From an optimization exercise on the open Yosys and OpenROAD flow, aimed at small area; shortcuts taken in it are not production practice.
Where RTL was checked, it was by simulation tests only, not by an equivalence proof against the original.
Some runs may be left out. An edit can pass the tests and still lose a function that they never use.
The RTL of runs 2 and 3 was laid out without a check of its function.
Power is estimated from default activity; no workload was simulated.

==> design.v <==
`timescale 1ns / 1ps
module display_controller(
	input clk,
	input rst,
	output hSync, vSync,
	output reg bright,
	output reg[9:0] hCount, 
	output reg [9:0] vCount  
	);
	reg [1:0] div4;
	wire tick25 = (div4 == 2'd0);
	always @(posedge clk)
		if (rst)
			div4 <= 2'd0;
		else
			div4 <= div4 + 2'd1;
	always @ (posedge clk)
		begin
		if (rst)
			begin
			hCount <= 0;
			vCount <= 0;
			end
		else if (tick25)
			begin
			if (hCount < 10'd799)
				begin
				hCount <= hCount + 1;
				end
			else if (vCount < 10'd524)
				begin
				hCount <= 0;
				vCount <= vCount + 1;
				end
			else
				begin
				hCount <= 0;
				vCount <= 0;
				end
			end
		end
	assign hSync = (hCount < 96) ? 1:0;
	assign vSync = (vCount < 2) ? 1:0;
	always @(posedge clk)
		begin
		if (rst)
			bright <= 0;
		else if (tick25)
			begin
			if(hCount > 10'd143 && hCount < 10'd784 && vCount > 10'd34 && vCount < 10'd516)
				bright <= 1;
			else
				bright <= 0;
			end
		end	
endmodule
`timescale 1ns / 1ps
module pong_vga_bitchange(
	input clk,
	input rst,
	input bright,
	input p1_button_u,
	input p1_button_d,
	input p2_button_u,
	input p2_button_d,
	input start_btn,
	input [9:0] hCount, vCount,
	output reg [11:0] rgb,
	output reg [15:0] score1,
	output reg [15:0] score2
   );
	parameter BLACK = 12'b0000_0000_0000;
	parameter WHITE = 12'b1111_1111_1111;
	parameter RED   = 12'b1111_0000_0000;
	parameter GREEN = 12'b0000_1111_0000;
	localparam [49:0] PADDLE_WAIT = 50'd50;
	localparam [49:0] BALL_WAIT   = 50'd100;
	wire p1_paddle;
	wire p2_paddle;
	wire ball;
	reg enable;
	wire p1_seg1, p1_seg2, p1_seg3, p1_seg4, p1_seg5, p1_seg6, p1_seg7, p1_one;
	wire p2_seg1, p2_seg2, p2_seg3, p2_seg4, p2_seg5, p2_seg6, p2_seg7, p2_one;
	reg [27:0]  divclk;
	reg[49:0] I;
	reg[49:0] J;
	reg[49:0] K;
	reg[1:0] trajectory_sign;
	reg[9:0] p1_paddle_mid; 
	reg[9:0] p2_paddle_mid; 
	reg[9:0] ball_mid_x; 
	reg[9:0] ball_mid_y; 
	reg[1:0] ball_shift_x; 
	reg[1:0] ball_shift_y; 
	always @(posedge clk) 	
	    begin							
	        if (rst)
				divclk <= 0;
	        else
				divclk <= divclk + 1'b1;
	    end
	always@ (*)  
         begin 
            if (p1_paddle == 1 || p2_paddle == 1 || ball == 1)
                rgb = WHITE;
            else
                rgb = BLACK;
            if(score1 == 16'd0 && ((p1_seg1 == 1) || (p1_seg2 == 1) || (p1_seg3 == 1) || (p1_seg4 == 1) || (p1_seg5 == 1) || (p1_seg6 == 1)))
            	rgb = WHITE;
            if(score1 == 16'd1 && ((p1_seg2 == 1) || (p1_seg3 == 1)))
            	rgb = WHITE;
            if(score1 == 16'd2 && ((p1_seg1 == 1) || (p1_seg2 == 1) || (p1_seg7 == 1) || (p1_seg5 == 1) || (p1_seg4 == 1)))
            	rgb = WHITE;
            if(score1 == 16'd3 && ((p1_seg1 == 1) || (p1_seg2 == 1) || (p1_seg3 == 1) || (p1_seg4 == 1) || (p1_seg7 == 1)))
            	rgb = WHITE;
           	if(score1 == 16'd4 && ((p1_seg2 == 1) || (p1_seg3 == 1) || (p1_seg6 == 1) || (p1_seg7 == 1)))
           		rgb = WHITE;
           	if(score1 == 16'd5 && ((p1_seg1 == 1) || (p1_seg3 == 1) || (p1_seg4 == 1) || (p1_seg6 == 1) || (p1_seg7 == 1)))
           		rgb = WHITE;
           	if(score1 == 16'd6 && ((p1_seg1 == 1) || (p1_seg3 == 1) || (p1_seg4 == 1) || (p1_seg5 == 1) || (p1_seg6 == 1) || (p1_seg7 == 1)))
           		rgb = WHITE;
           	if(score1 == 16'd7 && ((p1_seg1 == 1) || (p1_seg2 == 1) || (p1_seg3 == 1)))
           		rgb = WHITE;
           	if(score1 == 16'd8 && ((p1_seg1 == 1) || (p1_seg2 == 1) || (p1_seg3 == 1) || (p1_seg4 == 1) || (p1_seg5 == 1) || (p1_seg6 == 1) || (p1_seg7 == 1)))
           		rgb = WHITE;
           	if(score1 == 16'd9 && ((p1_seg1 == 1) || (p1_seg2 == 1) || (p1_seg3 == 1) || (p1_seg6 == 1) || (p1_seg7 == 1)))
           		rgb = WHITE;
           	if(score1 == 16'd10 && (p1_one == 1 || (p1_seg1 == 1) || (p1_seg2 == 1) || (p1_seg3 == 1) || (p1_seg4 == 1) || (p1_seg5 == 1) || (p1_seg6 == 1)))
           		rgb = WHITE;
           	if(score2 == 16'd0 && ((p2_seg1 == 1) || (p2_seg2 == 1) || (p2_seg3 == 1) || (p2_seg4 == 1) || (p2_seg5 == 1) || (p2_seg6 == 1)))
            	rgb = WHITE;
            if(score2 == 16'd1 && ((p2_seg2 == 1) || (p2_seg3 == 1)))
            	rgb = WHITE;
            if(score2 == 16'd2 && ((p2_seg1 == 1) || (p2_seg2 == 1) || (p2_seg7 == 1) || (p2_seg5 == 1) || (p2_seg4 == 1)))
            	rgb = WHITE;
            if(score2 == 16'd3 && ((p2_seg1 == 1) || (p2_seg2 == 1) || (p2_seg3 == 1) || (p2_seg4 == 1) || (p2_seg7 == 1)))
            	rgb = WHITE;
           	if(score2 == 16'd4 && ((p2_seg2 == 1) || (p2_seg3 == 1) || (p2_seg6 == 1) || (p2_seg7 == 1)))
           		rgb = WHITE;
           	if(score2 == 16'd5 && ((p2_seg1 == 1) || (p2_seg3 == 1) || (p2_seg4 == 1) || (p2_seg6 == 1) || (p2_seg7 == 1)))
           		rgb = WHITE;
           	if(score2 == 16'd6 && ((p2_seg1 == 1) || (p2_seg3 == 1) || (p2_seg4 == 1) || (p2_seg5 == 1) || (p2_seg6 == 1) || (p2_seg7 == 1)))
           		rgb = WHITE;
           	if(score2 == 16'd7 && ((p2_seg1 == 1) || (p2_seg2 == 1) || (p2_seg3 == 1)))
           		rgb = WHITE;
           	if(score2 == 16'd8 && ((p2_seg1 == 1) || (p2_seg2 == 1) || (p2_seg3 == 1) || (p2_seg4 == 1) || (p2_seg5 == 1) || (p2_seg6 == 1) || (p2_seg7 == 1)))
           		rgb = WHITE;
           	if(score2 == 16'd9 && ((p2_seg1 == 1) || (p2_seg2 == 1) || (p2_seg3 == 1) || (p2_seg6 == 1) || (p2_seg7 == 1)))
           		rgb = WHITE;
           	if(score2 == 16'd10 && (p2_one == 1 || (p2_seg1 == 1) || (p2_seg2 == 1) || (p2_seg3 == 1) || (p2_seg4 == 1) || (p2_seg5 == 1) || (p2_seg6 == 1)))
           		rgb = WHITE;
        end
	always@ (posedge clk)
	   begin
		if (rst)
			begin
				enable <= 1'b0;
				score1 <= 16'd0;
				score2 <= 16'd0;
			end
		else
			begin
				if(start_btn == 1'b1 && enable == 1'b0)
					begin
						enable <= 1'b1;  
						if(score1 == 16'd10 || score2 == 16'd10)
							begin
								score1 <= 16'd0;
								score2 <= 16'd0;
							end
					end
				if((ball_mid_x + 5 >= 10'd727) && (enable == 1'b1) && (start_btn == 1'b0))
					begin
						enable <= 1'b0;
						score1 <= score1 + 1;
					end 
				else if((ball_mid_x - 5 <= 10'd200) && (enable == 1'b1) && (start_btn == 1'b0))
					begin
						enable <= 1'b0;
						score2 <= score2 + 1;
					end
			end
		end
	always@ (posedge clk)
	begin
		if (rst)
			begin
				I <= 50'd0;
				J <= 50'd0;
				p1_paddle_mid <= 10'd275;
				p2_paddle_mid <= 10'd275;
			end
		else if(enable == 1'b1)
			begin
				if ((p1_button_u == 1'b1) && (hCount >= 10'd144) && (hCount <= 10'd784) && (p1_paddle_mid >= 10'd64))
					begin
						if(I < PADDLE_WAIT) 
							I <= I + 50'd1;
						else
							begin
								I <= 50'd0;
								p1_paddle_mid <= p1_paddle_mid - 10'd1;
							end
					end
				else if ((p1_button_d == 1'b1) && (hCount >= 10'd144) && (hCount <= 10'd784) && (p1_paddle_mid <= 10'd484))
					begin
						if(I < PADDLE_WAIT)
							I <= I + 50'd1;
						else
							begin
								I <= 50'd0;
								p1_paddle_mid <= p1_paddle_mid + 10'd1;
							end
					end
				if ((p2_button_u == 1'b1) && (hCount >= 10'd144) && (hCount <= 10'd784) && (p2_paddle_mid >= 10'd64))
					begin
						if(J < PADDLE_WAIT)
							J <= J + 50'd1;
						else
							begin
								J <= 50'd0;
								p2_paddle_mid <= p2_paddle_mid - 10'd1;
							end
					end 
				else if ((p2_button_d == 1'b1) && (hCount >= 10'd144) && (hCount <= 10'd784) && (p2_paddle_mid <= 10'd484))
					begin
						if(J < PADDLE_WAIT)
							J <= J + 50'd1;
						else
							begin
								J <= 50'd0;
								p2_paddle_mid <= p2_paddle_mid + 10'd1;
							end
					end 
			end
		else 
			begin
				p1_paddle_mid <= 10'd275;
				p2_paddle_mid <= 10'd275;
			end
	end
	reg [9:0] bx, by;
	reg [1:0] tr, sx, sy;
	reg [49:0] kn;
	always@(*)
	begin
		bx = ball_mid_x;
		by = ball_mid_y;
		tr = trajectory_sign;
		sx = ball_shift_x;
		sy = ball_shift_y;
		kn = K;
		if(start_btn == 1'b1 && enable == 1'b0)
			begin
				tr = divclk[1:0];
				sx = 2'd1 + divclk[2];
				sy = 2'd1 + divclk[2];
			end
		if(enable == 1'b1)
			begin
				if(kn < BALL_WAIT) 
					begin
						kn = kn + 50'd1;
					end
				else
					begin
						kn = 50'd0;
						case (trajectory_sign) 
						2'b00:
				            begin
				                bx = bx - sx;
				                by = by + sy;
				            end
						2'b01:
				            begin 
				                bx = bx + sx;
				                by = by + sy;
				            end
						2'b10:
				            begin
				                bx = bx - sx;
				                by = by - sy;
				            end
						2'b11:
				            begin
				                bx = bx + sx;
				                by = by - sy;
				            end
						endcase
					end
				if(by + 5 >= 10'd516)
					if(trajectory_sign[0] == 0) 
						begin
							tr = 2'b10;
						end
					else					    
						begin
							tr = 2'b11;
						end
				else if(by - 5 <= 10'd34)
					if(trajectory_sign[0] == 0) 
						begin
							tr = 2'b00;
						end
					else                        
						begin
							tr = 2'b01;
						end
				if(((bx - 5 <= 10'd210) && (bx - 5 >= 10'd200)) && ((by < p1_paddle_mid + 30) && (by > p1_paddle_mid - 30)))
					begin
						if(trajectory_sign[1] == 1)
							begin
								tr = 2'b11;
							end
						else
							begin
								tr = 2'b01;
							end
						if((by <= p1_paddle_mid + 30) && (by >= p1_paddle_mid + 18))
							begin
								sx = 2'd2;
								sy = 2'd3;
							end
						else if ((ball_shift_y < p1_paddle_mid + 18) && (ball_shift_y >= p1_paddle_mid + 6))
							begin
								sx = 2'd2;
								sy = 2'd1;
							end
						else if ((ball_shift_y < p1_paddle_mid + 6) && (ball_shift_y >= p1_paddle_mid - 6))
							begin
								sx = 2'd1;
								sy = 2'd1;
							end
						else if ((ball_shift_y < p1_paddle_mid - 6) && (ball_shift_y >= p1_paddle_mid - 18))
							begin
								sx = 2'd2;
								sy = 2'd1;
							end
						else if ((ball_shift_y < p1_paddle_mid - 18) && (ball_shift_y >= p1_paddle_mid - 30))
							begin
								sx = 2'd2;
								sy = 2'd3;
							end
					end
				else if(((bx + 5 >= 10'd717) && (bx + 5 <= 10'd727)) && ((by < p2_paddle_mid + 30) && (by > p2_paddle_mid - 30)))
					begin
						if(trajectory_sign[1] == 1)
							begin
								tr = 2'b10;
							end
						else
							begin
								tr = 2'b00;
							end
						if((by <= p2_paddle_mid + 30) && (by >= p2_paddle_mid + 18))
							begin
								sx = 2'd2;
								sy = 2'd3;
							end
						else if ((ball_shift_y < p2_paddle_mid + 18) && (ball_shift_y >= p2_paddle_mid + 6))
							begin
								sx = 2'd2;
								sy = 2'd1;
							end
						else if ((ball_shift_y < p2_paddle_mid + 6) && (ball_shift_y >= p2_paddle_mid - 6))
							begin
								sx = 2'd1;
								sy = 2'd1;
							end
						else if ((ball_shift_y < p2_paddle_mid - 6) && (ball_shift_y >= p2_paddle_mid - 18))
							begin
								sx = 2'd2;
								sy = 2'd1;
							end
						else if ((ball_shift_y < p2_paddle_mid - 18) && (ball_shift_y >= p2_paddle_mid - 30))
							begin
								sx = 2'd2;
								sy = 2'd3;
							end
					end 
			end
		else 
			begin
				bx = 10'd464;
				by = 10'd275;
			end
	end
	always@(posedge clk)
	begin
		if (rst)
			begin
				ball_mid_x <= 10'd464;
				ball_mid_y <= 10'd275;
				trajectory_sign <= 2'b00;
				ball_shift_x <= 2'd1;
				ball_shift_y <= 2'd1;
				K <= 50'd0;
			end
		else
			begin
				ball_mid_x <= bx;
				ball_mid_y <= by;
				trajectory_sign <= tr;
				ball_shift_x <= sx;
				ball_shift_y <= sy;
				K <= kn;
			end
	end
	assign p1_paddle = ((hCount >= 10'd200) && (hCount <= 10'd210)) && (vCount <= p1_paddle_mid + 30) && (vCount >= p1_paddle_mid - 30);
	assign p2_paddle = ((hCount >= 10'd717) && (hCount <= 10'd727)) && (vCount <= p2_paddle_mid + 30) && (vCount >= p2_paddle_mid - 30);
	assign ball = ((hCount >= ball_mid_x - 5) && (hCount <= ball_mid_x + 5)) && ((vCount <= ball_mid_y + 5) && (vCount >= ball_mid_y - 5));
	assign p1_seg1 = ((hCount >= 10'd337) && (hCount <= 10'd357)) && ((vCount >= 10'd44) && (vCount <= 10'd49));
	assign p1_seg2 = ((hCount >= 10'd352) && (hCount <= 10'd357)) && ((vCount > 10'd49) && (vCount <= 10'd64));
	assign p1_seg3 = ((hCount >= 10'd352) && (hCount <= 10'd357)) && ((vCount > 10'd64) && (vCount <= 10'd79));
	assign p1_seg4 = ((hCount >= 10'd337) && (hCount <= 10'd357)) && ((vCount > 10'd79) && (vCount <= 10'd84));
	assign p1_seg5 = ((hCount >= 10'd337) && (hCount <= 10'd342)) && ((vCount > 10'd64) && (vCount <= 10'd79));
	assign p1_seg6 = ((hCount >= 10'd337) && (hCount <= 10'd342)) && ((vCount > 10'd49) && (vCount <= 10'd64));
	assign p1_seg7 = ((hCount >= 10'd337) && (hCount <= 10'd357)) && ((vCount > 10'd62) && (vCount <= 10'd67));
	assign p1_one = ((hCount >= 10'd317) && (hCount <= 10'd322)) && ((vCount >= 10'd44) && (vCount <= 10'd84));
	assign p2_seg1 = ((hCount >= 10'd570) && (hCount <= 10'd590)) && ((vCount >= 10'd44) && (vCount <= 10'd49));
	assign p2_seg2 = ((hCount >= 10'd585) && (hCount <= 10'd590)) && ((vCount > 10'd49) && (vCount <= 10'd64));
	assign p2_seg3 = ((hCount >= 10'd585) && (hCount <= 10'd590)) && ((vCount > 10'd64) && (vCount <= 10'd79));
	assign p2_seg4 = ((hCount >= 10'd570) && (hCount <= 10'd590)) && ((vCount > 10'd79) && (vCount <= 10'd84));
	assign p2_seg5 = ((hCount >= 10'd570) && (hCount <= 10'd575)) && ((vCount > 10'd64) && (vCount <= 10'd79));
	assign p2_seg6 = ((hCount >= 10'd570) && (hCount <= 10'd575)) && ((vCount > 10'd49) && (vCount <= 10'd64));
	assign p2_seg7 = ((hCount >= 10'd570) && (hCount <= 10'd590)) && ((vCount > 10'd62) && (vCount <= 10'd67));
	assign p2_one = ((hCount >= 10'd550) && (hCount <= 10'd555)) && ((vCount >= 10'd44) && (vCount <= 10'd84));
endmodule
`timescale 1ns / 1ps
module counter(
	input clk,
	input rst,
	input[15:0] displayNumber1, 
	input[15:0] displayNumber2, 
	output reg [7:0] anode,
	output reg [6:0] ssdOut	
    );
	reg [20:0] refresh;
	reg [3:0] LEDNumber;
	wire [2:0] LEDCounter;
	always @ (posedge clk)
	begin
		if (rst)
			refresh <= 21'd0;
		else
			refresh <= refresh + 21'd1;
	end
	assign LEDCounter = refresh[20:18];
	always @ (*)
	 begin
		case (LEDCounter) 
		3'b000: begin
			anode = 8'b01111111;
			LEDNumber = displayNumber1/1000;
				end
		3'b001: begin
			anode = 8'b10111111;
			LEDNumber = (displayNumber1 % 1000)/100;
				end
		3'b010: begin
			anode = 8'b11011111;
			LEDNumber = ((displayNumber1 % 1000)%100)/10;
				end
		3'b011: begin
			anode = 8'b11101111;
			LEDNumber = ((displayNumber1 % 1000)%100)%10;
				end
		3'b100: begin
			anode = 8'b11110111;
			LEDNumber = displayNumber2/1000;
				end
		3'b101: begin
			anode = 8'b11111011;
			LEDNumber = (displayNumber2 % 1000)/100;
				end
		3'b110: begin
			anode = 8'b11111101;
			LEDNumber = ((displayNumber2 % 1000)%100)/10;
				end
		3'b111: begin
			anode = 8'b11111110;
			LEDNumber = ((displayNumber2 % 1000)%100)%10;
				end		
		endcase
	end
	always @ (*)
    begin
        case (LEDNumber) 
        4'b0000: ssdOut = 7'b0000001;     
        4'b0001: ssdOut = 7'b1001111; 
        4'b0010: ssdOut = 7'b0010010; 
        4'b0011: ssdOut = 7'b0000110;  
        4'b0100: ssdOut = 7'b1001100;  
        4'b0101: ssdOut = 7'b0100100; 
        4'b0110: ssdOut = 7'b0100000;  
        4'b0111: ssdOut = 7'b0001111;  
        4'b1000: ssdOut = 7'b0000000;     
        4'b1001: ssdOut = 7'b0000100; 
        default: ssdOut = 7'b0000001; 
        endcase
    end
endmodule
`timescale 1ns / 1ps
module pong_vga_top(
	input ClkPort,
	input rst,  
	input BtnC,
	input BtnU,
	input BtnD,
	input BtnL, 
	input BtnR,
	output hSync, vSync,
	output [3:0] vgaR, vgaG, vgaB,
	output An0, An1, An2, An3, An4, An5, An6, An7,
	output Ca, Cb, Cc, Cd, Ce, Cf, Cg, Dp,
	output MemOE, MemWR, RamCS, QuadSpiFlashCS
	);
	wire bright;
	wire[9:0] hc, vc;
	wire[15:0] score;
	wire[15:0] score1;
	wire[15:0] score2;
	wire [6:0] ssdOut;
	wire [7:0] anode;
	wire [11:0] rgb;
	display_controller dc(.clk(ClkPort), .rst(rst), .hSync(hSync), .vSync(vSync), .bright(bright), .hCount(hc), .vCount(vc));
	pong_vga_bitchange vbc(.clk(ClkPort), .rst(rst), .start_btn(BtnC), .bright(bright), .p1_button_u(BtnL), .p1_button_d(BtnD), .p2_button_u(BtnU), .p2_button_d(BtnR), .hCount(hc), .vCount(vc), .rgb(rgb), .score1(score1), .score2(score2));
	counter cnt(.clk(ClkPort), .rst(rst), .displayNumber1(score1), .displayNumber2(score2), .anode(anode), .ssdOut(ssdOut));
	assign Dp = 1;
	assign {Ca, Cb, Cc, Cd, Ce, Cf, Cg} = ssdOut[6 : 0];
    assign {An7, An6, An5, An4, An3, An2, An1, An0} = {anode};
	assign vgaR = rgb[11 : 8];
	assign vgaG = rgb[7  : 4];
	assign vgaB = rgb[3  : 0];
	assign {MemOE, MemWR, RamCS, QuadSpiFlashCS} = 4'b1111;
endmodule
==> run.sh <==
#!/bin/bash
# synth_recipe.tcl (not shown) runs the flow's synth.tcl, then flattens the netlist and writes it again
# the make line also repeats each setting of config.mk as NAME=value (left out here)
make -C /OpenROAD-flow-scripts/flow DESIGN_CONFIG=/design/flow/config.mk WORK_HOME=/design/flow/orfs CLKGATE_MAP_FILE= SYNTH_SCRIPT=/design/flow/synth_recipe.tcl finish
==> config.mk <==
export PLATFORM = sky130hd
export DESIGN_NAME = pong_vga_top
export DESIGN_NICKNAME = pong_vga_top
export VERILOG_FILES = /design/flow/design.v
export SDC_FILE = /design/flow/constraint.sdc
export NUM_CORES = 4
export LEC_CHECK = 0
export CAP_MARGIN = 20
export CORE_MARGIN = 2
export CORE_UTILIZATION = 40
export SLEW_MARGIN = 20
==> constraint.sdc <==
create_clock -name core_clock -period 120.0 [get_ports {ClkPort}]
set_input_delay 24.0000 -clock core_clock [delete_from_list [all_inputs] [get_ports {ClkPort}]]
set_output_delay 24.0000 -clock core_clock [all_outputs]
set_load 0.01 [all_outputs]
**Run 1: wiring heat map**

Scale bar: 100 microns. 28 x 28 tiles, from black (low) to pale yellow (high), scaled to the fullest tile. Values are wire area over tile area, all layers added.
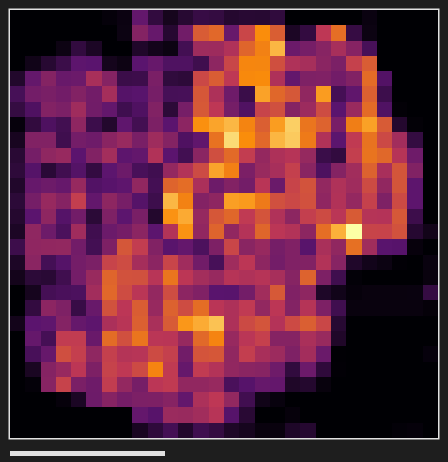
The emptiest ninth of the die: lower right. 20% of the tiles are nearly empty. 20% of the tiles are over half the peak. The fullest tile reaches 0.60.

**Run 1: logic cells by family**

Scale bar: 100 microns.
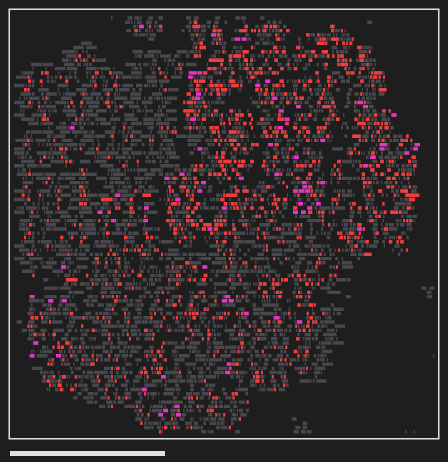
multiplexers: shown in magenta, cells 80, most used mux2i_1, where widely spread. inverting AOI/OAI gates: shown in red, cells 977, most used a21oi_1, where widely spread.
fraction of area in multi-input gates: 71.91%
commonest non-fill, non-tap cell in the layout: nor2_1
Post-Layout Cell Count: 4976

**Run 1: clock nets**

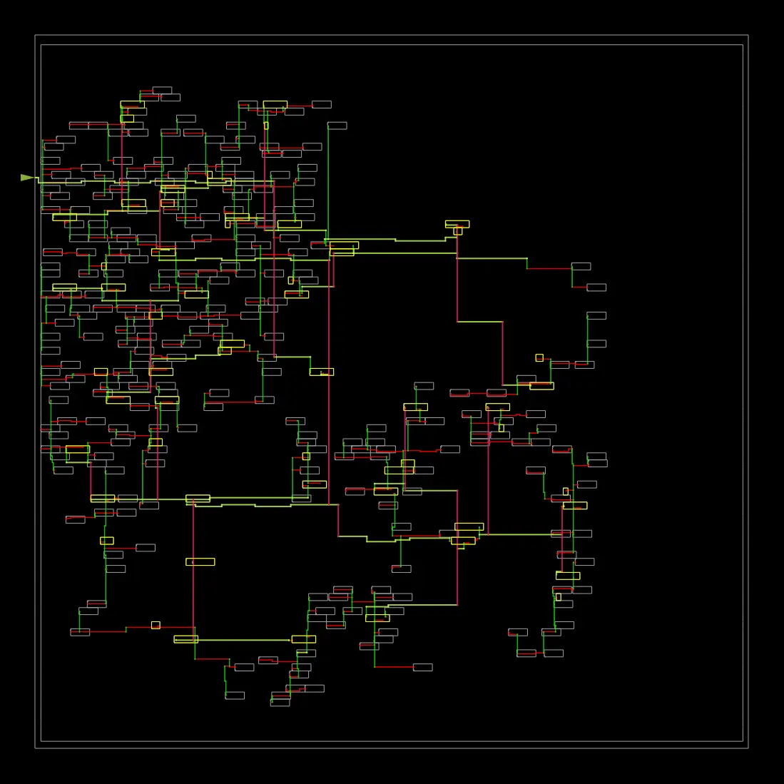
worst skew pair latency: 0.58 ns
CTS sink cnt: 275
CTS Buf Count: 34
Clock Buffer Count: 43
num sequential: 275

==> flow_summary.ini, run 1 <==
[floorplanning]
rows = 99
fp.dieW_microns = 275.8
die-area_sq_um = 76060
fp.coreArea_sq_um = 73080
start_util_pct = 40.43

[power]
power_frac_comb_pct = 4.4
finalPower_w = 0.0002069
intPower_w = 0.0001554
pwr-share-seq_pct = 44.7

[timing]
tns_ns = 0
maxSlewViolCount = 0
hold_viol = 0
max_clock_freq_mhz = 25.18

[route]
viasPerCell = 6.001
drcViolationCount = 0

[layout]
final_cell_mix = 555 x nor2_1, 330 x nand2_1, 284 x a21oi_1, 275 x dfxtp_1, 222 x o21ai_0

[place]
preCtsSetupSlack_ns = 81.25
gp_congestion = 0.9095
port_buffers = 35

[synth]
yosys_warnings = 3
synthTopCellsByArea = dfxtp_1 19%, ha_1 8.8%, nor2_1 7.1%, a21oi_1 4.8%, nand2_1 4.2%
synthDistinctLibCells = 130
synth.most_common_cell = nor2_1

[global_route]
grt_max_degree = 68
antenna_found_initial = 0
grt_use_total_pct = 21.72

[critical_path]
path_delay_family = compound AO/OA/AOI/OAI gates
path_buf_inv = 2
crit_path_top_delay_cell = o2bb2ai_1
critPathKind = register to primary output

[outcome]
status = complete, no violations

[cts]
path_clk_slew_ns = 0.06

[job]
drv_cap = 0
-- run 1: logic make-up after synthesis --
family / count (synthesis) / share of synthesized area (%)
simple gates: 1739 / 29.11
compound gates: 1185 / 27.48
buf+inv: 326 / 4.611
flops: 275 / 18.63
xor+xnor: 261 / 7.838
fa+ha+maj: 225 / 9.510
mux: 80 / 2.803
other cells: 1 / 0.01269
-- run 1: path summary, 6_finish.rpt --
path	startpoint	cells past startpoint	to	slack, ns
worst max-delay path	vbc.score2[13]	46	Cg	80.28
worst min-delay path	dc.div4[0]	1	dc.div4[0]	0.41
worst max register to register	vbc.enable	33	vbc.trajectory_sign[0]	112.74
worst min register to register	dc.div4[0]	1	dc.div4[0]	0.41
-- run 1: metal layers --
layer / wire length (microns) / GRT usage, %
met5: 0 / 0
met4: 1871 / 5.362
met3: 4312 / 2.497
met2: 37800 / 35.26
met1: 41190 / 30.52
-- run 1: registers in the layout (all words and copies together) (netlist names), 2 cells and up --
name,flops
dc.vCount,10
vbc.ball_mid_x,10
vbc.score1,16
dc.div4,2
vbc.score2,16
vbc.I,50
vbc.ball_shift_x,2
vbc.ball_mid_y,10
vbc.J,50
vbc.trajectory_sign,2
vbc.p1_paddle_mid,10
vbc.p2_paddle_mid,10
dc.hCount,10
vbc.ball_shift_y,2
cnt.refresh,21
vbc.divclk,3
vbc.K,50
-- run 1: final cells by class --
type	count	area, sq um
clock buffers	43	964.7
clock inverters	15	187.7
fillers	7561	41430
inverters	125	469.2
multi-input cells	3495	22760
flip-flops and latches	275	5505
well taps	959	1200
repair buffers	64	563.0
-- run 1: through the flow --
stage	hold WS [ns]	util (%)	cell area, sq um	instances
3_5_place_dp	0.4013	41.72	30490	4918
3_3_place_gp	0.4011	41.71	30480	4918
6_report	0.4111	43.31	31650	4976
2_1_floorplan	0.3925	-	29560	4096
4_1_cts	0.4092	43.30	31640	4976
5_1_grt	0.4326	43.31	31650	4976
-- run 1: power by group through the flow --
stage	combinational, W	sequential, W	clock (W)
floorplan	0.00000712	0.0000942	0
global placement	0.00000913	0.0000944	0
detailed placement	0.00000920	0.0000944	0
CTS	0.00000926	0.0000924	0.000108
global route	0.0000105	0.0000924	0.000112
finish	0.00000920	0.0000924	0.000105
==> run 2: a larger rewrite; changed files in full <==
==> design.v <==
`timescale 1ns / 1ps
module display_controller(
	input clk,
	input rst,
	output hSync, vSync,
	output reg [9:0] hCount,
	output reg [9:0] vCount,
	output [2:0] divclk,  
	output carry7         
	);
	reg [1:0] phase;  
	wire tick = ~phase[1] & ~phase[0];
	assign divclk = {hCount[0] ^ (phase[1] | phase[0]), phase};
	assign carry7 = phase[1] & phase[0] & ~(|hCount[4:0]);
	wire hEnd = hCount[9] & hCount[8] & (&hCount[4:0]);
	wire vEnd = vCount[9] & vCount[3] & vCount[2];
	reg [9:0] hn, vn;
	reg hc, vc;
	integer i;
	always @(*) begin
		hc = tick;
		vc = tick & hEnd;
		for (i = 0; i < 10; i = i + 1) begin
			hn[i] = hCount[i] ^ hc;
			hc = hCount[i] & hc;
			vn[i] = vCount[i] ^ vc;
			vc = vCount[i] & vc;
		end
	end
	always @(posedge clk) begin
		phase <= rst ? 2'd0 : {phase[1] ^ phase[0], ~phase[0]};
		hCount <= (rst | (tick & hEnd)) ? 10'd0 : hn;
		vCount <= (rst | (tick & hEnd & vEnd)) ? 10'd0 : vn;
	end
	assign hSync = ~(hCount[9] | hCount[8] | hCount[7] | (hCount[6] & hCount[5]));
	assign vSync = ~(|vCount[9:1]);
endmodule
`timescale 1ns / 1ps
module pong_vga_bitchange(
	input clk,
	input rst,
	input p1_button_u,
	input p1_button_d,
	input p2_button_u,
	input p2_button_d,
	input start_btn,
	input [2:0] divclk,
	input [9:0] hCount, vCount,
	output white,
	output reg [3:0] score1,
	output reg [3:0] score2
	);
	function ge(input [10:0] x, input [10:0] c);
		integer i;
		reg r;
		begin
			r = 1'b1;
			for (i = 0; i < 11; i = i + 1)
				r = c[i] ? (x[i] & r) : (x[i] | r);
			ge = r;
		end
	endfunction
	function [10:0] inc(input [10:0] x, input c);
		integer i;
		reg k;
		begin
			k = c;
			for (i = 0; i < 11; i = i + 1) begin
				inc[i] = x[i] ^ k;
				k = x[i] & k;
			end
		end
	endfunction
	function [10:0] add(input [10:0] a, input [10:0] b, input c);
		integer i;
		reg k;
		begin
			k = c;
			for (i = 0; i < 11; i = i + 1) begin
				add[i] = a[i] ^ b[i] ^ k;
				k = (a[i] & b[i]) | (k & (a[i] ^ b[i]));
			end
		end
	endfunction
	reg enable;
	reg [5:0] I, J;
	reg [6:0] K;
	reg [8:0] p1_paddle_mid, p2_paddle_mid;
	reg [9:0] ball_mid_x, ball_mid_y;
	reg [1:0] trajectory_sign;  
	reg [1:0] ball_shift_y;     
	wire run = enable & ~rst;
	wire start = start_btn & ~enable;
	wire s1_ten = score1[3] & score1[1];
	wire s2_ten = score2[3] & score2[1];
	wire goal1 = enable & ~start_btn & ge(ball_mid_x, 722);
	wire goal2 = enable & ~start_btn & ge(ball_mid_x, 5) & ~ge(ball_mid_x, 206);
	wire clr = rst | (start & (s1_ten | s2_ten));
	wire [10:0] s1n = inc(score1, goal1);
	wire [10:0] s2n = inc(score2, goal2);
	always @(posedge clk) begin
		enable <= ~rst & (start | (enable & ~goal1 & ~goal2));
		score1 <= clr ? 4'd0 : s1n[3:0];
		score2 <= clr ? 4'd0 : s2n[3:0];
	end
	wire hq = ge(hCount, 144) & ~ge(hCount, 785);
	wire u1 = p1_button_u & hq & ge(p1_paddle_mid, 64);
	wire d1 = ~u1 & p1_button_d & hq & ~ge(p1_paddle_mid, 485);
	wire u2 = p2_button_u & hq & ge(p2_paddle_mid, 64);
	wire d2 = ~u2 & p2_button_d & hq & ~ge(p2_paddle_mid, 485);
	wire st1 = enable & (u1 | d1);
	wire st2 = enable & (u2 | d2);
	wire iw = I[5] & I[4] & I[1];  
	wire jw = J[5] & J[4] & J[1];  
	wire [10:0] In = inc(I, st1);
	wire [10:0] Jn = inc(J, st2);
	wire [10:0] m1n = add(p1_paddle_mid, {11{u1 & iw}}, d1 & iw);
	wire [10:0] m2n = add(p2_paddle_mid, {11{u2 & jw}}, d2 & jw);
	always @(posedge clk) begin
		I <= (rst | (st1 & iw)) ? 6'd0 : In[5:0];
		J <= (rst | (st2 & jw)) ? 6'd0 : Jn[5:0];
		p1_paddle_mid <= run ? m1n[8:0] : 9'd275;
		p2_paddle_mid <= run ? m2n[8:0] : 9'd275;
	end
	wire kw = K[6] & K[5] & K[2];  
	wire move = enable & kw;
	wire [10:0] Kn = inc(K, enable);
	wire xr = trajectory_sign[0], yu = trajectory_sign[1];
	wire sx2 = ball_shift_y[1];
	wire [10:0] dx = move ? {{9{~xr}}, sx2 | ~xr, ~sx2} : 11'd0;
	wire [10:0] dy = move ? (yu ? {9'h1ff, ~ball_shift_y} : {9'd0, ball_shift_y}) : 11'd0;
	wire [10:0] bxs = add(ball_mid_x, dx, 1'b0);
	wire [10:0] bys = add(ball_mid_y, dy, move & yu);
	wire [9:0] bx = bxs[9:0];
	wire [9:0] by = bys[9:0];
	wire wall_lo = ge(by, 511);
	wire wall_hi = ge(by, 5) & ~ge(by, 40);
	wire [8:0] pm = bx[9] ? p2_paddle_mid : p1_paddle_mid;
	wire [10:0] e = add({1'b0, by}, ~{2'b0, pm}, 1'b1);  
	wire [10:0] es = {~e[10], e[9:0]};                   
	wire near = ge(es, 1024 - 29) & ~ge(es, 1024 + 30);
	wire edg = ge(es, 1024 + 18);
	wire hit1 = ge(bx, 205) & ~ge(bx, 216) & near;
	wire hit2 = ge(bx, 712) & ~ge(bx, 723) & near;
	always @(posedge clk) begin
		K <= (rst | move) ? 7'd0 : Kn[6:0];
		ball_mid_x <= run ? bx : 10'd464;
		ball_mid_y <= run ? by : 10'd275;
		if (rst) begin
			trajectory_sign <= 2'b00;
			ball_shift_y <= 2'd1;
		end else if (start) begin
			trajectory_sign <= divclk[1:0];
			ball_shift_y <= {divclk[2], ~divclk[2]};
		end else if (enable) begin
			if (hit1)
				trajectory_sign <= {trajectory_sign[1], 1'b1};
			else if (hit2)
				trajectory_sign <= {trajectory_sign[1], 1'b0};
			else if (wall_lo)
				trajectory_sign <= {1'b1, trajectory_sign[0]};
			else if (wall_hi)
				trajectory_sign <= {1'b0, trajectory_sign[0]};
			if ((hit1 | hit2) & edg)
				ball_shift_y <= 2'd3;
		end
	end
	wire [8:0] qm = hCount[9] ? p2_paddle_mid : p1_paddle_mid;
	wire [10:0] f = add({1'b0, vCount}, ~{2'b0, qm}, 1'b1);
	wire [10:0] fs = {~f[10], f[9:0]};
	wire pad = (ge(fs, 1024 - 30) & ~ge(fs, 1024 + 31)) &
		((ge(hCount, 200) & ~ge(hCount, 211)) | (ge(hCount, 717) & ~ge(hCount, 728)));
	wire [10:0] gx = add({1'b0, hCount}, ~{1'b0, ball_mid_x}, 1'b1);
	wire [10:0] gy = add({1'b0, vCount}, ~{1'b0, ball_mid_y}, 1'b1);
	wire [10:0] gxs = {~gx[10], gx[9:0]};
	wire [10:0] gys = {~gy[10], gy[9:0]};
	wire ball = ge(ball_mid_x, 5) & ge(ball_mid_y, 5) &
		ge(gxs, 1024 - 5) & ~ge(gxs, 1024 + 6) & ge(gys, 1024 - 5) & ~ge(gys, 1024 + 6);
	wire [3:0] s = hCount[9] ? score2 : score1;
	wire z0 = s == 4'd0, z1 = s == 4'd1, z2 = s == 4'd2, z3 = s == 4'd3, z4 = s == 4'd4,
		z5 = s == 4'd5, z6 = s == 4'd6, z7 = s == 4'd7, z8 = s == 4'd8, z9 = s == 4'd9,
		z10 = s == 4'd10;
	wire g1 = z0 | z2 | z3 | z5 | z6 | z7 | z8 | z9 | z10;
	wire g2 = z0 | z1 | z2 | z3 | z4 | z7 | z8 | z9 | z10;
	wire g3 = z0 | z1 | z3 | z4 | z5 | z6 | z7 | z8 | z9 | z10;
	wire g4 = z0 | z2 | z3 | z5 | z6 | z8 | z10;
	wire g5 = z0 | z2 | z6 | z8 | z10;
	wire g6 = z0 | z4 | z5 | z6 | z8 | z9 | z10;
	wire g7 = z2 | z3 | z4 | z5 | z6 | z8 | z9;
	wire v1  = ge(vCount, 44) & ~ge(vCount, 50);
	wire v26 = ge(vCount, 50) & ~ge(vCount, 65);
	wire v35 = ge(vCount, 65) & ~ge(vCount, 80);
	wire v4  = ge(vCount, 80) & ~ge(vCount, 85);
	wire v7  = ge(vCount, 63) & ~ge(vCount, 68);
	wire vo  = ge(vCount, 44) & ~ge(vCount, 85);
	wire hl = (ge(hCount, 337) & ~ge(hCount, 343)) | (ge(hCount, 570) & ~ge(hCount, 576));
	wire hr = (ge(hCount, 352) & ~ge(hCount, 358)) | (ge(hCount, 585) & ~ge(hCount, 591));
	wire ha = (ge(hCount, 337) & ~ge(hCount, 358)) | (ge(hCount, 570) & ~ge(hCount, 591));
	wire ho = (ge(hCount, 317) & ~ge(hCount, 323)) | (ge(hCount, 550) & ~ge(hCount, 556));
	wire dig = (ha & ((g1 & v1) | (g4 & v4) | (g7 & v7))) |
		(hr & ((g2 & v26) | (g3 & v35))) |
		(hl & ((g6 & v26) | (g5 & v35))) |
		(ho & z10 & vo);
	assign white = pad | ball | dig;
endmodule
`timescale 1ns / 1ps
module counter(
	input clk,
	input rst,
	input cin,                   
	input [3:0] displayNumber1,  
	input [3:0] displayNumber2,  
	output [7:0] anode,
	output [6:0] ssdOut
	);
	reg [20:7] refresh;
	reg [20:7] nxt;
	reg c;
	integer i;
	always @(*) begin
		c = cin;
		for (i = 7; i < 21; i = i + 1) begin
			nxt[i] = refresh[i] ^ c;
			c = refresh[i] & c;
		end
	end
	always @(posedge clk)
		refresh <= rst ? 14'd0 : nxt;
	wire [2:0] sel = refresh[20:18];
	wire [3:0] num = sel[2] ? displayNumber2 : displayNumber1;
	wire ten = num[3] & num[1];
	wire [3:0] digit = (sel[1:0] == 2'd2) ? {3'd0, ten} :
		((sel[1:0] == 2'd3) & ~ten) ? num : 4'd0;
	assign anode = ~(8'b10000000 >> sel);
	wire d0 = digit == 4'd0, d1 = digit == 4'd1, d2 = digit == 4'd2, d3 = digit == 4'd3,
		d4 = digit == 4'd4, d5 = digit == 4'd5, d6 = digit == 4'd6, d7 = digit == 4'd7,
		d8 = digit == 4'd8, d9 = digit == 4'd9;
	assign ssdOut[6] = d1 | d4;                  
	assign ssdOut[5] = d5 | d6;                  
	assign ssdOut[4] = d2;                       
	assign ssdOut[3] = d1 | d4 | d7;             
	assign ssdOut[2] = d1 | d3 | d4 | d5 | d7 | d9;  
	assign ssdOut[1] = d1 | d2 | d3 | d7;        
	assign ssdOut[0] = d0 | d1 | d7;             
endmodule
`timescale 1ns / 1ps
module pong_vga_top(
	input ClkPort,
	input rst,  
	input BtnC,
	input BtnU,
	input BtnD,
	input BtnL,
	input BtnR,
	output hSync, vSync,
	output [3:0] vgaR, vgaG, vgaB,
	output An0, An1, An2, An3, An4, An5, An6, An7,
	output Ca, Cb, Cc, Cd, Ce, Cf, Cg, Dp,
	output MemOE, MemWR, RamCS, QuadSpiFlashCS
	);
	wire [9:0] hc, vc;
	wire [3:0] score1, score2;
	wire [6:0] ssdOut;
	wire [7:0] anode;
	wire [2:0] divclk;  
	wire carry7;        
	wire white;
	display_controller dc(.clk(ClkPort), .rst(rst), .hSync(hSync), .vSync(vSync),
		.hCount(hc), .vCount(vc), .divclk(divclk), .carry7(carry7));
	counter cnt(.clk(ClkPort), .rst(rst), .cin(carry7), .displayNumber1(score1), .displayNumber2(score2),
		.anode(anode), .ssdOut(ssdOut));
	pong_vga_bitchange vbc(.clk(ClkPort), .rst(rst), .start_btn(BtnC), .divclk(divclk),
		.p1_button_u(BtnL), .p1_button_d(BtnD), .p2_button_u(BtnU), .p2_button_d(BtnR),
		.hCount(hc), .vCount(vc), .white(white), .score1(score1), .score2(score2));
	assign Dp = 1;
	assign {Ca, Cb, Cc, Cd, Ce, Cf, Cg} = ssdOut;
	assign {An7, An6, An5, An4, An3, An2, An1, An0} = anode;
	assign vgaR = {4{white}};
	assign vgaG = {4{white}};
	assign vgaB = {4{white}};
	assign {MemOE, MemWR, RamCS, QuadSpiFlashCS} = 4'b1111;
endmodule
==> config.mk <==
export PLATFORM = sky130hd
export DESIGN_NAME = pong_vga_top
export DESIGN_NICKNAME = pong_vga_top
export VERILOG_FILES = /design/flow/design.v
export SDC_FILE = /design/flow/constraint.sdc
export NUM_CORES = 4
export LEC_CHECK = 0
export CAP_MARGIN = 20
export CORE_MARGIN = 2
export CORE_UTILIZATION = 40
export CTS_BUF_LIST = sky130_fd_sc_hd__clkbuf_2 sky130_fd_sc_hd__clkbuf_4 sky130_fd_sc_hd__clkbuf_8
export SLEW_MARGIN = 20
==> flow_summary.ini, run 2 <==
[outcome]
status = complete, no violations

[synth]
synthSimpleGateAreaFrac_pct = 20.76
yosys_warnings = 3
synth.most_common_cell = dfxtp_1
synthTopCellsByArea = dfxtp_1 28%, fa_1 18%, ha_1 10%, and2_1 3.9%, inv_1 3.7%
synth_fa_ha_area_share_pct = 28.39
synth-xor-area-share_pct = 2.584

[route]
drt-met1-wl_mm = 7.576
highest_layer = met4
drcViolationCount = 0
wl_met2_mm = 7.115

[critical_path]
r2r_start = vbc.enable
r2r_end = vbc.ball_shift_y[1]
crit_start = dc.vCount[0]
endpoint = vgaR[1]

[layout]
final_common_cell = dfxtp_1
largest_register = cnt.refresh

[floorplanning]
die-area_sq_um = 19750
rows = 49

[cts]
path_clk_slew_ns = 0.11

[place]
place_inst = 1011
place_area_sq_um = 7916

[global_route]
grt_busiest_layer = met2
grt_max_degree = 33

[timing]
hold_viol = 0
## run 2: cell count changes after synthesis, sizes merged, moves of 65 or more
cell / before / now
nor2: 560 / 57
nand2: 332 / 41
a21oi: 293 / 21
o21ai: 249 / 20
dfxtp: 275 / 106
ha: 207 / 62
nand3: 159 / 18
clkbuf: 146 / 18
xnor2: 144 / 17
xor2: 117 / 5
nor3: 117 / 18
and3: 92 / 3
a31oi: 93 / 5
a21o: 67 / 2
## run 2: kinds of logic after synthesis
kind of cell    after synthesis
flops                       106
buf+inv                     112
mux                          29
xor+xnor                     22
simple gates                282
fa+ha+maj                   129
other cells                   1
compound gates               97
## run 2: layout make-up
| class | instances | area [sq um] | area share [%] |
|---|---|---|---|
| repair buffers | 39 | 380.4 | 4.694 |
| well taps | 229 | 286.5 | 3.536 |
| inverters | 73 | 274.0 | 3.381 |
| flip-flops and latches | 106 | 2122 | 26.19 |
| clock buffers | 10 | 131.4 | 1.621 |
| multi-input cells | 564 | 4853 | 59.89 |
| clock inverters | 6 | 56.30 | 0.6948 |
## run 2: critical path, stage by stage, from the launching register on
cell	delay, ns
dfxtp_1	0.37
inv_1	0.09
ha_1	0.14
inv_1	0.05
fa_1	0.41
fa_1	0.43
fa_1	0.44
fa_1	0.43
fa_1	0.43
fa_1	0.42
fa_1	0.43
fa_1	0.39
inv_1	0.08
fa_1	0.42
nor4b_1	0.16
nand3_1	0.06
o31ai_1	0.07
a31oi_1	0.18
o311ai_1	0.11
or4_1	0.74
clkdlybuf4s50_1	0.57
## run 2: worst min path at each step
| stage | startpoint | to | slack, ns | cells past startpoint |
|---|---|---|---|---|
| floorplan | dc.phase[0] | dc.phase[0] | 0.41 | 1 |
| global placement | dc.phase[0] | dc.phase[0] | 0.45 | 1 |
| detailed placement | dc.phase[0] | dc.phase[0] | 0.47 | 1 |
| CTS | dc.phase[0] | dc.phase[0] | 0.49 | 1 |
| global route | dc.phase[0] | dc.phase[0] | 0.51 | 1 |
| finish | dc.phase[0] | dc.phase[0] | 0.48 | 1 |
## run 2: where the power goes
group | switching [W] | leakage, nW | total, W | internal, W
Sequential | 0.000000546 | 0.856 | 0.0000361 | 0.0000356
Combinational | 0.00000192 | 2.60 | 0.00000318 | 0.00000125
Clock | 0.0000139 | 0.0947 | 0.0000221 | 0.00000827
**Run 2: clock nets**

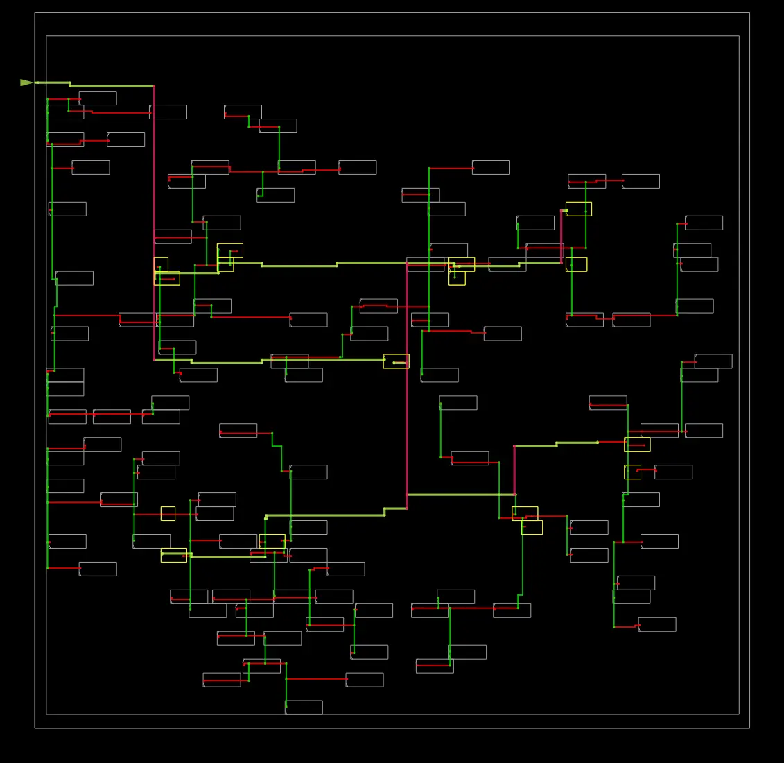
P_clk: 0.0000221 W
Clock Skew: 0.01683 ns
CTS Buf Count: 9
CTS sink cnt: 106

**Run 2: metal layers overlaid**

Scale bar: 50 microns.
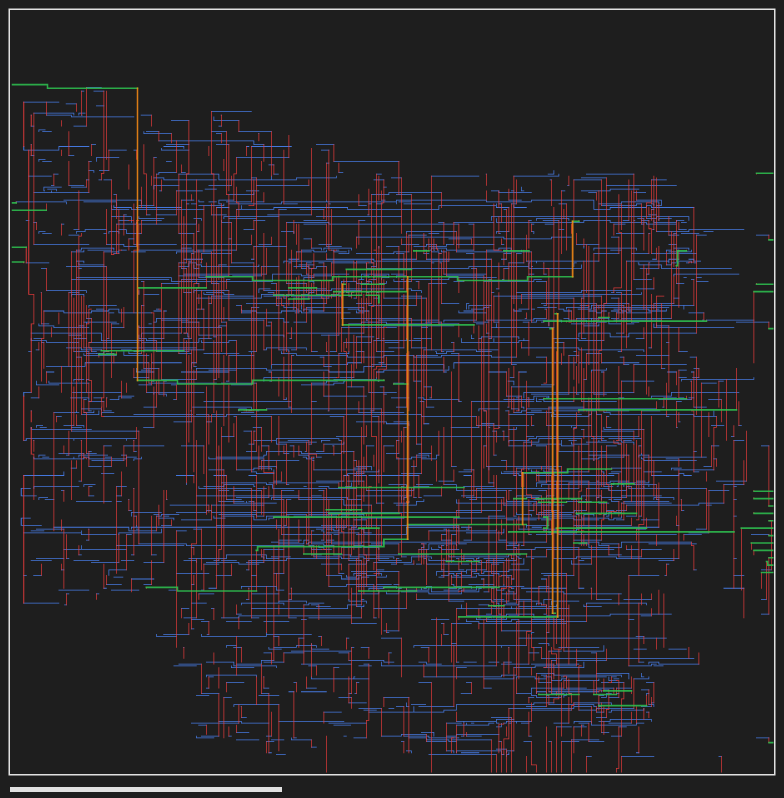
met2: shown in red, wire length 7120 microns. met4: shown in orange, wire length 237 microns. met1: shown in blue, wire length 7580 microns. met3: shown in green, wire length 798 microns.
gr usage total: 16.98%
Total Wirelength: 15.73 mm
wire per inst: 15.31 microns
vias post-DR: 5386

--- run 3 (diff from run 2) ---
--- a/config.mk
+++ b/config.mk
@@ -9,4 +9,5 @@
 export CORE_MARGIN = 2
 export CORE_UTILIZATION = 40
-export CTS_BUF_LIST = sky130_fd_sc_hd__clkbuf_2 sky130_fd_sc_hd__clkbuf_4 sky130_fd_sc_hd__clkbuf_8
+export CTS_BUF_LIST = sky130_fd_sc_hd__clkbuf_8
+export CTS_CLUSTER_SIZE = 20
 export SLEW_MARGIN = 20
==> flow_summary.ini, run 3 <==
[cts]
path_clk_slew_ns = 0.11
cts_buffers = 9
post_cts_buffers = 0
cts.sink_count = 106

[timing]
fin_skew_ns = 0.01662
hold_viol = 0

[layout]
syn2layout_area_growth_pct = 8.624
largest_register = cnt.refresh
multi_input_area_sq_um = 4853
regArea_sq_um = 2122
final_nets = 929
final_common_cell = dfxtp_1
drive_above_1_share_pct = 5.263

[critical_path]
r2r_end = vbc.ball_shift_y[1]
crit_start = dc.vCount[0]
r2r_start = vbc.enable
endpoint = vgaR[1]

[floorplanning]
fp.dieW_microns = 140.5
die-area_sq_um = 19750
die_y_microns = 140.5
rows = 49

[synth]
ys_ff_latch = 106
yosys-top-cells-count = 106 x dfxtp_1, 73 x inv_1, 67 x fa_1
synth-xor-area-share_pct = 2.584
synthSimpleGateAreaFrac_pct = 20.76
synth_top_area_share_pct = 28.46
synth.most_common_cell = dfxtp_1
synthTopCellsByArea = dfxtp_1 28%, fa_1 18%, ha_1 10%, and2_1 3.9%, inv_1 3.7%
synth_fa_ha_area_share_pct = 28.39
yosys_warnings = 3

[global_route]
grt_max_degree = 33

[place]
preCtsSetupSlack_ns = 89.59
place_area_sq_um = 7916

[route]
dr_total_vias = 5386
drcViolationCount = 0
first_pass_iters = 5

[power]
power_density_nw_per_um2 = 7.553

[outcome]
status = complete, no violations
-- run 3: where the power goes --
| group | internal, W | leakage, nW | total [W] | switching [W] |
|---|---|---|---|---|
| Combinational | 0.00000125 | 2.60 | 0.00000319 | 0.00000194 |
| Clock | 0.00000796 | 0.0955 | 0.0000218 | 0.0000139 |
| Sequential | 0.0000356 | 0.856 | 0.0000361 | 0.000000558 |
-- run 3: routing by layer --
layer | share of wire [%] | GRT usage [%] | up-vias
li1 | - | - | 2673
met1 | 48 | 24.02 | 2574
met2 | 45 | 26.42 | 123
met3 | 4.8 | 4.103 | 16
met4 | 1.5 | 4.263 | 0
met5 | 0 | 0 | -
-- run 3: through the flow --
step	util (%)	instances
floorplan	-	782
global placement	43.62	1011
detailed placement	43.62	1011
CTS	44.64	1027
global route	44.64	1027
finish	44.64	1027
-- run 3: how the worst min path moves through the flow --
| stage | cells after the start | endpoint | slack [ns] | startpoint |
|---|---|---|---|---|
| 6_report | 1 | dc.phase[0] | 0.48 | dc.phase[0] |
| 5_1_grt | 1 | dc.phase[0] | 0.51 | dc.phase[0] |
| 4_1_cts | 1 | dc.phase[0] | 0.49 | dc.phase[0] |
| 3_5_place_dp | 1 | dc.phase[0] | 0.47 | dc.phase[0] |
| 3_3_place_gp | 1 | dc.phase[0] | 0.45 | dc.phase[0] |
| 2_1_floorplan | 1 | dc.phase[0] | 0.41 | dc.phase[0] |
-- run 3: logic make-up (layout without fill, tap and decap cells) --
group	Yosys count	count (layout)
other cells	1	5
simple gates	282	282
xor+xnor	22	22
compound gates	97	97
mux	29	29
flops	106	106
buf+inv	112	128
fa+ha+maj	129	129
-- run 3: area by class of cell --
type                       instances  area share, %
timing repair buffer              39          4.696
clock buffer                       9          1.529
tap                              229          3.537
clock inverter                     7         0.7414
sequential                       106          26.20
inverter                          73          3.383
multi-input combinational        564          59.92
-- run 3: worst max-delay path: stages, from the launching register on --
cell and delay [ns]:
dfxtp_1 0.37, inv_1 0.09, ha_1 0.14, inv_1 0.05
fa_1 0.41, fa_1 0.43, fa_1 0.44, fa_1 0.43
fa_1 0.43, fa_1 0.42, fa_1 0.43, fa_1 0.39
inv_1 0.08, fa_1 0.42, nor4b_1 0.16, nand3_1 0.06
o31ai_1 0.07, a31oi_1 0.18, o311ai_1 0.11, or4_1 0.73
clkdlybuf4s50_1 0.57
**Run 3: wiring heat map**

Scale bar: 50 microns. 28 x 28 tiles, from black (low) to pale yellow (high), scaled to the fullest tile. Values are wire area over tile area, all layers added.
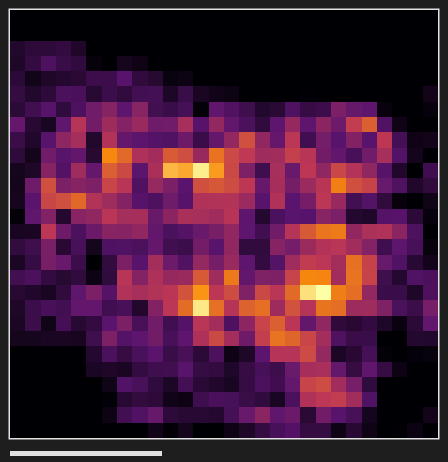
9.2% of the tiles are over half the peak. 26% of the tiles are nearly empty. The mean over all tiles is 0.13. The emptiest ninth of the die: upper right.

**Run 3: metal layers overlaid**

Scale bar: 50 microns.
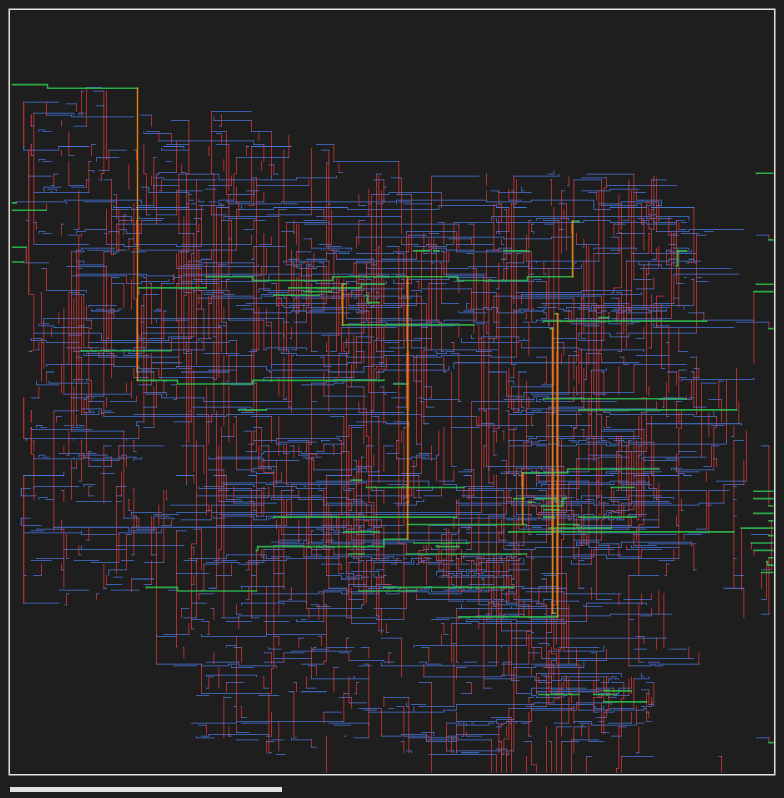
wire per inst: 15.46 microns
gr usage total: 17.03%
Total Wirelength: 15.87 mm

--- run 4 (diff from run 3) ---
--- a/design.v
+++ b/design.v
@@ -3,14 +3,9 @@
 	input clk,
 	input rst,
+	input tick,
 	output hSync, vSync,
 	output reg [9:0] hCount,
-	output reg [9:0] vCount,
-	output [2:0] divclk,  
-	output carry7         
-	);
-	reg [1:0] phase;  
-	wire tick = ~phase[1] & ~phase[0];
-	assign divclk = {hCount[0] ^ (phase[1] | phase[0]), phase};
-	assign carry7 = phase[1] & phase[0] & ~(|hCount[4:0]);
+	output reg [9:0] vCount
+	);
 	wire hEnd = hCount[9] & hCount[8] & (&hCount[4:0]);
 	wire vEnd = vCount[9] & vCount[3] & vCount[2];
@@ -29,5 +24,4 @@
 	end
 	always @(posedge clk) begin
-		phase <= rst ? 2'd0 : {phase[1] ^ phase[0], ~phase[0]};
 		hCount <= (rst | (tick & hEnd)) ? 10'd0 : hn;
 		vCount <= (rst | (tick & hEnd & vEnd)) ? 10'd0 : vn;
@@ -208,17 +202,17 @@
 	input clk,
 	input rst,
-	input cin,                   
 	input [3:0] displayNumber1,  
 	input [3:0] displayNumber2,  
+	output [2:0] fast,
 	output [7:0] anode,
 	output [6:0] ssdOut
 	);
-	reg [20:7] refresh;
-	reg [20:7] nxt;
+	reg [20:0] refresh;
+	reg [20:0] nxt;
 	reg c;
 	integer i;
 	always @(*) begin
-		c = cin;
-		for (i = 7; i < 21; i = i + 1) begin
+		c = 1'b1;
+		for (i = 0; i < 21; i = i + 1) begin
 			nxt[i] = refresh[i] ^ c;
 			c = refresh[i] & c;
@@ -226,5 +220,6 @@
 	end
 	always @(posedge clk)
-		refresh <= rst ? 14'd0 : nxt;
+		refresh <= rst ? 21'd0 : nxt;
+	assign fast = refresh[2:0];
 	wire [2:0] sel = refresh[20:18];
 	wire [3:0] num = sel[2] ? displayNumber2 : displayNumber1;
@@ -263,12 +258,11 @@
 	wire [6:0] ssdOut;
 	wire [7:0] anode;
-	wire [2:0] divclk;  
-	wire carry7;        
+	wire [2:0] fast;   
 	wire white;
-	display_controller dc(.clk(ClkPort), .rst(rst), .hSync(hSync), .vSync(vSync),
-		.hCount(hc), .vCount(vc), .divclk(divclk), .carry7(carry7));
-	counter cnt(.clk(ClkPort), .rst(rst), .cin(carry7), .displayNumber1(score1), .displayNumber2(score2),
-		.anode(anode), .ssdOut(ssdOut));
-	pong_vga_bitchange vbc(.clk(ClkPort), .rst(rst), .start_btn(BtnC), .divclk(divclk),
+	counter cnt(.clk(ClkPort), .rst(rst), .displayNumber1(score1), .displayNumber2(score2),
+		.fast(fast), .anode(anode), .ssdOut(ssdOut));
+	display_controller dc(.clk(ClkPort), .rst(rst), .tick(fast[1:0] == 2'd0),
+		.hSync(hSync), .vSync(vSync), .hCount(hc), .vCount(vc));
+	pong_vga_bitchange vbc(.clk(ClkPort), .rst(rst), .start_btn(BtnC), .divclk(fast),
 		.p1_button_u(BtnL), .p1_button_d(BtnD), .p2_button_u(BtnU), .p2_button_d(BtnR),
 		.hCount(hc), .vCount(vc), .white(white), .score1(score1), .score2(score2));
--- a/config.mk
+++ b/config.mk
@@ -9,5 +9,3 @@
 export CORE_MARGIN = 2
 export CORE_UTILIZATION = 40
-export CTS_BUF_LIST = sky130_fd_sc_hd__clkbuf_8
-export CTS_CLUSTER_SIZE = 20
 export SLEW_MARGIN = 20
==> flow_summary.ini, run 4 <==
[route]
dr_total_vias = 5377
wl_per_cell_microns = 15.36
routed_wl_mm = 15.89
first_pass_iters = 5

[layout]
drive_above_1_share_pct = 5.368
final_util_pct = 45.08
largest_register = cnt.refresh
syn2layout_area_growth_pct = 10.11
multi_input_area_sq_um = 5010

[power]
power_density_nw_per_um2 = 8.716

[synth]
ys_ff_latch = 111
synth.most_common_cell = dfxtp_1
synthTopCellsByArea = dfxtp_1 29%, fa_1 17%, ha_1 11%, and2_1 4.0%, inv_1 3.1%
synth_fa_ha_area_share_pct = 28.37
synth_top_area_share_pct = 28.92
synth-xor-area-share_pct = 2.394

[cts]
post_cts_buffers = 0
cts_buffers = 9
path_clk_slew_ns = 0.08

[place]
preCtsSetupSlack_ns = 89.53
place_area_sq_um = 8129
place_inst = 1019

[outcome]
status = complete, no violations

[floorplanning]
rows = 50
die_y_microns = 142.6

[critical_path]
r2r_start = vbc.enable
r2r_end = vbc.trajectory_sign[1]

[timing]
hold_viol = 0
fin_skew_ns = 0.009655

[worst_hold_path]
whs_path_depth = 1

[global_route]
grt_max_degree = 47
-- run 4: cell types whose count changed in the layout (fill, tap and decap cells not counted), sizes merged, moves of 6 or more --
cell	before	now
o21ai	20	26
inv	78	65
nor2	57	38
nor3b	7	13
or2	8	1
a21oi	21	27
nor2b	19	25
-- run 4: layer usage --
metal	global-route usage (%)	wire [microns]	up-vias
li1	-	-	2706
met1	24.10	8133	2572
met2	25.40	6963	83
met3	2.355	519	16
met4	5.680	277	0
met5	0	0	-
-- run 4: area by class of cell --
cell class              instances  share of cell area (%)
clock buffers                  10                   2.706
repair buffers                 38                   4.348
flip-flops and latches        111                   26.26
clock inverters                 6                   1.213
inverters                      63                   2.795
well taps                     234                   3.461
multi-input cells             573                   59.21
-- run 4: where the power goes --
group | leakage (nW) | internal (W) | switching [W]
Sequential | 0.897 | 0.0000372 | 0.000000680
Combinational | 2.66 | 0.000000949 | 0.00000144
Clock | 0.160 | 0.0000187 | 0.0000148
-- run 4: cells by family (layout without fill, tap and decap cells) --
| group | count (synthesis) | after routing |
|---|---|---|
| adder cells (fa/ha/maj) | 134 | 134 |
| AO/OA/AOI/OAI | 105 | 105 |
| buffers and inverters | 104 | 117 |
| AND/OR/NAND/NOR | 280 | 280 |
| flip-flops | 111 | 111 |
| multiplexers | 28 | 28 |
| other | 1 | 5 |
| XOR/XNOR | 21 | 21 |
-- run 4: worst max-delay path: stages (launching register included) --
cell and delay (ns):
dfxtp_1 0.35, inv_1 0.10, ha_1 0.16, inv_1 0.05
fa_1 0.41, fa_1 0.43, fa_1 0.42, fa_1 0.43
fa_1 0.43, fa_1 0.43, fa_1 0.43, fa_1 0.40
inv_1 0.08, fa_1 0.42, nor4b_1 0.16, nand3_1 0.07
o31ai_1 0.11, a31oi_1 0.19, o21ai_0 0.09, or4_1 0.72
clkdlybuf4s50_1 0.56
-- run 4: worst max path at each step --
| stage | from | end | slack [ns] |
|---|---|---|---|
| finish | dc.vCount[0] | vgaR[0] | 89.19 |
| detailed placement | dc.vCount[0] | vgaB[2] | 89.53 |
| floorplan | dc.vCount[0] | vgaB[0] | 90.27 |
| global route | dc.vCount[0] | vgaB[0] | 88.86 |
| global placement | dc.vCount[0] | vgaB[2] | 89.65 |
| CTS | dc.vCount[0] | vgaB[2] | 89.12 |
**Run 4: clock nets**

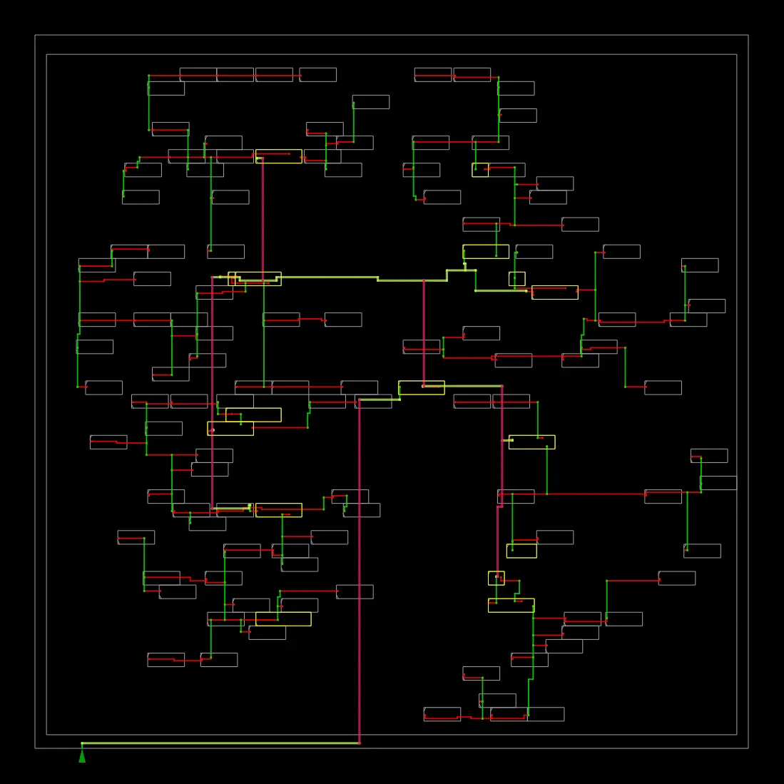
CTS sink cnt: 111
Clock Buffer Count: 10
P_clk: 0.0000335 W
num sequential: 111

**Run 4: logic cells by family**

Scale bar: 50 microns.
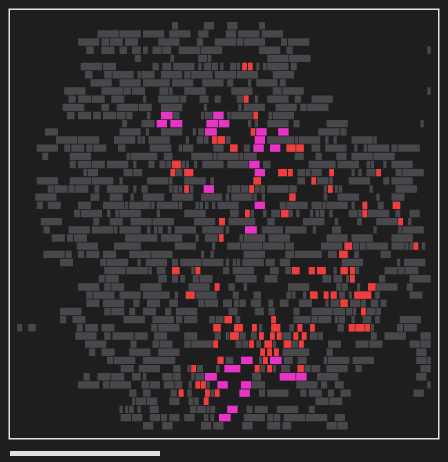
multiplexers: shown in magenta, cells 28, most used mux2i_1. inverting AOI/OAI gates: shown in red, cells 88.
Post-Layout Cell Count: 1035
fraction of area in multi-input gates: 59.21%
commonest non-fill, non-tap cell in the layout: dfxtp_1

--- run 5 (diff from run 4) ---
--- a/design.v
+++ b/design.v
@@ -3,9 +3,14 @@
 	input clk,
 	input rst,
-	input tick,
 	output hSync, vSync,
 	output reg [9:0] hCount,
-	output reg [9:0] vCount
-	);
+	output reg [9:0] vCount,
+	output [2:0] divclk,  
+	output carry7         
+	);
+	reg [1:0] phase;  
+	wire tick = ~phase[1] & ~phase[0];
+	assign divclk = {hCount[0] ^ (phase[1] | phase[0]), phase};
+	assign carry7 = phase[1] & phase[0] & ~(|hCount[4:0]);
 	wire hEnd = hCount[9] & hCount[8] & (&hCount[4:0]);
 	wire vEnd = vCount[9] & vCount[3] & vCount[2];
@@ -24,4 +29,5 @@
 	end
 	always @(posedge clk) begin
+		phase <= rst ? 2'd0 : {phase[1] ^ phase[0], ~phase[0]};
 		hCount <= (rst | (tick & hEnd)) ? 10'd0 : hn;
 		vCount <= (rst | (tick & hEnd & vEnd)) ? 10'd0 : vn;
@@ -81,5 +87,7 @@
 	reg [6:0] K;
 	reg [8:0] p1_paddle_mid, p2_paddle_mid;
-	reg [9:0] ball_mid_x, ball_mid_y;
+	reg [9:0] nbx, nby;   
+	wire [9:0] ball_mid_x = ~nbx;
+	wire [9:0] ball_mid_y = ~nby;
 	reg [1:0] trajectory_sign;  
 	reg [1:0] ball_shift_y;     
@@ -122,23 +130,23 @@
 	wire xr = trajectory_sign[0], yu = trajectory_sign[1];
 	wire sx2 = ball_shift_y[1];
-	wire [10:0] dx = move ? {{9{~xr}}, sx2 | ~xr, ~sx2} : 11'd0;
-	wire [10:0] dy = move ? (yu ? {9'h1ff, ~ball_shift_y} : {9'd0, ball_shift_y}) : 11'd0;
-	wire [10:0] bxs = add(ball_mid_x, dx, 1'b0);
-	wire [10:0] bys = add(ball_mid_y, dy, move & yu);
-	wire [9:0] bx = bxs[9:0];
-	wire [9:0] by = bys[9:0];
+	wire [10:0] ndx = move ? ~{{9{~xr}}, sx2 | ~xr, ~sx2} : 11'h7ff;
+	wire [10:0] ndy = move ? (yu ? {9'd0, ball_shift_y} : {9'h1ff, ~ball_shift_y}) : 11'd0;
+	wire [10:0] nbxs = add(nbx, ndx, 1'b1);
+	wire [10:0] nbys = add(nby, ndy, move & ~yu);
+	wire [9:0] bx = ~nbxs[9:0];
+	wire [9:0] by = ~nbys[9:0];
 	wire wall_lo = ge(by, 511);
 	wire wall_hi = ge(by, 5) & ~ge(by, 40);
 	wire [8:0] pm = bx[9] ? p2_paddle_mid : p1_paddle_mid;
-	wire [10:0] e = add({1'b0, by}, ~{2'b0, pm}, 1'b1);  
-	wire [10:0] es = {~e[10], e[9:0]};                   
+	wire [10:0] e = add({2'b0, pm}, {1'b1, nbys[9:0]}, 1'b1);  
+	wire [10:0] es = {~e[10], e[9:0]};                         
 	wire near = ge(es, 1024 - 29) & ~ge(es, 1024 + 30);
-	wire edg = ge(es, 1024 + 18);
+	wire edg = ~ge(es, 1024 - 17);
 	wire hit1 = ge(bx, 205) & ~ge(bx, 216) & near;
 	wire hit2 = ge(bx, 712) & ~ge(bx, 723) & near;
 	always @(posedge clk) begin
 		K <= (rst | move) ? 7'd0 : Kn[6:0];
-		ball_mid_x <= run ? bx : 10'd464;
-		ball_mid_y <= run ? by : 10'd275;
+		nbx <= run ? nbxs[9:0] : ~10'd464;
+		nby <= run ? nbys[9:0] : ~10'd275;
 		if (rst) begin
 			trajectory_sign <= 2'b00;
@@ -160,11 +168,11 @@
 		end
 	end
-	wire [8:0] qm = hCount[9] ? p2_paddle_mid : p1_paddle_mid;
-	wire [10:0] f = add({1'b0, vCount}, ~{2'b0, qm}, 1'b1);
+	wire [8:0] nqm = hCount[9] ? ~p2_paddle_mid : ~p1_paddle_mid;
+	wire [10:0] f = add({1'b0, vCount}, {2'b11, nqm}, 1'b1);
 	wire [10:0] fs = {~f[10], f[9:0]};
 	wire pad = (ge(fs, 1024 - 30) & ~ge(fs, 1024 + 31)) &
 		((ge(hCount, 200) & ~ge(hCount, 211)) | (ge(hCount, 717) & ~ge(hCount, 728)));
-	wire [10:0] gx = add({1'b0, hCount}, ~{1'b0, ball_mid_x}, 1'b1);
-	wire [10:0] gy = add({1'b0, vCount}, ~{1'b0, ball_mid_y}, 1'b1);
+	wire [10:0] gx = add({1'b0, hCount}, {1'b1, nbx}, 1'b1);
+	wire [10:0] gy = add({1'b0, vCount}, {1'b1, nby}, 1'b1);
 	wire [10:0] gxs = {~gx[10], gx[9:0]};
 	wire [10:0] gys = {~gy[10], gy[9:0]};
@@ -202,17 +210,17 @@
 	input clk,
 	input rst,
+	input cin,                   
 	input [3:0] displayNumber1,  
 	input [3:0] displayNumber2,  
-	output [2:0] fast,
 	output [7:0] anode,
 	output [6:0] ssdOut
 	);
-	reg [20:0] refresh;
-	reg [20:0] nxt;
+	reg [20:7] refresh;
+	reg [20:7] nxt;
 	reg c;
 	integer i;
 	always @(*) begin
-		c = 1'b1;
-		for (i = 0; i < 21; i = i + 1) begin
+		c = cin;
+		for (i = 7; i < 21; i = i + 1) begin
 			nxt[i] = refresh[i] ^ c;
 			c = refresh[i] & c;
@@ -220,6 +228,5 @@
 	end
 	always @(posedge clk)
-		refresh <= rst ? 21'd0 : nxt;
-	assign fast = refresh[2:0];
+		refresh <= rst ? 14'd0 : nxt;
 	wire [2:0] sel = refresh[20:18];
 	wire [3:0] num = sel[2] ? displayNumber2 : displayNumber1;
@@ -258,11 +265,12 @@
 	wire [6:0] ssdOut;
 	wire [7:0] anode;
-	wire [2:0] fast;   
+	wire [2:0] divclk;  
+	wire carry7;        
 	wire white;
-	counter cnt(.clk(ClkPort), .rst(rst), .displayNumber1(score1), .displayNumber2(score2),
-		.fast(fast), .anode(anode), .ssdOut(ssdOut));
-	display_controller dc(.clk(ClkPort), .rst(rst), .tick(fast[1:0] == 2'd0),
-		.hSync(hSync), .vSync(vSync), .hCount(hc), .vCount(vc));
-	pong_vga_bitchange vbc(.clk(ClkPort), .rst(rst), .start_btn(BtnC), .divclk(fast),
+	display_controller dc(.clk(ClkPort), .rst(rst), .hSync(hSync), .vSync(vSync),
+		.hCount(hc), .vCount(vc), .divclk(divclk), .carry7(carry7));
+	counter cnt(.clk(ClkPort), .rst(rst), .cin(carry7), .displayNumber1(score1), .displayNumber2(score2),
+		.anode(anode), .ssdOut(ssdOut));
+	pong_vga_bitchange vbc(.clk(ClkPort), .rst(rst), .start_btn(BtnC), .divclk(divclk),
 		.p1_button_u(BtnL), .p1_button_d(BtnD), .p2_button_u(BtnU), .p2_button_d(BtnR),
 		.hCount(hc), .vCount(vc), .white(white), .score1(score1), .score2(score2));
--- a/config.mk
+++ b/config.mk
@@ -8,4 +8,6 @@
 export CAP_MARGIN = 20
 export CORE_MARGIN = 2
-export CORE_UTILIZATION = 40
+export CORE_UTILIZATION = 75
+export CTS_BUF_LIST = sky130_fd_sc_hd__clkbuf_8
+export PLACE_DENSITY = 0.85
 export SLEW_MARGIN = 20
==> flow_summary.ini, run 5 <==
[floorplanning]
die_y_microns = 103.7

[timing]
fin_skew_ns = 0.008995
hold_viol = 0

[critical_path]
path_delay_family = adder cells
r2r_start = vbc.enable
cpPeakStageDelay_ns = 0.72
cp_common_cell = fa_1
r2r_end = vbc.ball_shift_y[1]
path_buf_inv = 3
cp_cell_sequence = inv_1, ha_1, fa_1, fa_1, fa_1, fa_1, fa_1, fa_1, fa_1, fa_1, inv_1, fa_1, nor4b_1, nand3_1, a211oi_1, a32oi_1, o31ai_1, or4b_1, clkdlybuf4s50_1
crit_path_top_delay_cell = or4b_1

[layout]
final_common_cell = dfxtp_1
multi_input_area_sq_um = 4836
syn2layout_area_growth_pct = 7.145
largest_register = cnt.refresh
final_util_pct = 82.15
fin_area_sq_um = 7993
drive_above_1_share_pct = 6.508

[cts]
cts_buffers = 9
cts.sink_count = 106
hold_buffers = 0
cts_tree = built
path_clk_slew_ns = 0.11
post_cts_buffers = 0

[synth]
synth_flop_cell = dfxtp_1
synth_top_area_share_pct = 28.45
syn_area_sq_um = 7460
synthTopCellsByArea = dfxtp_1 28%, fa_1 18%, ha_1 10%, and2_1 4.2%, inv_1 4.1%
synthesis.instances = 776
yosys-top-cells-count = 106 x dfxtp_1, 82 x inv_1, 67 x fa_1
ys_ff_latch = 106
synth.most_common_cell = dfxtp_1

[route]
routed_wl_mm = 16.16
dr_total_vias = 5676
wl_per_cell_microns = 17.34
first_pass_iters = 8

[worst_hold_path]
whs_path_depth = 1

[place]
place_area_sq_um = 7812

[outcome]
status = complete, no violations

[global_route]
grt_max_degree = 33
[run 5: changes by cell type after synthesis, moves of 6 or more]
cell and delta:
inv_1 +19, nor2_1 +6, nand3_1 +8, nor3b_1 -7, or2_2 +7
[run 5: how the worst max path moves through the flow]
stage / end / slack, ns / cells past startpoint
6_report: vgaG[1] / 88.94 / 19
5_1_grt: vgaG[1] / 88.58 / 19
4_1_cts: vgaG[1] / 88.95 / 19
3_5_place_dp: vgaG[1] / 89.42 / 19
3_3_place_gp: vgaR[2] / 89.60 / 19
2_1_floorplan: vgaB[0] / 90.15 / 19
[run 5: cell families after synthesis]
family	synth area share (%)
other cells	0.05027
compound gates	9.074
simple gates	20.48
flops	28.45
xor+xnor	2.466
buf+inv	6.927
mux	4.176
fa+ha+maj	28.38
[run 5: layer usage]
metal,up-vias,GRT usage [%],wire [microns]
met5,-,0,0
met4,0,12.93,516
met3,57,4.972,1008
met2,231,56.39,8180
met1,2729,39.50,6459
li1,2659,-,-
[run 5: area by class of cell]
cell class,count,share of cell area (%)
flip-flops and latches,106,26.55
well taps,133,2.082
clock inverters,7,0.7044
clock buffers,9,1.550
repair buffers,39,4.759
multi-input cells,556,60.50
inverters,82,3.851
[run 5: worst register-to-register path, delay by kind of cell (launching register included)]
family	cells	cell delay [ns]
fa+ha+maj	17	6.18
simple gates	5	1.58
buf+inv	5	0.51
compound gates	3	0.51
mux	1	0.38
flops	1	0.75
xor+xnor	2	0.33
[run 5: where the power goes]
part,switching [W],internal (W),total (W)
logic,0.00000166,0.00000101,0.00000267
clock network,0.0000133,0.00000794,0.0000213
registers,0.000000606,0.0000356,0.0000362
total,0.0000156,0.0000445,0.0000601
[run 5: metrics by stage]
| stage | hold WS [ns] | cells | total power (W) | setup WS, ns |
|---|---|---|---|---|
| 5_1_grt | 0.5153 | 932 | 0.00006228 | 88.58 |
| 3_3_place_gp | 0.4496 | 916 | 0.00003934 | 89.60 |
| 4_1_cts | 0.4863 | 932 | 0.00006032 | 88.95 |
| 6_report | 0.4812 | 932 | 0.00006012 | 88.94 |
| 2_1_floorplan | 0.4144 | 780 | 0.00003866 | 90.15 |
| 3_5_place_dp | 0.4569 | 916 | 0.00003955 | 89.42 |
**Run 5: logic cells by family**

Scale bar: 20 microns.
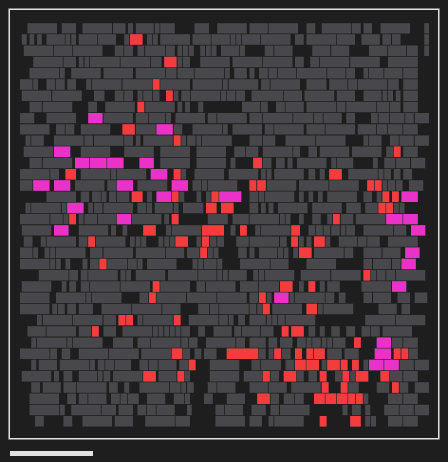
multiplexers: shown in magenta, cells 29, most used mux2i_1. inverting AOI/OAI gates: shown in red, cells 88, most used o21ai_0.

**Run 5: register map, names as in the netlist**

Scale bar: 20 microns. Other sequential cells in the stronger grey, the rest of the logic in the fainter grey.
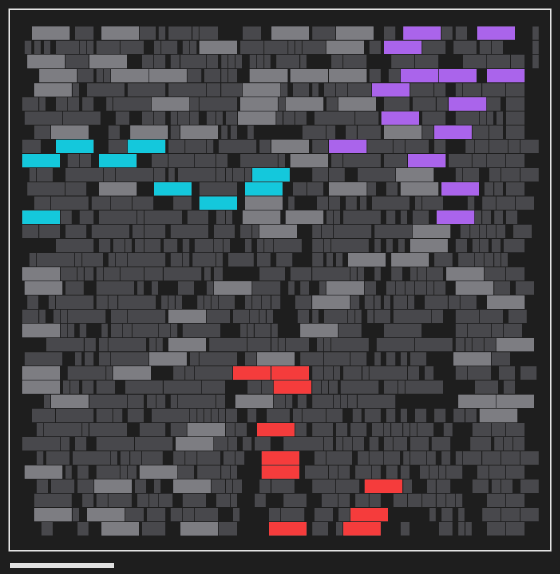
vbc.p2_paddle_mid: shown in cyan, sequential cells 9. cnt.refresh: shown in purple, sequential cells 14, where upper right. dc.hCount: shown in red, sequential cells 10, where bottom centre.
Another 73 sequential cells are not coloured.
Seq area share: 26.55%
register area: 2122 sq um

--- run 6 (diff from run 5) ---
==> flow/run.sh (new file) <==
#!/bin/bash
# Own layout flow: the standard flow (standard.sh) with two changes in how
# the layout is made:
#  - ABC maps the logic with an area-oriented script (abc.script here) instead
#    of ORFS's speed script, whose buffering and upsizing aim at delay;
#  - the port buffers that global placement adds are sky130_fd_sc_hd__buf_1.
# Everything else (synthesis passes, floorplan, power grid, taps, CTS, routing)
# is the standard flow. Each tool's output goes to a log in this folder.
set -euo pipefail
here=$(pwd)
rm -rf "$here/scripts_mod"
cp -r "$FLOW_HOME/scripts" "$here/scripts_mod"
cp "$here/flow/abc.script" "$here/scripts_mod/abc_area.script"
export SCRIPTS_DIR="$here/scripts_mod"
export ABC_AREA=1
export BUFFER_PORTS_ARGS="-buffer_cell sky130_fd_sc_hd__buf_1"
bash standard.sh > "$here/standard_flow.log" 2>&1
==> flow/abc.script (new file) <==
strash
dch
map -a
&get -n
&st
&dch
&nf -R 1000
&put
topo
dnsize -c
==> standard.sh (new file) <==
#!/bin/bash
# synth_recipe.tcl (not shown) runs the flow's synth.tcl, then flattens the netlist and writes it again
# the make line also repeats each setting of config.mk as NAME=value (left out here)
make -C /OpenROAD-flow-scripts/flow DESIGN_CONFIG=/design/flow/config.mk WORK_HOME=/design/flow/orfs CLKGATE_MAP_FILE= SYNTH_SCRIPT=/design/flow/synth_recipe.tcl "${@:-finish}"
--- a/config.mk
+++ b/config.mk
@@ -8,6 +8,5 @@
 export CAP_MARGIN = 20
 export CORE_MARGIN = 2
-export CORE_UTILIZATION = 75
-export CTS_BUF_LIST = sky130_fd_sc_hd__clkbuf_8
-export PLACE_DENSITY = 0.85
+export CORE_UTILIZATION = 40
+export CTS_BUF_LIST = sky130_fd_sc_hd__clkbuf_2 sky130_fd_sc_hd__clkbuf_4 sky130_fd_sc_hd__clkbuf_8
 export SLEW_MARGIN = 20
removed: run.sh
==> flow_summary.ini, run 6 <==
[global_route]
grt_max_degree = 33
grt_pass1_wl_mm = 24.60

[floorplanning]
fp.coreArea_sq_um = 17360
die_y_microns = 137.6
io-pin-count = 41

[route]
routed_wl_mm = 14.49
wl_per_cell_microns = 14.31
first_pass_iters = 5

[worst_hold_path]
whs_path_depth = 1

[synth]
synth_top_area_share_pct = 29.71
synthTopCellsByArea = dfxtp_1 30%, fa_1 19%, ha_1 11%, clkinv_1 4.4%, and2_0 4.2%
synthesis.instances = 747
avgSynthCellArea_sq_um = 9.561
yosys.area.top_type = dfxtp_1
synth.most_common_cell = dfxtp_1
yosys-top-cells-count = 106 x dfxtp_1, 83 x clkinv_1, 67 x fa_1
syn_area_sq_um = 7142
ys_ff_latch = 106
synth_flop_cell = dfxtp_1
synthDistinctLibCells = 45

[critical_path]
r2r_end = vbc.trajectory_sign[1]
r2r_start = vbc.enable
crit_start = dc.hCount[0]

[layout]
drive_above_1_share_pct = 2.538
final_common_cell = dfxtp_1
syn2layout_area_growth_pct = 7.130
antenna_cells = 0
largest_register = cnt.refresh

[cts]
path_clk_slew_ns = 0.10
post_cts_buffers = 0
hold_buffers = 0
cts_buffers = 9
cts_tree = built
cts.sink_count = 106
clockRootBuffer = clkbuf_8

[power]
pg_comb_w = 0.00000240
pwr-share-seq_pct = 60.9
pg_clk_w = 0.0000208
intPower_w = 0.00004416
top_power_group = sequential cells
p_clk_share_pct = 35.1
power_frac_comb_pct = 4.0
switching_share_pct = 25.64

[outcome]
status = complete, no violations

[place]
place_inst = 998

[job]
drv_cap = 0

[timing]
whs_ns = 0.4930
fin_skew_ns = 0.01188
hold_viol = 0
## run 6: cell count changes in the layout (fill, tap and decap cells not counted), moves of 16 or more
cell / delta
inv_1: -82
clkinv_1: +83
clkdlybuf4s50_1: -35
a21oi_1: +16
and2_1: -50
and2_0: +48
buf_1: +35
## run 6: routing by layer
layer | vias up | share of wire, % | GRT usage (%)
li1 | 2624 | - | -
met1 | 2498 | 49 | 23.47
met2 | 109 | 45 | 26.40
met3 | 12 | 5.1 | 3.753
met4 | 0 | 1.2 | 3.723
met5 | - | 0 | 0
## run 6: cell families after synthesis
group | count (synthesis) | share of synthesized area, %
buffers and inverters | 100 | 6.149
AOI/OAI and AO/OA | 109 | 9.128
DFF | 106 | 29.71
adders and majority gates | 129 | 29.64
xor gates and xnor gates | 16 | 1.962
muxes | 26 | 3.854
other | 1 | 0.05251
and+or+nand+nor | 260 | 19.50
## run 6: through the flow
step	area, sq um	setup WS, ns	total power [W]	utilization (%)
3_5_place_dp	7475	90.02	0.00003940	43.07
6_report	7651	89.70	0.00005940	44.08
3_3_place_gp	7475	90.16	0.00003937	43.07
5_1_grt	7651	89.17	0.00006234	44.08
4_1_cts	7651	89.59	0.00006068	44.08
2_1_floorplan	7157	90.31	0.00003840	-
## run 6: critical path: stages (launching register included)
cell and delay, ns:
dfxtp_1 0.45, clkinv_1 0.10, ha_1 0.22, fa_1 0.41
fa_1 0.42, fa_1 0.42, fa_1 0.43, fa_1 0.43
fa_1 0.43, fa_1 0.42, fa_1 0.40, clkinv_1 0.07
fa_1 0.41, nand4b_1 0.17, nor3_1 0.13, a31oi_1 0.07
nor4_1 0.28, nor3_1 0.08, o2111ai_1 0.35, buf_1 0.21
## run 6: cell type report
type / count / area (sq um) / area share [%]
Inverter: 83 / 311.5 / 4.072
Clock buffer: 9 / 123.9 / 1.619
Clock inverter: 6 / 52.55 / 0.6868
Timing Repair Buffer: 39 / 161.4 / 2.110
Sequential cell: 106 / 2122 / 27.74
Tap cell: 225 / 281.5 / 3.679
Multi-Input combinational cell: 545 / 4598 / 60.10
## run 6: worst max path at each step
stage | slack [ns] | cells after the start | to
global route | 89.17 | 19 | vgaG[0]
global placement | 90.16 | 19 | vgaB[2]
finish | 89.70 | 19 | vgaG[0]
CTS | 89.59 | 19 | vgaG[0]
detailed placement | 90.02 | 19 | vgaG[0]
floorplan | 90.31 | 19 | vgaB[0]
**Run 6: logic cells by family**

Scale bar: 50 microns.
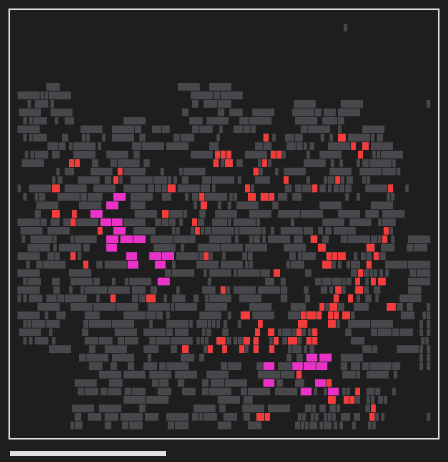
multiplexers: shown in magenta, cells 26, most used mux2i_1. inverting AOI/OAI gates: shown in red, cells 103, most used a21oi_1.
Post-Layout Cell Count: 1013
fraction of area in multi-input gates: 60.10%

**Run 6: register map, names as in the netlist**

Scale bar: 50 microns. Other sequential cells in the stronger grey, the rest of the logic in the fainter grey.
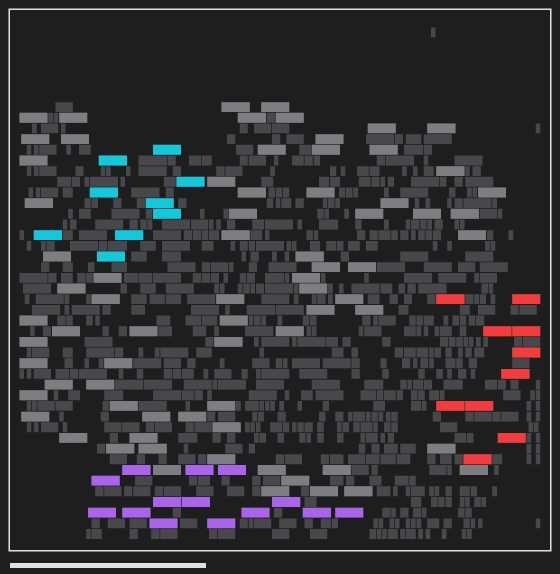
Seq area share: 27.74%
sequential power: 0.0000362 W
Core Util, Final: 44.08%

--- run 7 (diff from run 6) ---
--- a/flow/run.sh
+++ b/flow/run.sh
@@ -4,4 +4,6 @@
 #  - ABC maps the logic with an area-oriented script (abc.script here) instead
 #    of ORFS's speed script, whose buffering and upsizing aim at delay;
+#  - Yosys's synth runs without its early "abc -fast", so the full adders
+#    are extracted from the written-out carry chains without inverters;
 #  - the port buffers that global placement adds are sky130_fd_sc_hd__buf_1.
 # Everything else (synthesis passes, floorplan, power grid, taps, CTS, routing)
@@ -14,4 +16,5 @@
 export SCRIPTS_DIR="$here/scripts_mod"
 export ABC_AREA=1
+export SYNTH_ARGS=-noabc
 export BUFFER_PORTS_ARGS="-buffer_cell sky130_fd_sc_hd__buf_1"
 bash standard.sh > "$here/standard_flow.log" 2>&1
==> flow_summary.ini, run 7 <==
[outcome]
status = complete, no violations

[synth]
avgSynthCellArea_sq_um = 9.869
synthTopCellsByArea = dfxtp_1 30%, fa_1 19%, ha_1 11%, and2_0 4.5%, nor2_1 4.0%
synthSimpleGateAreaFrac_pct = 20.78
yosys.area.top_type = dfxtp_1
synth_top_family_by_area = adder cells
synthDistinctLibCells = 48
yosys-top-cells-count = 106 x dfxtp_1, 74 x nor2_1, 67 x fa_1
synth.most_common_cell = dfxtp_1
synthesis.instances = 712
synth_fa_ha_area_share_pct = 30.31
synth_mux_area_share_pct = 4.363
synth-xor-area-share_pct = 1.870
syn_area_sq_um = 7027
synth-compound-area-share_pct = 8.903

[power]
pwr-share-seq_pct = 56.5
switching_share_pct = 25.47
power_frac_comb_pct = 4.6
finalPower_w = 0.00006410

[critical_path]
critPathKind = register to primary output
path_buf_inv = 3
r2r_start = vbc.enable
cp_cell_sequence = clkinv_1, ha_1, clkinv_1, fa_1, fa_1, fa_1, fa_1, fa_1, fa_1, fa_1, fa_1, fa_1, nand2_1, o41ai_1, nand4_1, o221ai_1, a221oi_1, o21ai_1, buf_1
crit_path_top_delay_cell = fa_1

[cts]
hold_buffers = 0
post_cts_buffers = 0
clockRootBuffer = clkbuf_8
cts_tree = built
path_clk_slew_ns = 0.11

[floorplanning]
die_y_microns = 136.5
fp.coreArea_sq_um = 17240
io-pin-count = 41

[place]
place_area_sq_um = 7373
preCtsSetupSlack_ns = 89.90
place_inst = 965

[layout]
multi_input_area_sq_um = 4672
final_common_cell = dfxtp_1
regArea_sq_um = 2122
antenna_cells = 0
fin_area_sq_um = 7592
fin_cells = 981
syn2layout_area_growth_pct = 8.048
largest_register = cnt.refresh

[job]
drv_cap = 0

[timing]
worst_slack_ns = 89.56

[route]
first_pass_iters = 5

[global_route]
antenna_found_initial = 0
grt_max_degree = 48
## run 7: kinds of logic (layout without fill, tap and decap cells)
logic type,after synthesis,count (layout)
xor+xnor,15,15
buf+inv,49,89
simple gates,283,283
fa+ha+maj,130,130
flops,106,106
mux,29,29
compound gates,99,99
other cells,1,5
## run 7: power by group through the flow
stage / combinational [W] / clock [W] / sequential [W]
detailed placement: 0.00000291 / 0 / 0.0000370
CTS: 0.00000294 / 0.0000257 / 0.0000362
global placement: 0.00000287 / 0 / 0.0000370
finish: 0.00000292 / 0.0000250 / 0.0000362
floorplan: 0.00000193 / 0 / 0.0000369
global route: 0.00000338 / 0.0000272 / 0.0000363
## run 7: stage by stage
| step | hold slack [ns] | utilization (%) |
|---|---|---|
| finish | 0.5034 | 44.05 |
| global route | 0.5212 | 44.05 |
| CTS | 0.5052 | 44.05 |
| detailed placement | 0.4792 | 42.78 |
| global placement | 0.4740 | 42.78 |
| floorplan | 0.4332 | - |
## run 7: metal layers
layer	GRT usage, %	part of all wire, %
met5	0	0
met3	3.333	4.2
met1	23.91	46
met2	30.00	48
met4	5.903	1.7
## run 7: cell type report
type | count | area share (%)
Clock inverter | 5 | 0.8899
Sequential cell | 106 | 27.95
Tap cell | 225 | 3.708
Clock buffer | 11 | 1.994
Timing Repair Buffer | 41 | 2.340
Inverter | 32 | 1.582
Multi-Input combinational cell | 561 | 61.54
## run 7: how the worst max path moves through the flow
| stage | startpoint | endpoint | cells after the start |
|---|---|---|---|
| global placement | dc.hCount[0] | vgaB[0] | 20 |
| floorplan | dc.hCount[9] | vgaB[0] | 19 |
| global route | dc.hCount[0] | vgaG[2] | 19 |
| detailed placement | dc.hCount[0] | vgaB[1] | 20 |
| finish | dc.hCount[0] | vgaB[1] | 19 |
| CTS | dc.hCount[0] | vgaB[1] | 20 |
**Run 7: register map, names as in the netlist**

Scale bar: 50 microns. Other sequential cells in the stronger grey, the rest of the logic in the fainter grey.
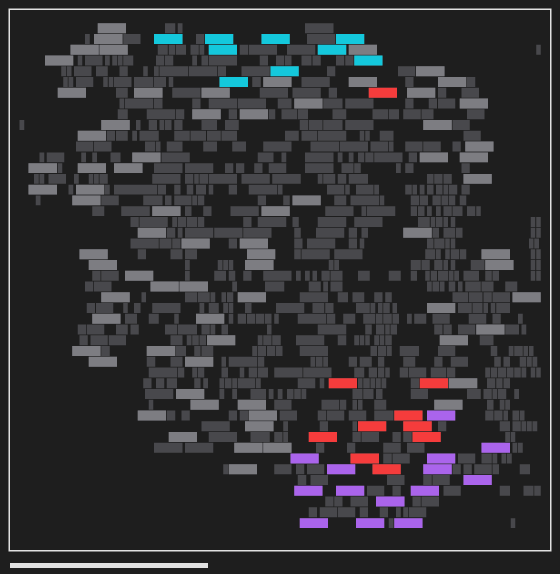
Core Util, Final: 44.05%
Seq area share: 27.95%

**Run 7: wiring heat map**

Scale bar: 50 microns. 27 x 27 tiles, from black (low) to pale yellow (high), scaled to the fullest tile. Values are wire area over tile area, all layers added.
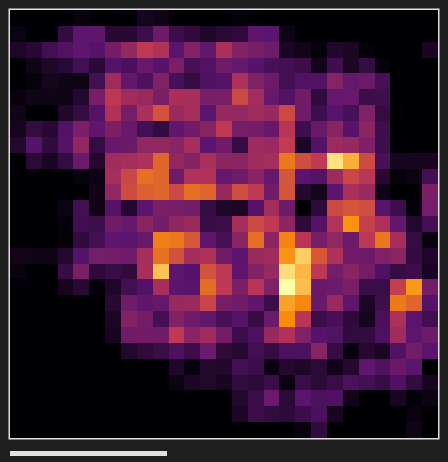
gr usage total: 18.11%
Total Wirelength: 15.39 mm
vias post-DR: 5359
wire per inst: 15.68 microns

--- run 8 (diff from run 7) ---
--- a/flow/run.sh
+++ b/flow/run.sh
@@ -1,4 +1,4 @@
 #!/bin/bash
-# Own layout flow: the standard flow (standard.sh) with two changes in how
+# Own layout flow: the standard flow (standard.sh) with these changes in how
 # the layout is made:
 #  - ABC maps the logic with an area-oriented script (abc.script here) instead
==> flow_summary.ini, run 8 <==
[layout]
antenna_cells = 0
largest_register = cnt.refresh
syn2layout_area_growth_pct = 8.048
final_common_cell = dfxtp_1
final_nets = 888

[floorplanning]
fp.coreArea_sq_um = 17240
io-pin-count = 41
die-area_sq_um = 18640
die_y_microns = 136.5
fp.dieW_microns = 136.5
start_util_pct = 40.77

[outcome]
status = complete, no violations

[synth]
avgSynthCellArea_sq_um = 9.869
synth.most_common_cell = dfxtp_1
synthTopCellsByArea = dfxtp_1 30%, fa_1 19%, ha_1 11%, and2_0 4.5%, nor2_1 4.0%
synth-compound-area-share_pct = 8.903
synthDistinctLibCells = 48
synth_mux_area_share_pct = 4.363
yosys-top-cells-count = 106 x dfxtp_1, 74 x nor2_1, 67 x fa_1
synthSimpleGateAreaFrac_pct = 20.78
synth-xor-area-share_pct = 1.870
synth_fa_ha_area_share_pct = 30.31
syn_area_sq_um = 7027
yosys.area.top_type = dfxtp_1
synth_top_family_by_area = adder cells

[global_route]
grt_use_total_pct = 18.11
antenna_found_initial = 0

[timing]
finalCritPeriodShare_pct = 25.37
whs_ns = 0.5034

[cts]
clockRootBuffer = clkbuf_8
hold_buffers = 0
path_clk_slew_ns = 0.11
post_cts_buffers = 0

[route]
first_pass_iters = 5
wl_per_cell_microns = 15.68

[critical_path]
crit_path_top_delay_cell = fa_1
crit_start = dc.hCount[0]
r2r_start = vbc.enable
cp_cell_sequence = clkinv_1, ha_1, clkinv_1, fa_1, fa_1, fa_1, fa_1, fa_1, fa_1, fa_1, fa_1, fa_1, nand2_1, o41ai_1, nand4_1, o221ai_1, a221oi_1, o21ai_1, buf_1
endpoint = vgaB[1]

[job]
drv_cap = 0

[power]
p_leak_nw = 3.089
finalPower_w = 0.00006410

[place]
dp_hpwl_mm = 11.79
==> run 8: cell counts in the layout (fill, tap and decap cells not counted) <==
No cell type changed its count.
==> run 8: cells by family (layout without fill, tap and decap cells) <==
| kind of cell | Yosys count | count (layout) |
|---|---|---|
| other | 1 | 5 |
| multiplexers | 29 | 29 |
| AO/OA/AOI/OAI | 99 | 99 |
| XOR/XNOR | 15 | 15 |
| buffers and inverters | 49 | 89 |
| AND/OR/NAND/NOR | 283 | 283 |
| adder cells (fa/ha/maj) | 130 | 130 |
| flip-flops | 106 | 106 |
==> run 8: layer usage <==
metal  routed length (microns)  global-route usage, %  vias up
li1                          -                      -     2564
met1                      7086                  23.91     2624
met2                      7395                  30.00      148
met3                       644                  3.333       23
met4                       258                  5.903        0
met5                         0                      0        -
==> run 8: stage by stage <==
stage,utilization (%),cell area [sq um],cells,setup WS (ns)
final,44.05,7592,981,89.56
after global routing,44.05,7592,981,88.99
after CTS,44.05,7592,981,89.44
after detailed placement,42.78,7373,965,89.90
after global placement,42.78,7373,965,90.04
after floorplan,-,7042,716,89.83
==> run 8: area by class of cell <==
cell class / count / area [sq um] / area share, %
Tap cell: 225 / 281.5 / 3.708
Multi-Input combinational cell: 561 / 4672 / 61.54
Sequential cell: 106 / 2122 / 27.95
Clock inverter: 5 / 67.56 / 0.8899
Inverter: 32 / 120.1 / 1.582
Timing Repair Buffer: 41 / 177.7 / 2.340
Clock buffer: 11 / 151.4 / 1.994
==> run 8: worst max-delay path: cells and delay by family, from the launching register on <==
family / cells / cell delay [ns]
buf+inv: 3 / 0.37
compound gates: 4 / 0.91
simple gates: 2 / 0.20
fa+ha+maj: 10 / 4.13
flops: 1 / 0.41
==> run 8: how the worst min path moves through the flow <==
stage	endpoint	slack, ns	depth (start not counted)
3_5_place_dp	vbc.ball_shift_y[0]	0.48	1
5_1_grt	vbc.ball_shift_y[0]	0.52	1
3_3_place_gp	dc.phase[0]	0.47	1
6_report	vbc.ball_shift_y[0]	0.50	1
2_1_floorplan	dc.phase[0]	0.43	1
4_1_cts	vbc.ball_shift_y[0]	0.51	1
==> run 8: power by group <==
group	switching (W)	internal, W	total [W]
sequential	0.000000594	0.0000356	0.0000362
clock	0.0000138	0.0000112	0.0000250
combinational	0.00000193	0.000000988	0.00000292
total	0.0000163	0.0000478	0.0000641
**Run 8: metal layers overlaid**

Scale bar: 50 microns.
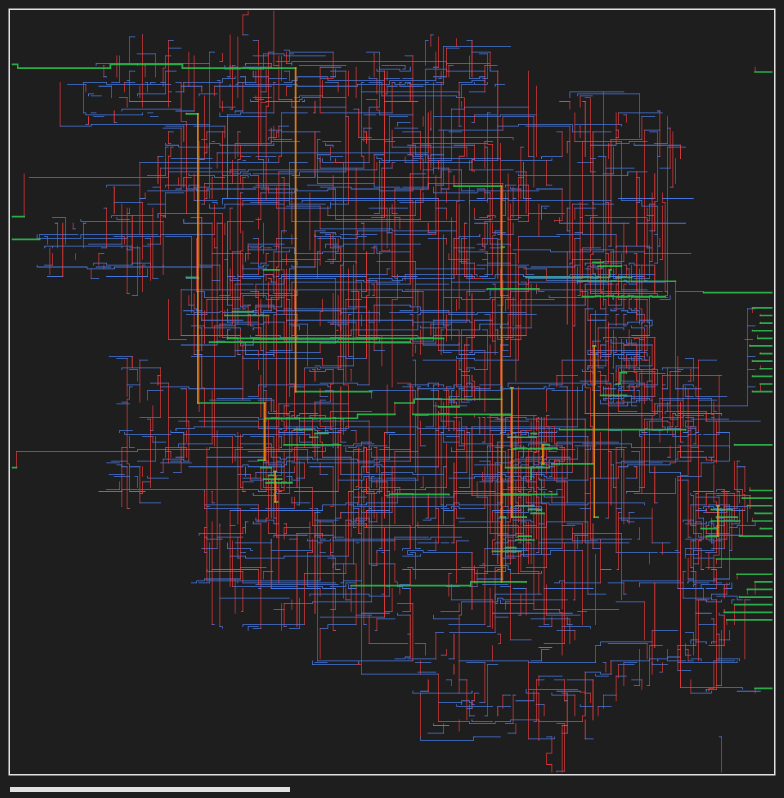

**Run 8: clock nets**

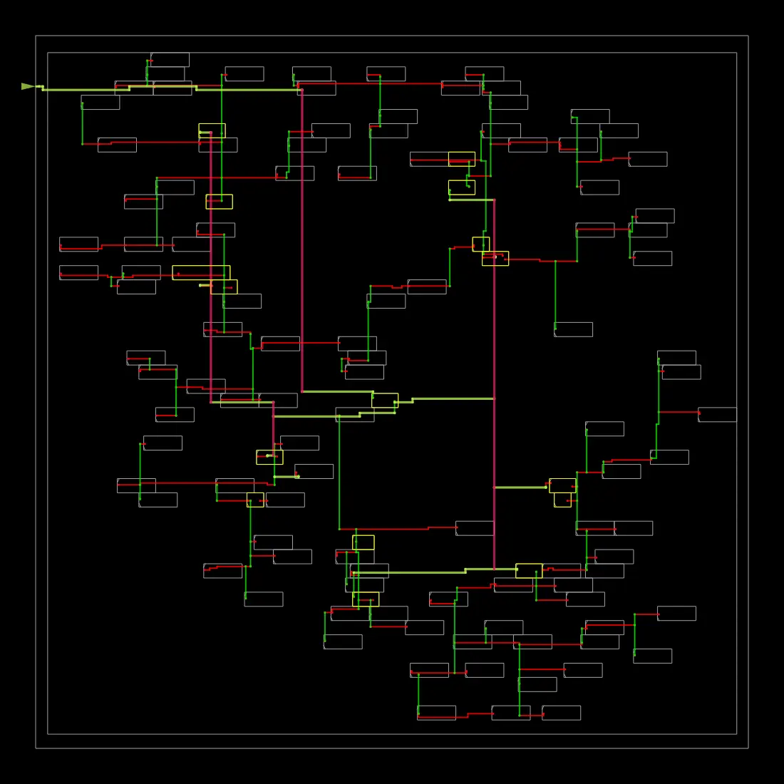
P_clk: 0.0000250 W
num sequential: 106
CTS sink cnt: 106
worst skew pair latency: 0.40 ns

--- run 9 (diff from run 8) ---
--- a/flow/run.sh
+++ b/flow/run.sh
@@ -17,4 +17,5 @@
 export ABC_AREA=1
 export SYNTH_ARGS=-noabc
+export CTS_ARGS="-sink_clustering_enable -repair_clock_nets -buf_list {sky130_fd_sc_hd__clkbuf_4 sky130_fd_sc_hd__clkbuf_8} -dont_use_dummy_load"
 export BUFFER_PORTS_ARGS="-buffer_cell sky130_fd_sc_hd__buf_1"
 bash standard.sh > "$here/standard_flow.log" 2>&1
==> flow_summary.ini, run 9 <==
[synth]
yosys-top-cells-count = 106 x dfxtp_1, 74 x nor2_1, 67 x fa_1
synthTopCellsByArea = dfxtp_1 30%, fa_1 19%, ha_1 11%, and2_0 4.5%, nor2_1 4.0%
syn_area_sq_um = 7027
synthDistinctLibCells = 48
avgSynthCellArea_sq_um = 9.869
yosys.area.top_type = dfxtp_1
synth.most_common_cell = dfxtp_1

[floorplanning]
die_y_microns = 136.5
fp.dieW_microns = 136.5
start_util_pct = 40.77
fp.coreArea_sq_um = 17240
die-area_sq_um = 18640

[timing]
finalCritPeriodShare_pct = 25.36
worst_slack_ns = 89.57

[layout]
syn2layout_area_growth_pct = 6.695
antenna_cells = 0
final_nets = 888
final_common_cell = dfxtp_1

[global_route]
antenna_found_initial = 0
grt_use_total_pct = 17.89

[place]
dp_hpwl_mm = 11.79
preCtsSetupSlack_ns = 89.90
place_area_sq_um = 7373

[power]
finalPower_w = 0.00005740
p_leak_nw = 3.041

[cts]
cts.sink_count = 106
clockRootBuffer = clkbuf_8
hold_buffers = 0
clock_latency_ns = 0.40

[job]
drv_cap = 0

[route]
wl_per_cell_microns = 15.67
first_pass_iters = 5

[outcome]
status = complete, no violations
run 9: cell counts after synthesis:
Identical to the previous run, type by type.
run 9: cell type report:
cell class                 instances  area (sq um)
clock buffer                       9         123.9
inverter                          32         120.1
tap                              225         281.5
multi-input combinational        561          4672
fill                            1626          9739
timing repair buffer              41         177.7
sequential                       106          2122
run 9: power breakdown:
group	switching, W	internal, W
registers	0.000000599	0.0000356
logic	0.00000194	0.000000987
clock network	0.0000115	0.00000677
total	0.0000140	0.0000434
run 9: per-layer routing:
layer / track usage, % / vias to the layer above / share of wire, % / routed length, microns
li1: - / 2555 / - / -
met1: 23.70 / 2631 / 46 / 7083
met2: 29.67 / 126 / 48 / 7312
met3: 3.444 / 21 / 4.1 / 627
met4: 5.382 / 0 / 1.6 / 238
met5: 0 / - / 0 / 0
run 9: stage by stage:
stage | hold WS, ns | cells | utilization, %
2_1_floorplan | 0.4332 | 716 | -
5_1_grt | 0.5173 | 974 | 43.50
3_3_place_gp | 0.4740 | 965 | 42.78
3_5_place_dp | 0.4792 | 965 | 42.78
6_report | 0.4999 | 974 | 43.50
4_1_cts | 0.5022 | 974 | 43.50
run 9: critical path, cell delays in order (launching register included):
cell	delay [ns]
dfxtp_1	0.41
clkinv_1	0.08
ha_1	0.14
clkinv_1	0.08
fa_1	0.43
fa_1	0.43
fa_1	0.42
fa_1	0.43
fa_1	0.43
fa_1	0.44
fa_1	0.44
fa_1	0.43
fa_1	0.54
nand2_1	0.06
o41ai_1	0.37
nand4_1	0.14
o221ai_1	0.09
a221oi_1	0.07
o21ai_1	0.38
buf_1	0.21
run 9: logic make-up after synthesis:
kind of cell	share of synthesized area, %
compound gates	8.903
xor+xnor	1.870
fa+ha+maj	30.31
buf+inv	3.526
flops	30.20
mux	4.362
other cells	0.05337
simple gates	20.78
run 9: path summary, 6_finish.rpt:
kind                        from  cells past startpoint                   to  slack (ns)
max                 dc.hCount[0]                     19              vgaB[1]       89.57
min          vbc.ball_shift_y[0]                      1  vbc.ball_shift_y[0]        0.50
max reg2reg           vbc.enable                     33  vbc.ball_shift_y[1]      108.47
min reg2reg  vbc.ball_shift_y[0]                      1  vbc.ball_shift_y[0]        0.50
**Run 9: register map, names as in the netlist**

Scale bar: 50 microns. Other sequential cells in the stronger grey, the rest of the logic in the fainter grey.
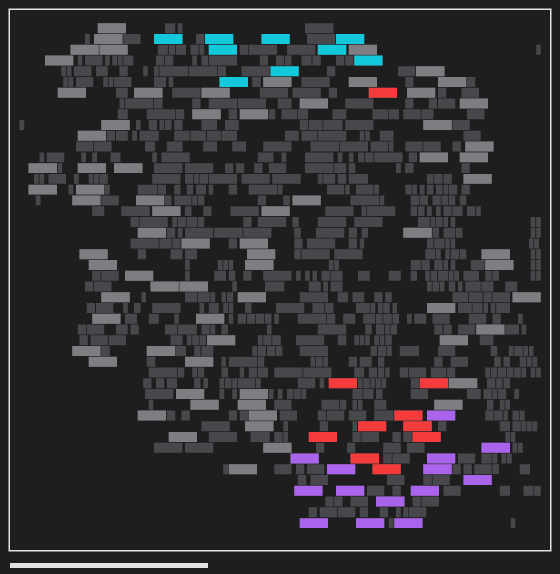
vbc.p2_paddle_mid: shown in cyan, sequential cells 9, where top centre. cnt.refresh: shown in purple, sequential cells 14. dc.hCount: shown in red, sequential cells 10.
Another 73 sequential cells are not coloured.
Core Util, Final: 43.50%
Seq area share: 28.30%

**Run 9: clock nets**

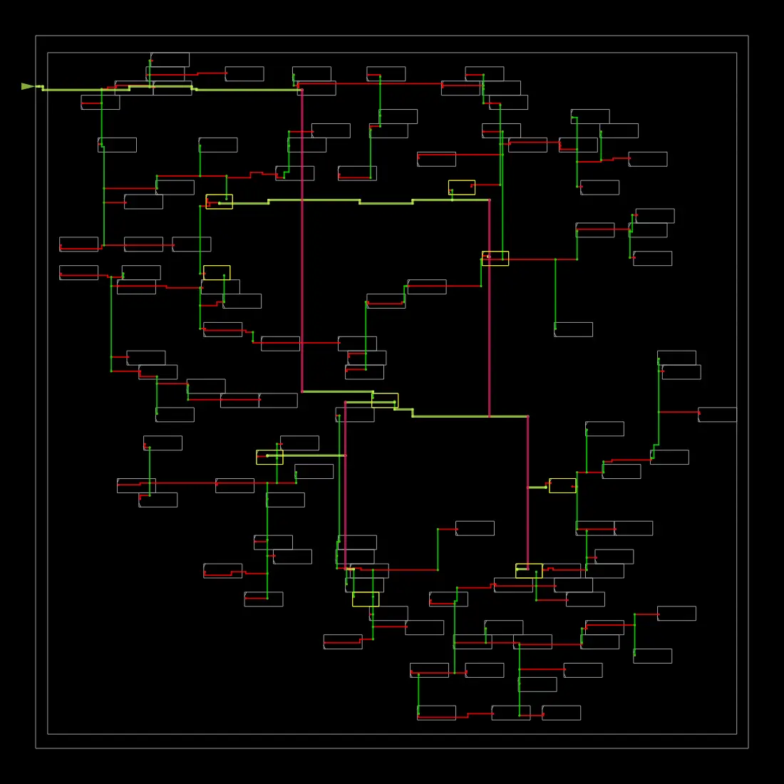
Clock Skew: 0.03552 ns
Clock Buffer Count: 9
P_clk: 0.0000183 W

--- run 10 (diff from run 9) ---
--- a/flow/run.sh
+++ b/flow/run.sh
@@ -17,5 +17,5 @@
 export ABC_AREA=1
 export SYNTH_ARGS=-noabc
-export CTS_ARGS="-sink_clustering_enable -repair_clock_nets -buf_list {sky130_fd_sc_hd__clkbuf_4 sky130_fd_sc_hd__clkbuf_8} -dont_use_dummy_load"
+export CTS_ARGS="-sink_clustering_enable -repair_clock_nets -buf_list {sky130_fd_sc_hd__clkbuf_2 sky130_fd_sc_hd__clkbuf_4 sky130_fd_sc_hd__clkbuf_8} -sink_clustering_size 10 -sink_clustering_max_diameter 60 -dont_use_dummy_load"
 export BUFFER_PORTS_ARGS="-buffer_cell sky130_fd_sc_hd__buf_1"
 bash standard.sh > "$here/standard_flow.log" 2>&1
==> flow_summary.ini, run 10 <==
[cts]
clockRootBuffer = clkbuf_8
cts.sink_count = 106
hold_buffers = 0
clockBufferDepth = 2
clock_latency_ns = 0.40

[critical_path]
critPathKind = register to primary output
cp_cell_sequence = clkinv_1, ha_1, clkinv_1, fa_1, fa_1, fa_1, fa_1, fa_1, fa_1, fa_1, fa_1, fa_1, nand2_1, o41ai_1, nand4_1, o221ai_1, a221oi_1, o21ai_1, buf_1
cp-start-kind = register
crit_path_top_delay_cell = fa_1
path_buf_inv = 3
crit_fanout = 12
path_delay_family = adder cells
cpPeakStageDelay_ns = 0.54
cp_common_cell = fa_1

[global_route]
grt_pass1_wl_mm = 26.14
antenna_found_initial = 0
grt_use_total_pct = 17.89

[synth]
yosys-top-cells-count = 106 x dfxtp_1, 74 x nor2_1, 67 x fa_1
yosys.area.top_type = dfxtp_1
yosys_warnings = 3
syn_area_sq_um = 7027
synth_async_sr_flop_share_pct = 0
synth.most_common_cell = dfxtp_1
synth_edf_count = 0
synthDistinctLibCells = 48
avgSynthCellArea_sq_um = 9.869
synthTopCellsByArea = dfxtp_1 30%, fa_1 19%, ha_1 11%, and2_0 4.5%, nor2_1 4.0%

[job]
drv_cap = 0

[timing]
whs_ns = 0.4999
fin_skew_ns = 0.03552
worst_slack_ns = 89.57
max_clock_freq_mhz = 32.86
finalCritPeriodShare_pct = 25.36
setup_viol = 0
tns_ns = 0

[layout]
antenna_cells = 0
final_common_cell = dfxtp_1
regArea_sq_um = 2122
multi_input_area_sq_um = 4672
nFillCells = 1626
final_cell_mix = 106 x dfxtp_1, 74 x nor2_1, 67 x fa_1, 63 x ha_1, 51 x and2_0
syn2layout_area_growth_pct = 6.695
final_nets = 888

[route]
drt_iter0_drc = 384
drtAntennaViolNets = 0
first_pass_iters = 5
wl_per_cell_microns = 15.67

[power]
p_leak_nw = 3.041

[floorplanning]
io-pin-count = 41
die_y_microns = 136.5
fp.coreArea_sq_um = 17240
start_util_pct = 40.77
die-area_sq_um = 18640
fp.dieW_microns = 136.5
rows = 48

[worst_hold_path]
hp-class = register to register

[outcome]
status = complete, no violations

[place]
preCtsSetupSlack_ns = 89.90
dp_hpwl_mm = 11.79
-- run 10: report_power, final --
group / internal, W / switching, W
clock: 0.00000677 / 0.0000115
sequential: 0.0000356 / 0.000000599
combinational: 0.000000987 / 0.00000194
total: 0.0000434 / 0.0000140
-- run 10: logic make-up after synthesis --
group           Yosys count  share of synthesized area, %
other cells               1                       0.05337
mux                      29                         4.362
buf+inv                  49                         3.526
fa+ha+maj               130                         30.31
compound gates           99                         8.903
xor+xnor                 15                         1.870
simple gates            283                         20.78
flops                   106                         30.20
-- run 10: worst paths after layout --
path                                          start                  end  slack (ns)  depth (start not counted)
worst min register to register  vbc.ball_shift_y[0]  vbc.ball_shift_y[0]        0.50                          1
worst max register to register           vbc.enable  vbc.ball_shift_y[1]      108.47                         33
worst min-delay path            vbc.ball_shift_y[0]  vbc.ball_shift_y[0]        0.50                          1
worst max-delay path                   dc.hCount[0]              vgaB[1]       89.57                         19
-- run 10: stage by stage --
step	total power, W	utilization (%)	std cells	area, sq um
final	0.00005740	43.50	974	7497
after CTS	0.00005821	43.50	974	7497
after global placement	0.00003984	42.78	965	7373
after detailed placement	0.00003991	42.78	965	7373
after global routing	0.00006009	43.50	974	7497
after floorplan	0.00003878	-	716	7042
-- run 10: area by class of cell --
type                    instances  share of cell area, %
clock buffers                   9                  1.652
flip-flops and latches        106                  28.30
multi-input cells             561                  62.32
inverters                      32                  1.602
repair buffers                 41                  2.370
well taps                     225                  3.755
-- run 10: layer usage --
layer	global-route usage (%)	wire length [microns]	up-vias
met1	23.70	7083	2631
met2	29.67	7312	126
li1	-	-	2555
met5	0	0	-
met4	5.382	238	0
met3	3.444	627	21
**Run 10: logic cells by family**

Scale bar: 50 microns.
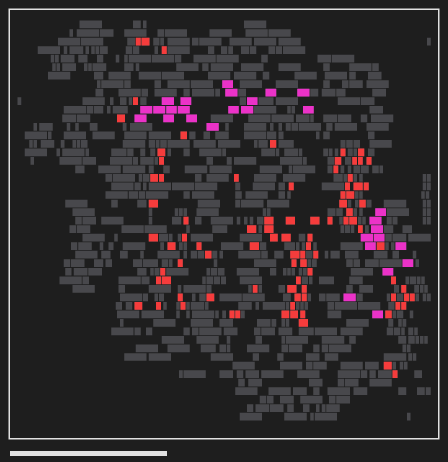
multiplexers: shown in magenta, cells 29, most used mux2i_1. inverting AOI/OAI gates: shown in red, cells 89, most used o21ai_0.

**Run 10: wiring heat map**

Scale bar: 50 microns. 27 x 27 tiles, from black (low) to pale yellow (high), scaled to the fullest tile. Values are wire area over tile area, all layers added.
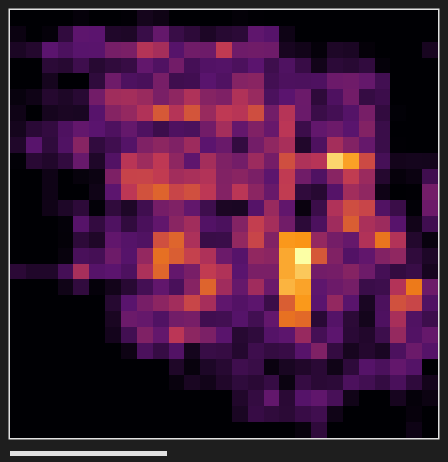
7.0% of the tiles are over half the peak. The fullest tile reaches 0.67. 28% of the tiles are nearly empty. The emptiest ninth of the die: lower left. The densest ninth of the die: centre. The mean over all tiles is 0.13.

--- run 11 (diff from run 10) ---
--- a/design.v
+++ b/design.v
@@ -86,8 +86,7 @@
 	reg [5:0] I, J;
 	reg [6:0] K;
-	reg [8:0] p1_paddle_mid, p2_paddle_mid;
-	reg [9:0] nbx, nby;   
-	wire [9:0] ball_mid_x = ~nbx;
-	wire [9:0] ball_mid_y = ~nby;
+	reg [8:0] p1_top, p2_top;
+	reg [9:0] nbx, nby;
+	wire [9:0] xo = ~nbx;
 	reg [1:0] trajectory_sign;  
 	reg [1:0] ball_shift_y;     
@@ -96,6 +95,6 @@
 	wire s1_ten = score1[3] & score1[1];
 	wire s2_ten = score2[3] & score2[1];
-	wire goal1 = enable & ~start_btn & ge(ball_mid_x, 722);
-	wire goal2 = enable & ~start_btn & ge(ball_mid_x, 5) & ~ge(ball_mid_x, 206);
+	wire goal1 = enable & ~start_btn & ge(xo, 717) & ~ge(xo, 1019);
+	wire goal2 = enable & ~start_btn & ~ge(xo, 201);
 	wire clr = rst | (start & (s1_ten | s2_ten));
 	wire [10:0] s1n = inc(score1, goal1);
@@ -107,8 +106,8 @@
 	end
 	wire hq = ge(hCount, 144) & ~ge(hCount, 785);
-	wire u1 = p1_button_u & hq & ge(p1_paddle_mid, 64);
-	wire d1 = ~u1 & p1_button_d & hq & ~ge(p1_paddle_mid, 485);
-	wire u2 = p2_button_u & hq & ge(p2_paddle_mid, 64);
-	wire d2 = ~u2 & p2_button_d & hq & ~ge(p2_paddle_mid, 485);
+	wire u1 = p1_button_u & hq & ge(p1_top, 34);
+	wire d1 = ~u1 & p1_button_d & hq & ~ge(p1_top, 455);
+	wire u2 = p2_button_u & hq & ge(p2_top, 34);
+	wire d2 = ~u2 & p2_button_d & hq & ~ge(p2_top, 455);
 	wire st1 = enable & (u1 | d1);
 	wire st2 = enable & (u2 | d2);
@@ -117,11 +116,11 @@
 	wire [10:0] In = inc(I, st1);
 	wire [10:0] Jn = inc(J, st2);
-	wire [10:0] m1n = add(p1_paddle_mid, {11{u1 & iw}}, d1 & iw);
-	wire [10:0] m2n = add(p2_paddle_mid, {11{u2 & jw}}, d2 & jw);
+	wire [10:0] t1n = add(p1_top, {11{u1 & iw}}, d1 & iw);
+	wire [10:0] t2n = add(p2_top, {11{u2 & jw}}, d2 & jw);
 	always @(posedge clk) begin
 		I <= (rst | (st1 & iw)) ? 6'd0 : In[5:0];
 		J <= (rst | (st2 & jw)) ? 6'd0 : Jn[5:0];
-		p1_paddle_mid <= run ? m1n[8:0] : 9'd275;
-		p2_paddle_mid <= run ? m2n[8:0] : 9'd275;
+		p1_top <= run ? t1n[8:0] : 9'd245;
+		p2_top <= run ? t2n[8:0] : 9'd245;
 	end
 	wire kw = K[6] & K[5] & K[2];  
@@ -134,19 +133,19 @@
 	wire [10:0] nbxs = add(nbx, ndx, 1'b1);
 	wire [10:0] nbys = add(nby, ndy, move & ~yu);
-	wire [9:0] bx = ~nbxs[9:0];
-	wire [9:0] by = ~nbys[9:0];
-	wire wall_lo = ge(by, 511);
-	wire wall_hi = ge(by, 5) & ~ge(by, 40);
-	wire [8:0] pm = bx[9] ? p2_paddle_mid : p1_paddle_mid;
-	wire [10:0] e = add({2'b0, pm}, {1'b1, nbys[9:0]}, 1'b1);  
-	wire [10:0] es = {~e[10], e[9:0]};                         
-	wire near = ge(es, 1024 - 29) & ~ge(es, 1024 + 30);
-	wire edg = ~ge(es, 1024 - 17);
-	wire hit1 = ge(bx, 205) & ~ge(bx, 216) & near;
-	wire hit2 = ge(bx, 712) & ~ge(bx, 723) & near;
+	wire [9:0] bxo = ~nbxs[9:0];  
+	wire [9:0] byo = ~nbys[9:0];  
+	wire wall_lo = ge(byo, 506);
+	wire wall_hi = ~ge(byo, 35);
+	wire [8:0] pt = bxo[9] ? p2_top : p1_top;
+	wire [10:0] c = add({2'b0, pt}, {1'b0, nbys[9:0]}, 1'b1);
+	wire [9:0] cs = {~c[9], c[8:0]};  
+	wire near = ge(cs, 512 - 54) & ~ge(cs, 512 + 5);   
+	wire edg = ~ge(cs, 512 - 42);                      
+	wire hit1 = ge(bxo, 200) & ~ge(bxo, 211) & near;   
+	wire hit2 = ge(bxo, 707) & ~ge(bxo, 718) & near;   
 	always @(posedge clk) begin
 		K <= (rst | move) ? 7'd0 : Kn[6:0];
-		nbx <= run ? nbxs[9:0] : ~10'd464;
-		nby <= run ? nbys[9:0] : ~10'd275;
+		nbx <= run ? nbxs[9:0] : ~10'd459;
+		nby <= run ? nbys[9:0] : ~10'd270;
 		if (rst) begin
 			trajectory_sign <= 2'b00;
@@ -168,15 +167,11 @@
 		end
 	end
-	wire [8:0] nqm = hCount[9] ? ~p2_paddle_mid : ~p1_paddle_mid;
-	wire [10:0] f = add({1'b0, vCount}, {2'b11, nqm}, 1'b1);
-	wire [10:0] fs = {~f[10], f[9:0]};
-	wire pad = (ge(fs, 1024 - 30) & ~ge(fs, 1024 + 31)) &
+	wire [8:0] nqt = hCount[9] ? ~p2_top : ~p1_top;
+	wire [10:0] f = add({1'b0, vCount}, {1'b0, 1'b1, nqt}, 1'b1);  
+	wire pad = f[10] & ~ge(f[9:0], 61) &
 		((ge(hCount, 200) & ~ge(hCount, 211)) | (ge(hCount, 717) & ~ge(hCount, 728)));
-	wire [10:0] gx = add({1'b0, hCount}, {1'b1, nbx}, 1'b1);
-	wire [10:0] gy = add({1'b0, vCount}, {1'b1, nby}, 1'b1);
-	wire [10:0] gxs = {~gx[10], gx[9:0]};
-	wire [10:0] gys = {~gy[10], gy[9:0]};
-	wire ball = ge(ball_mid_x, 5) & ge(ball_mid_y, 5) &
-		ge(gxs, 1024 - 5) & ~ge(gxs, 1024 + 6) & ge(gys, 1024 - 5) & ~ge(gys, 1024 + 6);
+	wire [10:0] gx = add({1'b0, hCount}, {1'b0, nbx}, 1'b1);
+	wire [10:0] gy = add({1'b0, vCount}, {1'b0, nby}, 1'b1);
+	wire ball = gx[10] & ~ge(gx[9:0], 11) & gy[10] & ~ge(gy[9:0], 11);
 	wire [3:0] s = hCount[9] ? score2 : score1;
 	wire z0 = s == 4'd0, z1 = s == 4'd1, z2 = s == 4'd2, z3 = s == 4'd3, z4 = s == 4'd4,
--- a/flow/run.sh
+++ b/flow/run.sh
@@ -17,5 +17,5 @@
 export ABC_AREA=1
 export SYNTH_ARGS=-noabc
-export CTS_ARGS="-sink_clustering_enable -repair_clock_nets -buf_list {sky130_fd_sc_hd__clkbuf_2 sky130_fd_sc_hd__clkbuf_4 sky130_fd_sc_hd__clkbuf_8} -sink_clustering_size 10 -sink_clustering_max_diameter 60 -dont_use_dummy_load"
+export CTS_ARGS="-sink_clustering_enable -repair_clock_nets -buf_list {sky130_fd_sc_hd__clkbuf_4 sky130_fd_sc_hd__clkbuf_8} -dont_use_dummy_load"
 export BUFFER_PORTS_ARGS="-buffer_cell sky130_fd_sc_hd__buf_1"
 bash standard.sh > "$here/standard_flow.log" 2>&1
--- a/config.mk
+++ b/config.mk
@@ -8,5 +8,4 @@
 export CAP_MARGIN = 20
 export CORE_MARGIN = 2
-export CORE_UTILIZATION = 40
-export CTS_BUF_LIST = sky130_fd_sc_hd__clkbuf_2 sky130_fd_sc_hd__clkbuf_4 sky130_fd_sc_hd__clkbuf_8
+export CORE_UTILIZATION = 70
 export SLEW_MARGIN = 20
==> flow_summary.ini, run 11 <==
[synth]
avgSynthCellArea_sq_um = 10.13
synthDistinctLibCells = 55
syn_area_sq_um = 6942
yosys-top-cells-count = 106 x dfxtp_1, 67 x fa_1, 62 x ha_1

[route]
drt_iter0_drc = 304
drt-met1-wl_mm = 6.142
highest_layer = met4

[layout]
final_cell_mix = 106 x dfxtp_1, 67 x fa_1, 62 x ha_1, 58 x and2_0, 43 x nor2_1
antenna_cells = 0
nFillCells = 707
syn2layout_area_growth_pct = 5.137

[place]
dp_hpwl_mm = 11.51
place_inst = 846

[cts]
clockRootBuffer = clkbuf_8
cts.sink_count = 106
clockBufferDepth = 2

[timing]
finalCritPeriodShare_pct = 25.16
tns_ns = 0
fin_skew_ns = 0.01991

[job]
drv_cap = 0

[critical_path]
cp_common_cell = fa_1
crit_fanout = 28
cp_cell_sequence = buf_4, mux2_1, ha_1, clkinv_1, fa_1, fa_1, fa_1, fa_1, fa_1, fa_1, fa_1, fa_1, clkinv_1, ha_1, nand4_1, o41ai_1, a21oi_1, nand2_1, buf_1

[floorplanning]
rows = 36
start_util_pct = 71.68

[outcome]
status = complete, no violations

[worst_hold_path]
hp-class = register to register
run 11: changes by cell type in the layout (fill, tap and decap cells not counted), moves of 5 or more:
cell      delta
and3_1       -6
nor4_1       -6
clkinv_1     -7
and2_0       +7
a211oi_1     +5
nand2b_1    +20
or3_1       -16
nor2_1      -31
nor2b_1      +6
run 11: report_power, final:
| group | leakage (nW) | switching [W] | total (W) | internal (W) |
|---|---|---|---|---|
| Clock | 0.0647 | 0.0000111 | 0.0000179 | 0.00000677 |
| Sequential | 0.857 | 0.000000595 | 0.0000362 | 0.0000356 |
| Combinational | 2.06 | 0.00000190 | 0.00000304 | 0.00000113 |
| Total | 2.99 | 0.0000136 | 0.0000571 | 0.0000435 |
run 11: cell type report:
class                      instances  share of cell area (%)
multi-input combinational        541                   63.24
sequential                       106                   29.08
timing repair buffer              41                   2.417
tap                              133                   2.280
clock buffer                       9                   1.697
inverter                          25                   1.286
run 11: final timing paths:
check                from                  end  slack, ns  cells past startpoint
max          dc.hCount[9]              vgaG[0]      89.81                     19
min           dc.phase[0]          dc.phase[0]       0.47                      1
max reg2reg    vbc.enable  vbc.ball_shift_y[0]     108.22                     35
min reg2reg   dc.phase[0]          dc.phase[0]       0.47                      1
run 11: routing by layer:
layer	vias to the layer above	GRT usage (%)
li1	2450	-
met1	2435	35.51
met2	179	52.46
met3	31	4.342
met4	0	10.52
met5	-	0
run 11: worst register-to-register path, delay by kind of cell (launching register included):
family                     cells  cell delay (ns)
AOI/OAI and AO/OA              4             0.75
xor gates and xnor gates       2             0.42
adders and majority gates     18             7.74
buffers and inverters          4             0.53
DFF                            1             0.70
muxes                          1             0.21
and+or+nand+nor                6             1.32
run 11: kinds of logic (layout without fill, tap and decap cells):
group | after synthesis | after routing | share of synthesized area [%]
buf+inv | 42 | 75 | 3.190
other cells | 1 | 5 | 0.05402
flops | 106 | 106 | 30.57
compound gates | 102 | 102 | 9.517
simple gates | 263 | 263 | 20.21
fa+ha+maj | 129 | 129 | 30.50
mux | 26 | 26 | 3.947
xor+xnor | 16 | 16 | 2.019
run 11: through the flow:
step | setup WS, ns | area (sq um) | utilization (%)
after floorplan | 90.26 | 6957 | -
after global placement | 90.37 | 7174 | 74.08
after detailed placement | 90.20 | 7174 | 74.08
after CTS | 89.76 | 7298 | 75.36
after global routing | 89.51 | 7298 | 75.36
final | 89.81 | 7298 | 75.36
**Run 11: wiring heat map**

Scale bar: 20 microns. 21 x 21 tiles, from black (low) to pale yellow (high), scaled to the fullest tile. Values are wire area over tile area, all layers added.
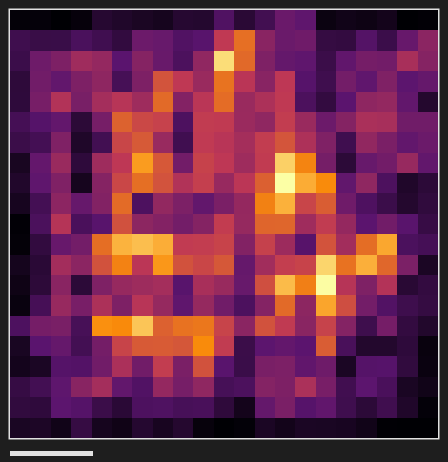
gr usage total: 29.10%
vias post-DR: 5095
Total Wirelength: 14.68 mm
wire per inst: 17.17 microns

**Run 11: register map, names as in the netlist**

Scale bar: 20 microns. Other sequential cells in the stronger grey, the rest of the logic in the fainter grey.
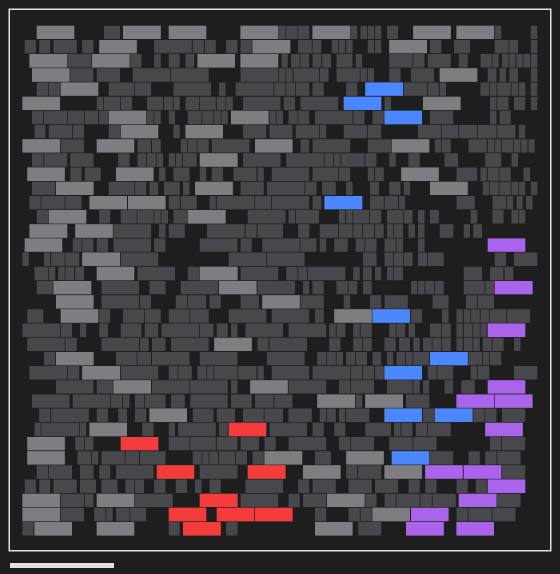
Core Util, Final: 75.36%
Seq area share: 29.08%

[what the ideal ports hide]
The flow's constraints put no driver on any port. The routed layouts listed below were extracted and timed again, unchanged, in two steps. Step 1 (the two cells are an assumption about what drives the block):
set clk [get_ports {ClkPort}]
set_driving_cell -lib_cell sky130_fd_sc_hd__clkbuf_16 $clk
set_driving_cell -lib_cell sky130_fd_sc_hd__buf_2 [delete_from_list [all_inputs] $clk]
Step 2 moves the port delays by t, midway between the first and last clock arrival at a register: inputs arrive t later, outputs are due t later. That takes back most of the time a late clock gives input paths. a / b / c = ideal ports / drivers / drivers and shift; a / b = the first two.
| run | t (ns) | slack for setup (ns) | worst hold slack (ns) | worst setup path after step 2 | clock arrival spread, ns |
|---|---|---|---|---|---|
| run 1 | 0.622 | 80.279 / 80.225 / 80.847 | 0.411 / 0.411 / 0.411 | register to output | 0.016 / 0.016 |
| run 2 | 0.435 | 89.187 / 89.148 / 89.584 | 0.477 / 0.477 / 0.477 | register to output | 0.016 / 0.017 |
| run 3 | 0.439 | 89.193 / 89.154 / 89.592 | 0.479 / 0.479 / 0.479 | register to output | 0.017 / 0.017 |
| run 4 | 0.400 | 89.188 / 89.147 / 89.547 | 0.503 / 0.503 / 0.503 | register to output | 0.010 / 0.010 |
| run 5 | 0.415 | 88.944 / 88.907 / 89.322 | 0.481 / 0.481 / 0.481 | register to output | 0.011 / 0.010 |
| run 6 | 0.425 | 89.704 / 89.667 / 90.093 | 0.493 / 0.493 / 0.493 | register to output | 0.013 / 0.013 |
| run 7 | 0.434 | 89.560 / 89.521 / 89.956 | 0.503 / 0.503 / 0.503 | register to output | 0.014 / 0.015 |
| run 8 | 0.434 | 89.560 / 89.521 / 89.956 | 0.503 / 0.503 / 0.503 | register to output | 0.014 / 0.015 |
| run 9 | 0.417 | 89.568 / 89.529 / 89.946 | 0.500 / 0.500 / 0.500 | register to output | 0.035 / 0.036 |
| run 10 | 0.417 | 89.568 / 89.529 / 89.946 | 0.500 / 0.500 / 0.500 | register to output | 0.035 / 0.036 |
| run 11 | 0.395 | 89.809 / 89.775 / 90.170 | 0.472 / 0.472 / 0.472 | register to output | 0.021 / 0.020 |
After both steps every run listed still meets setup and hold.
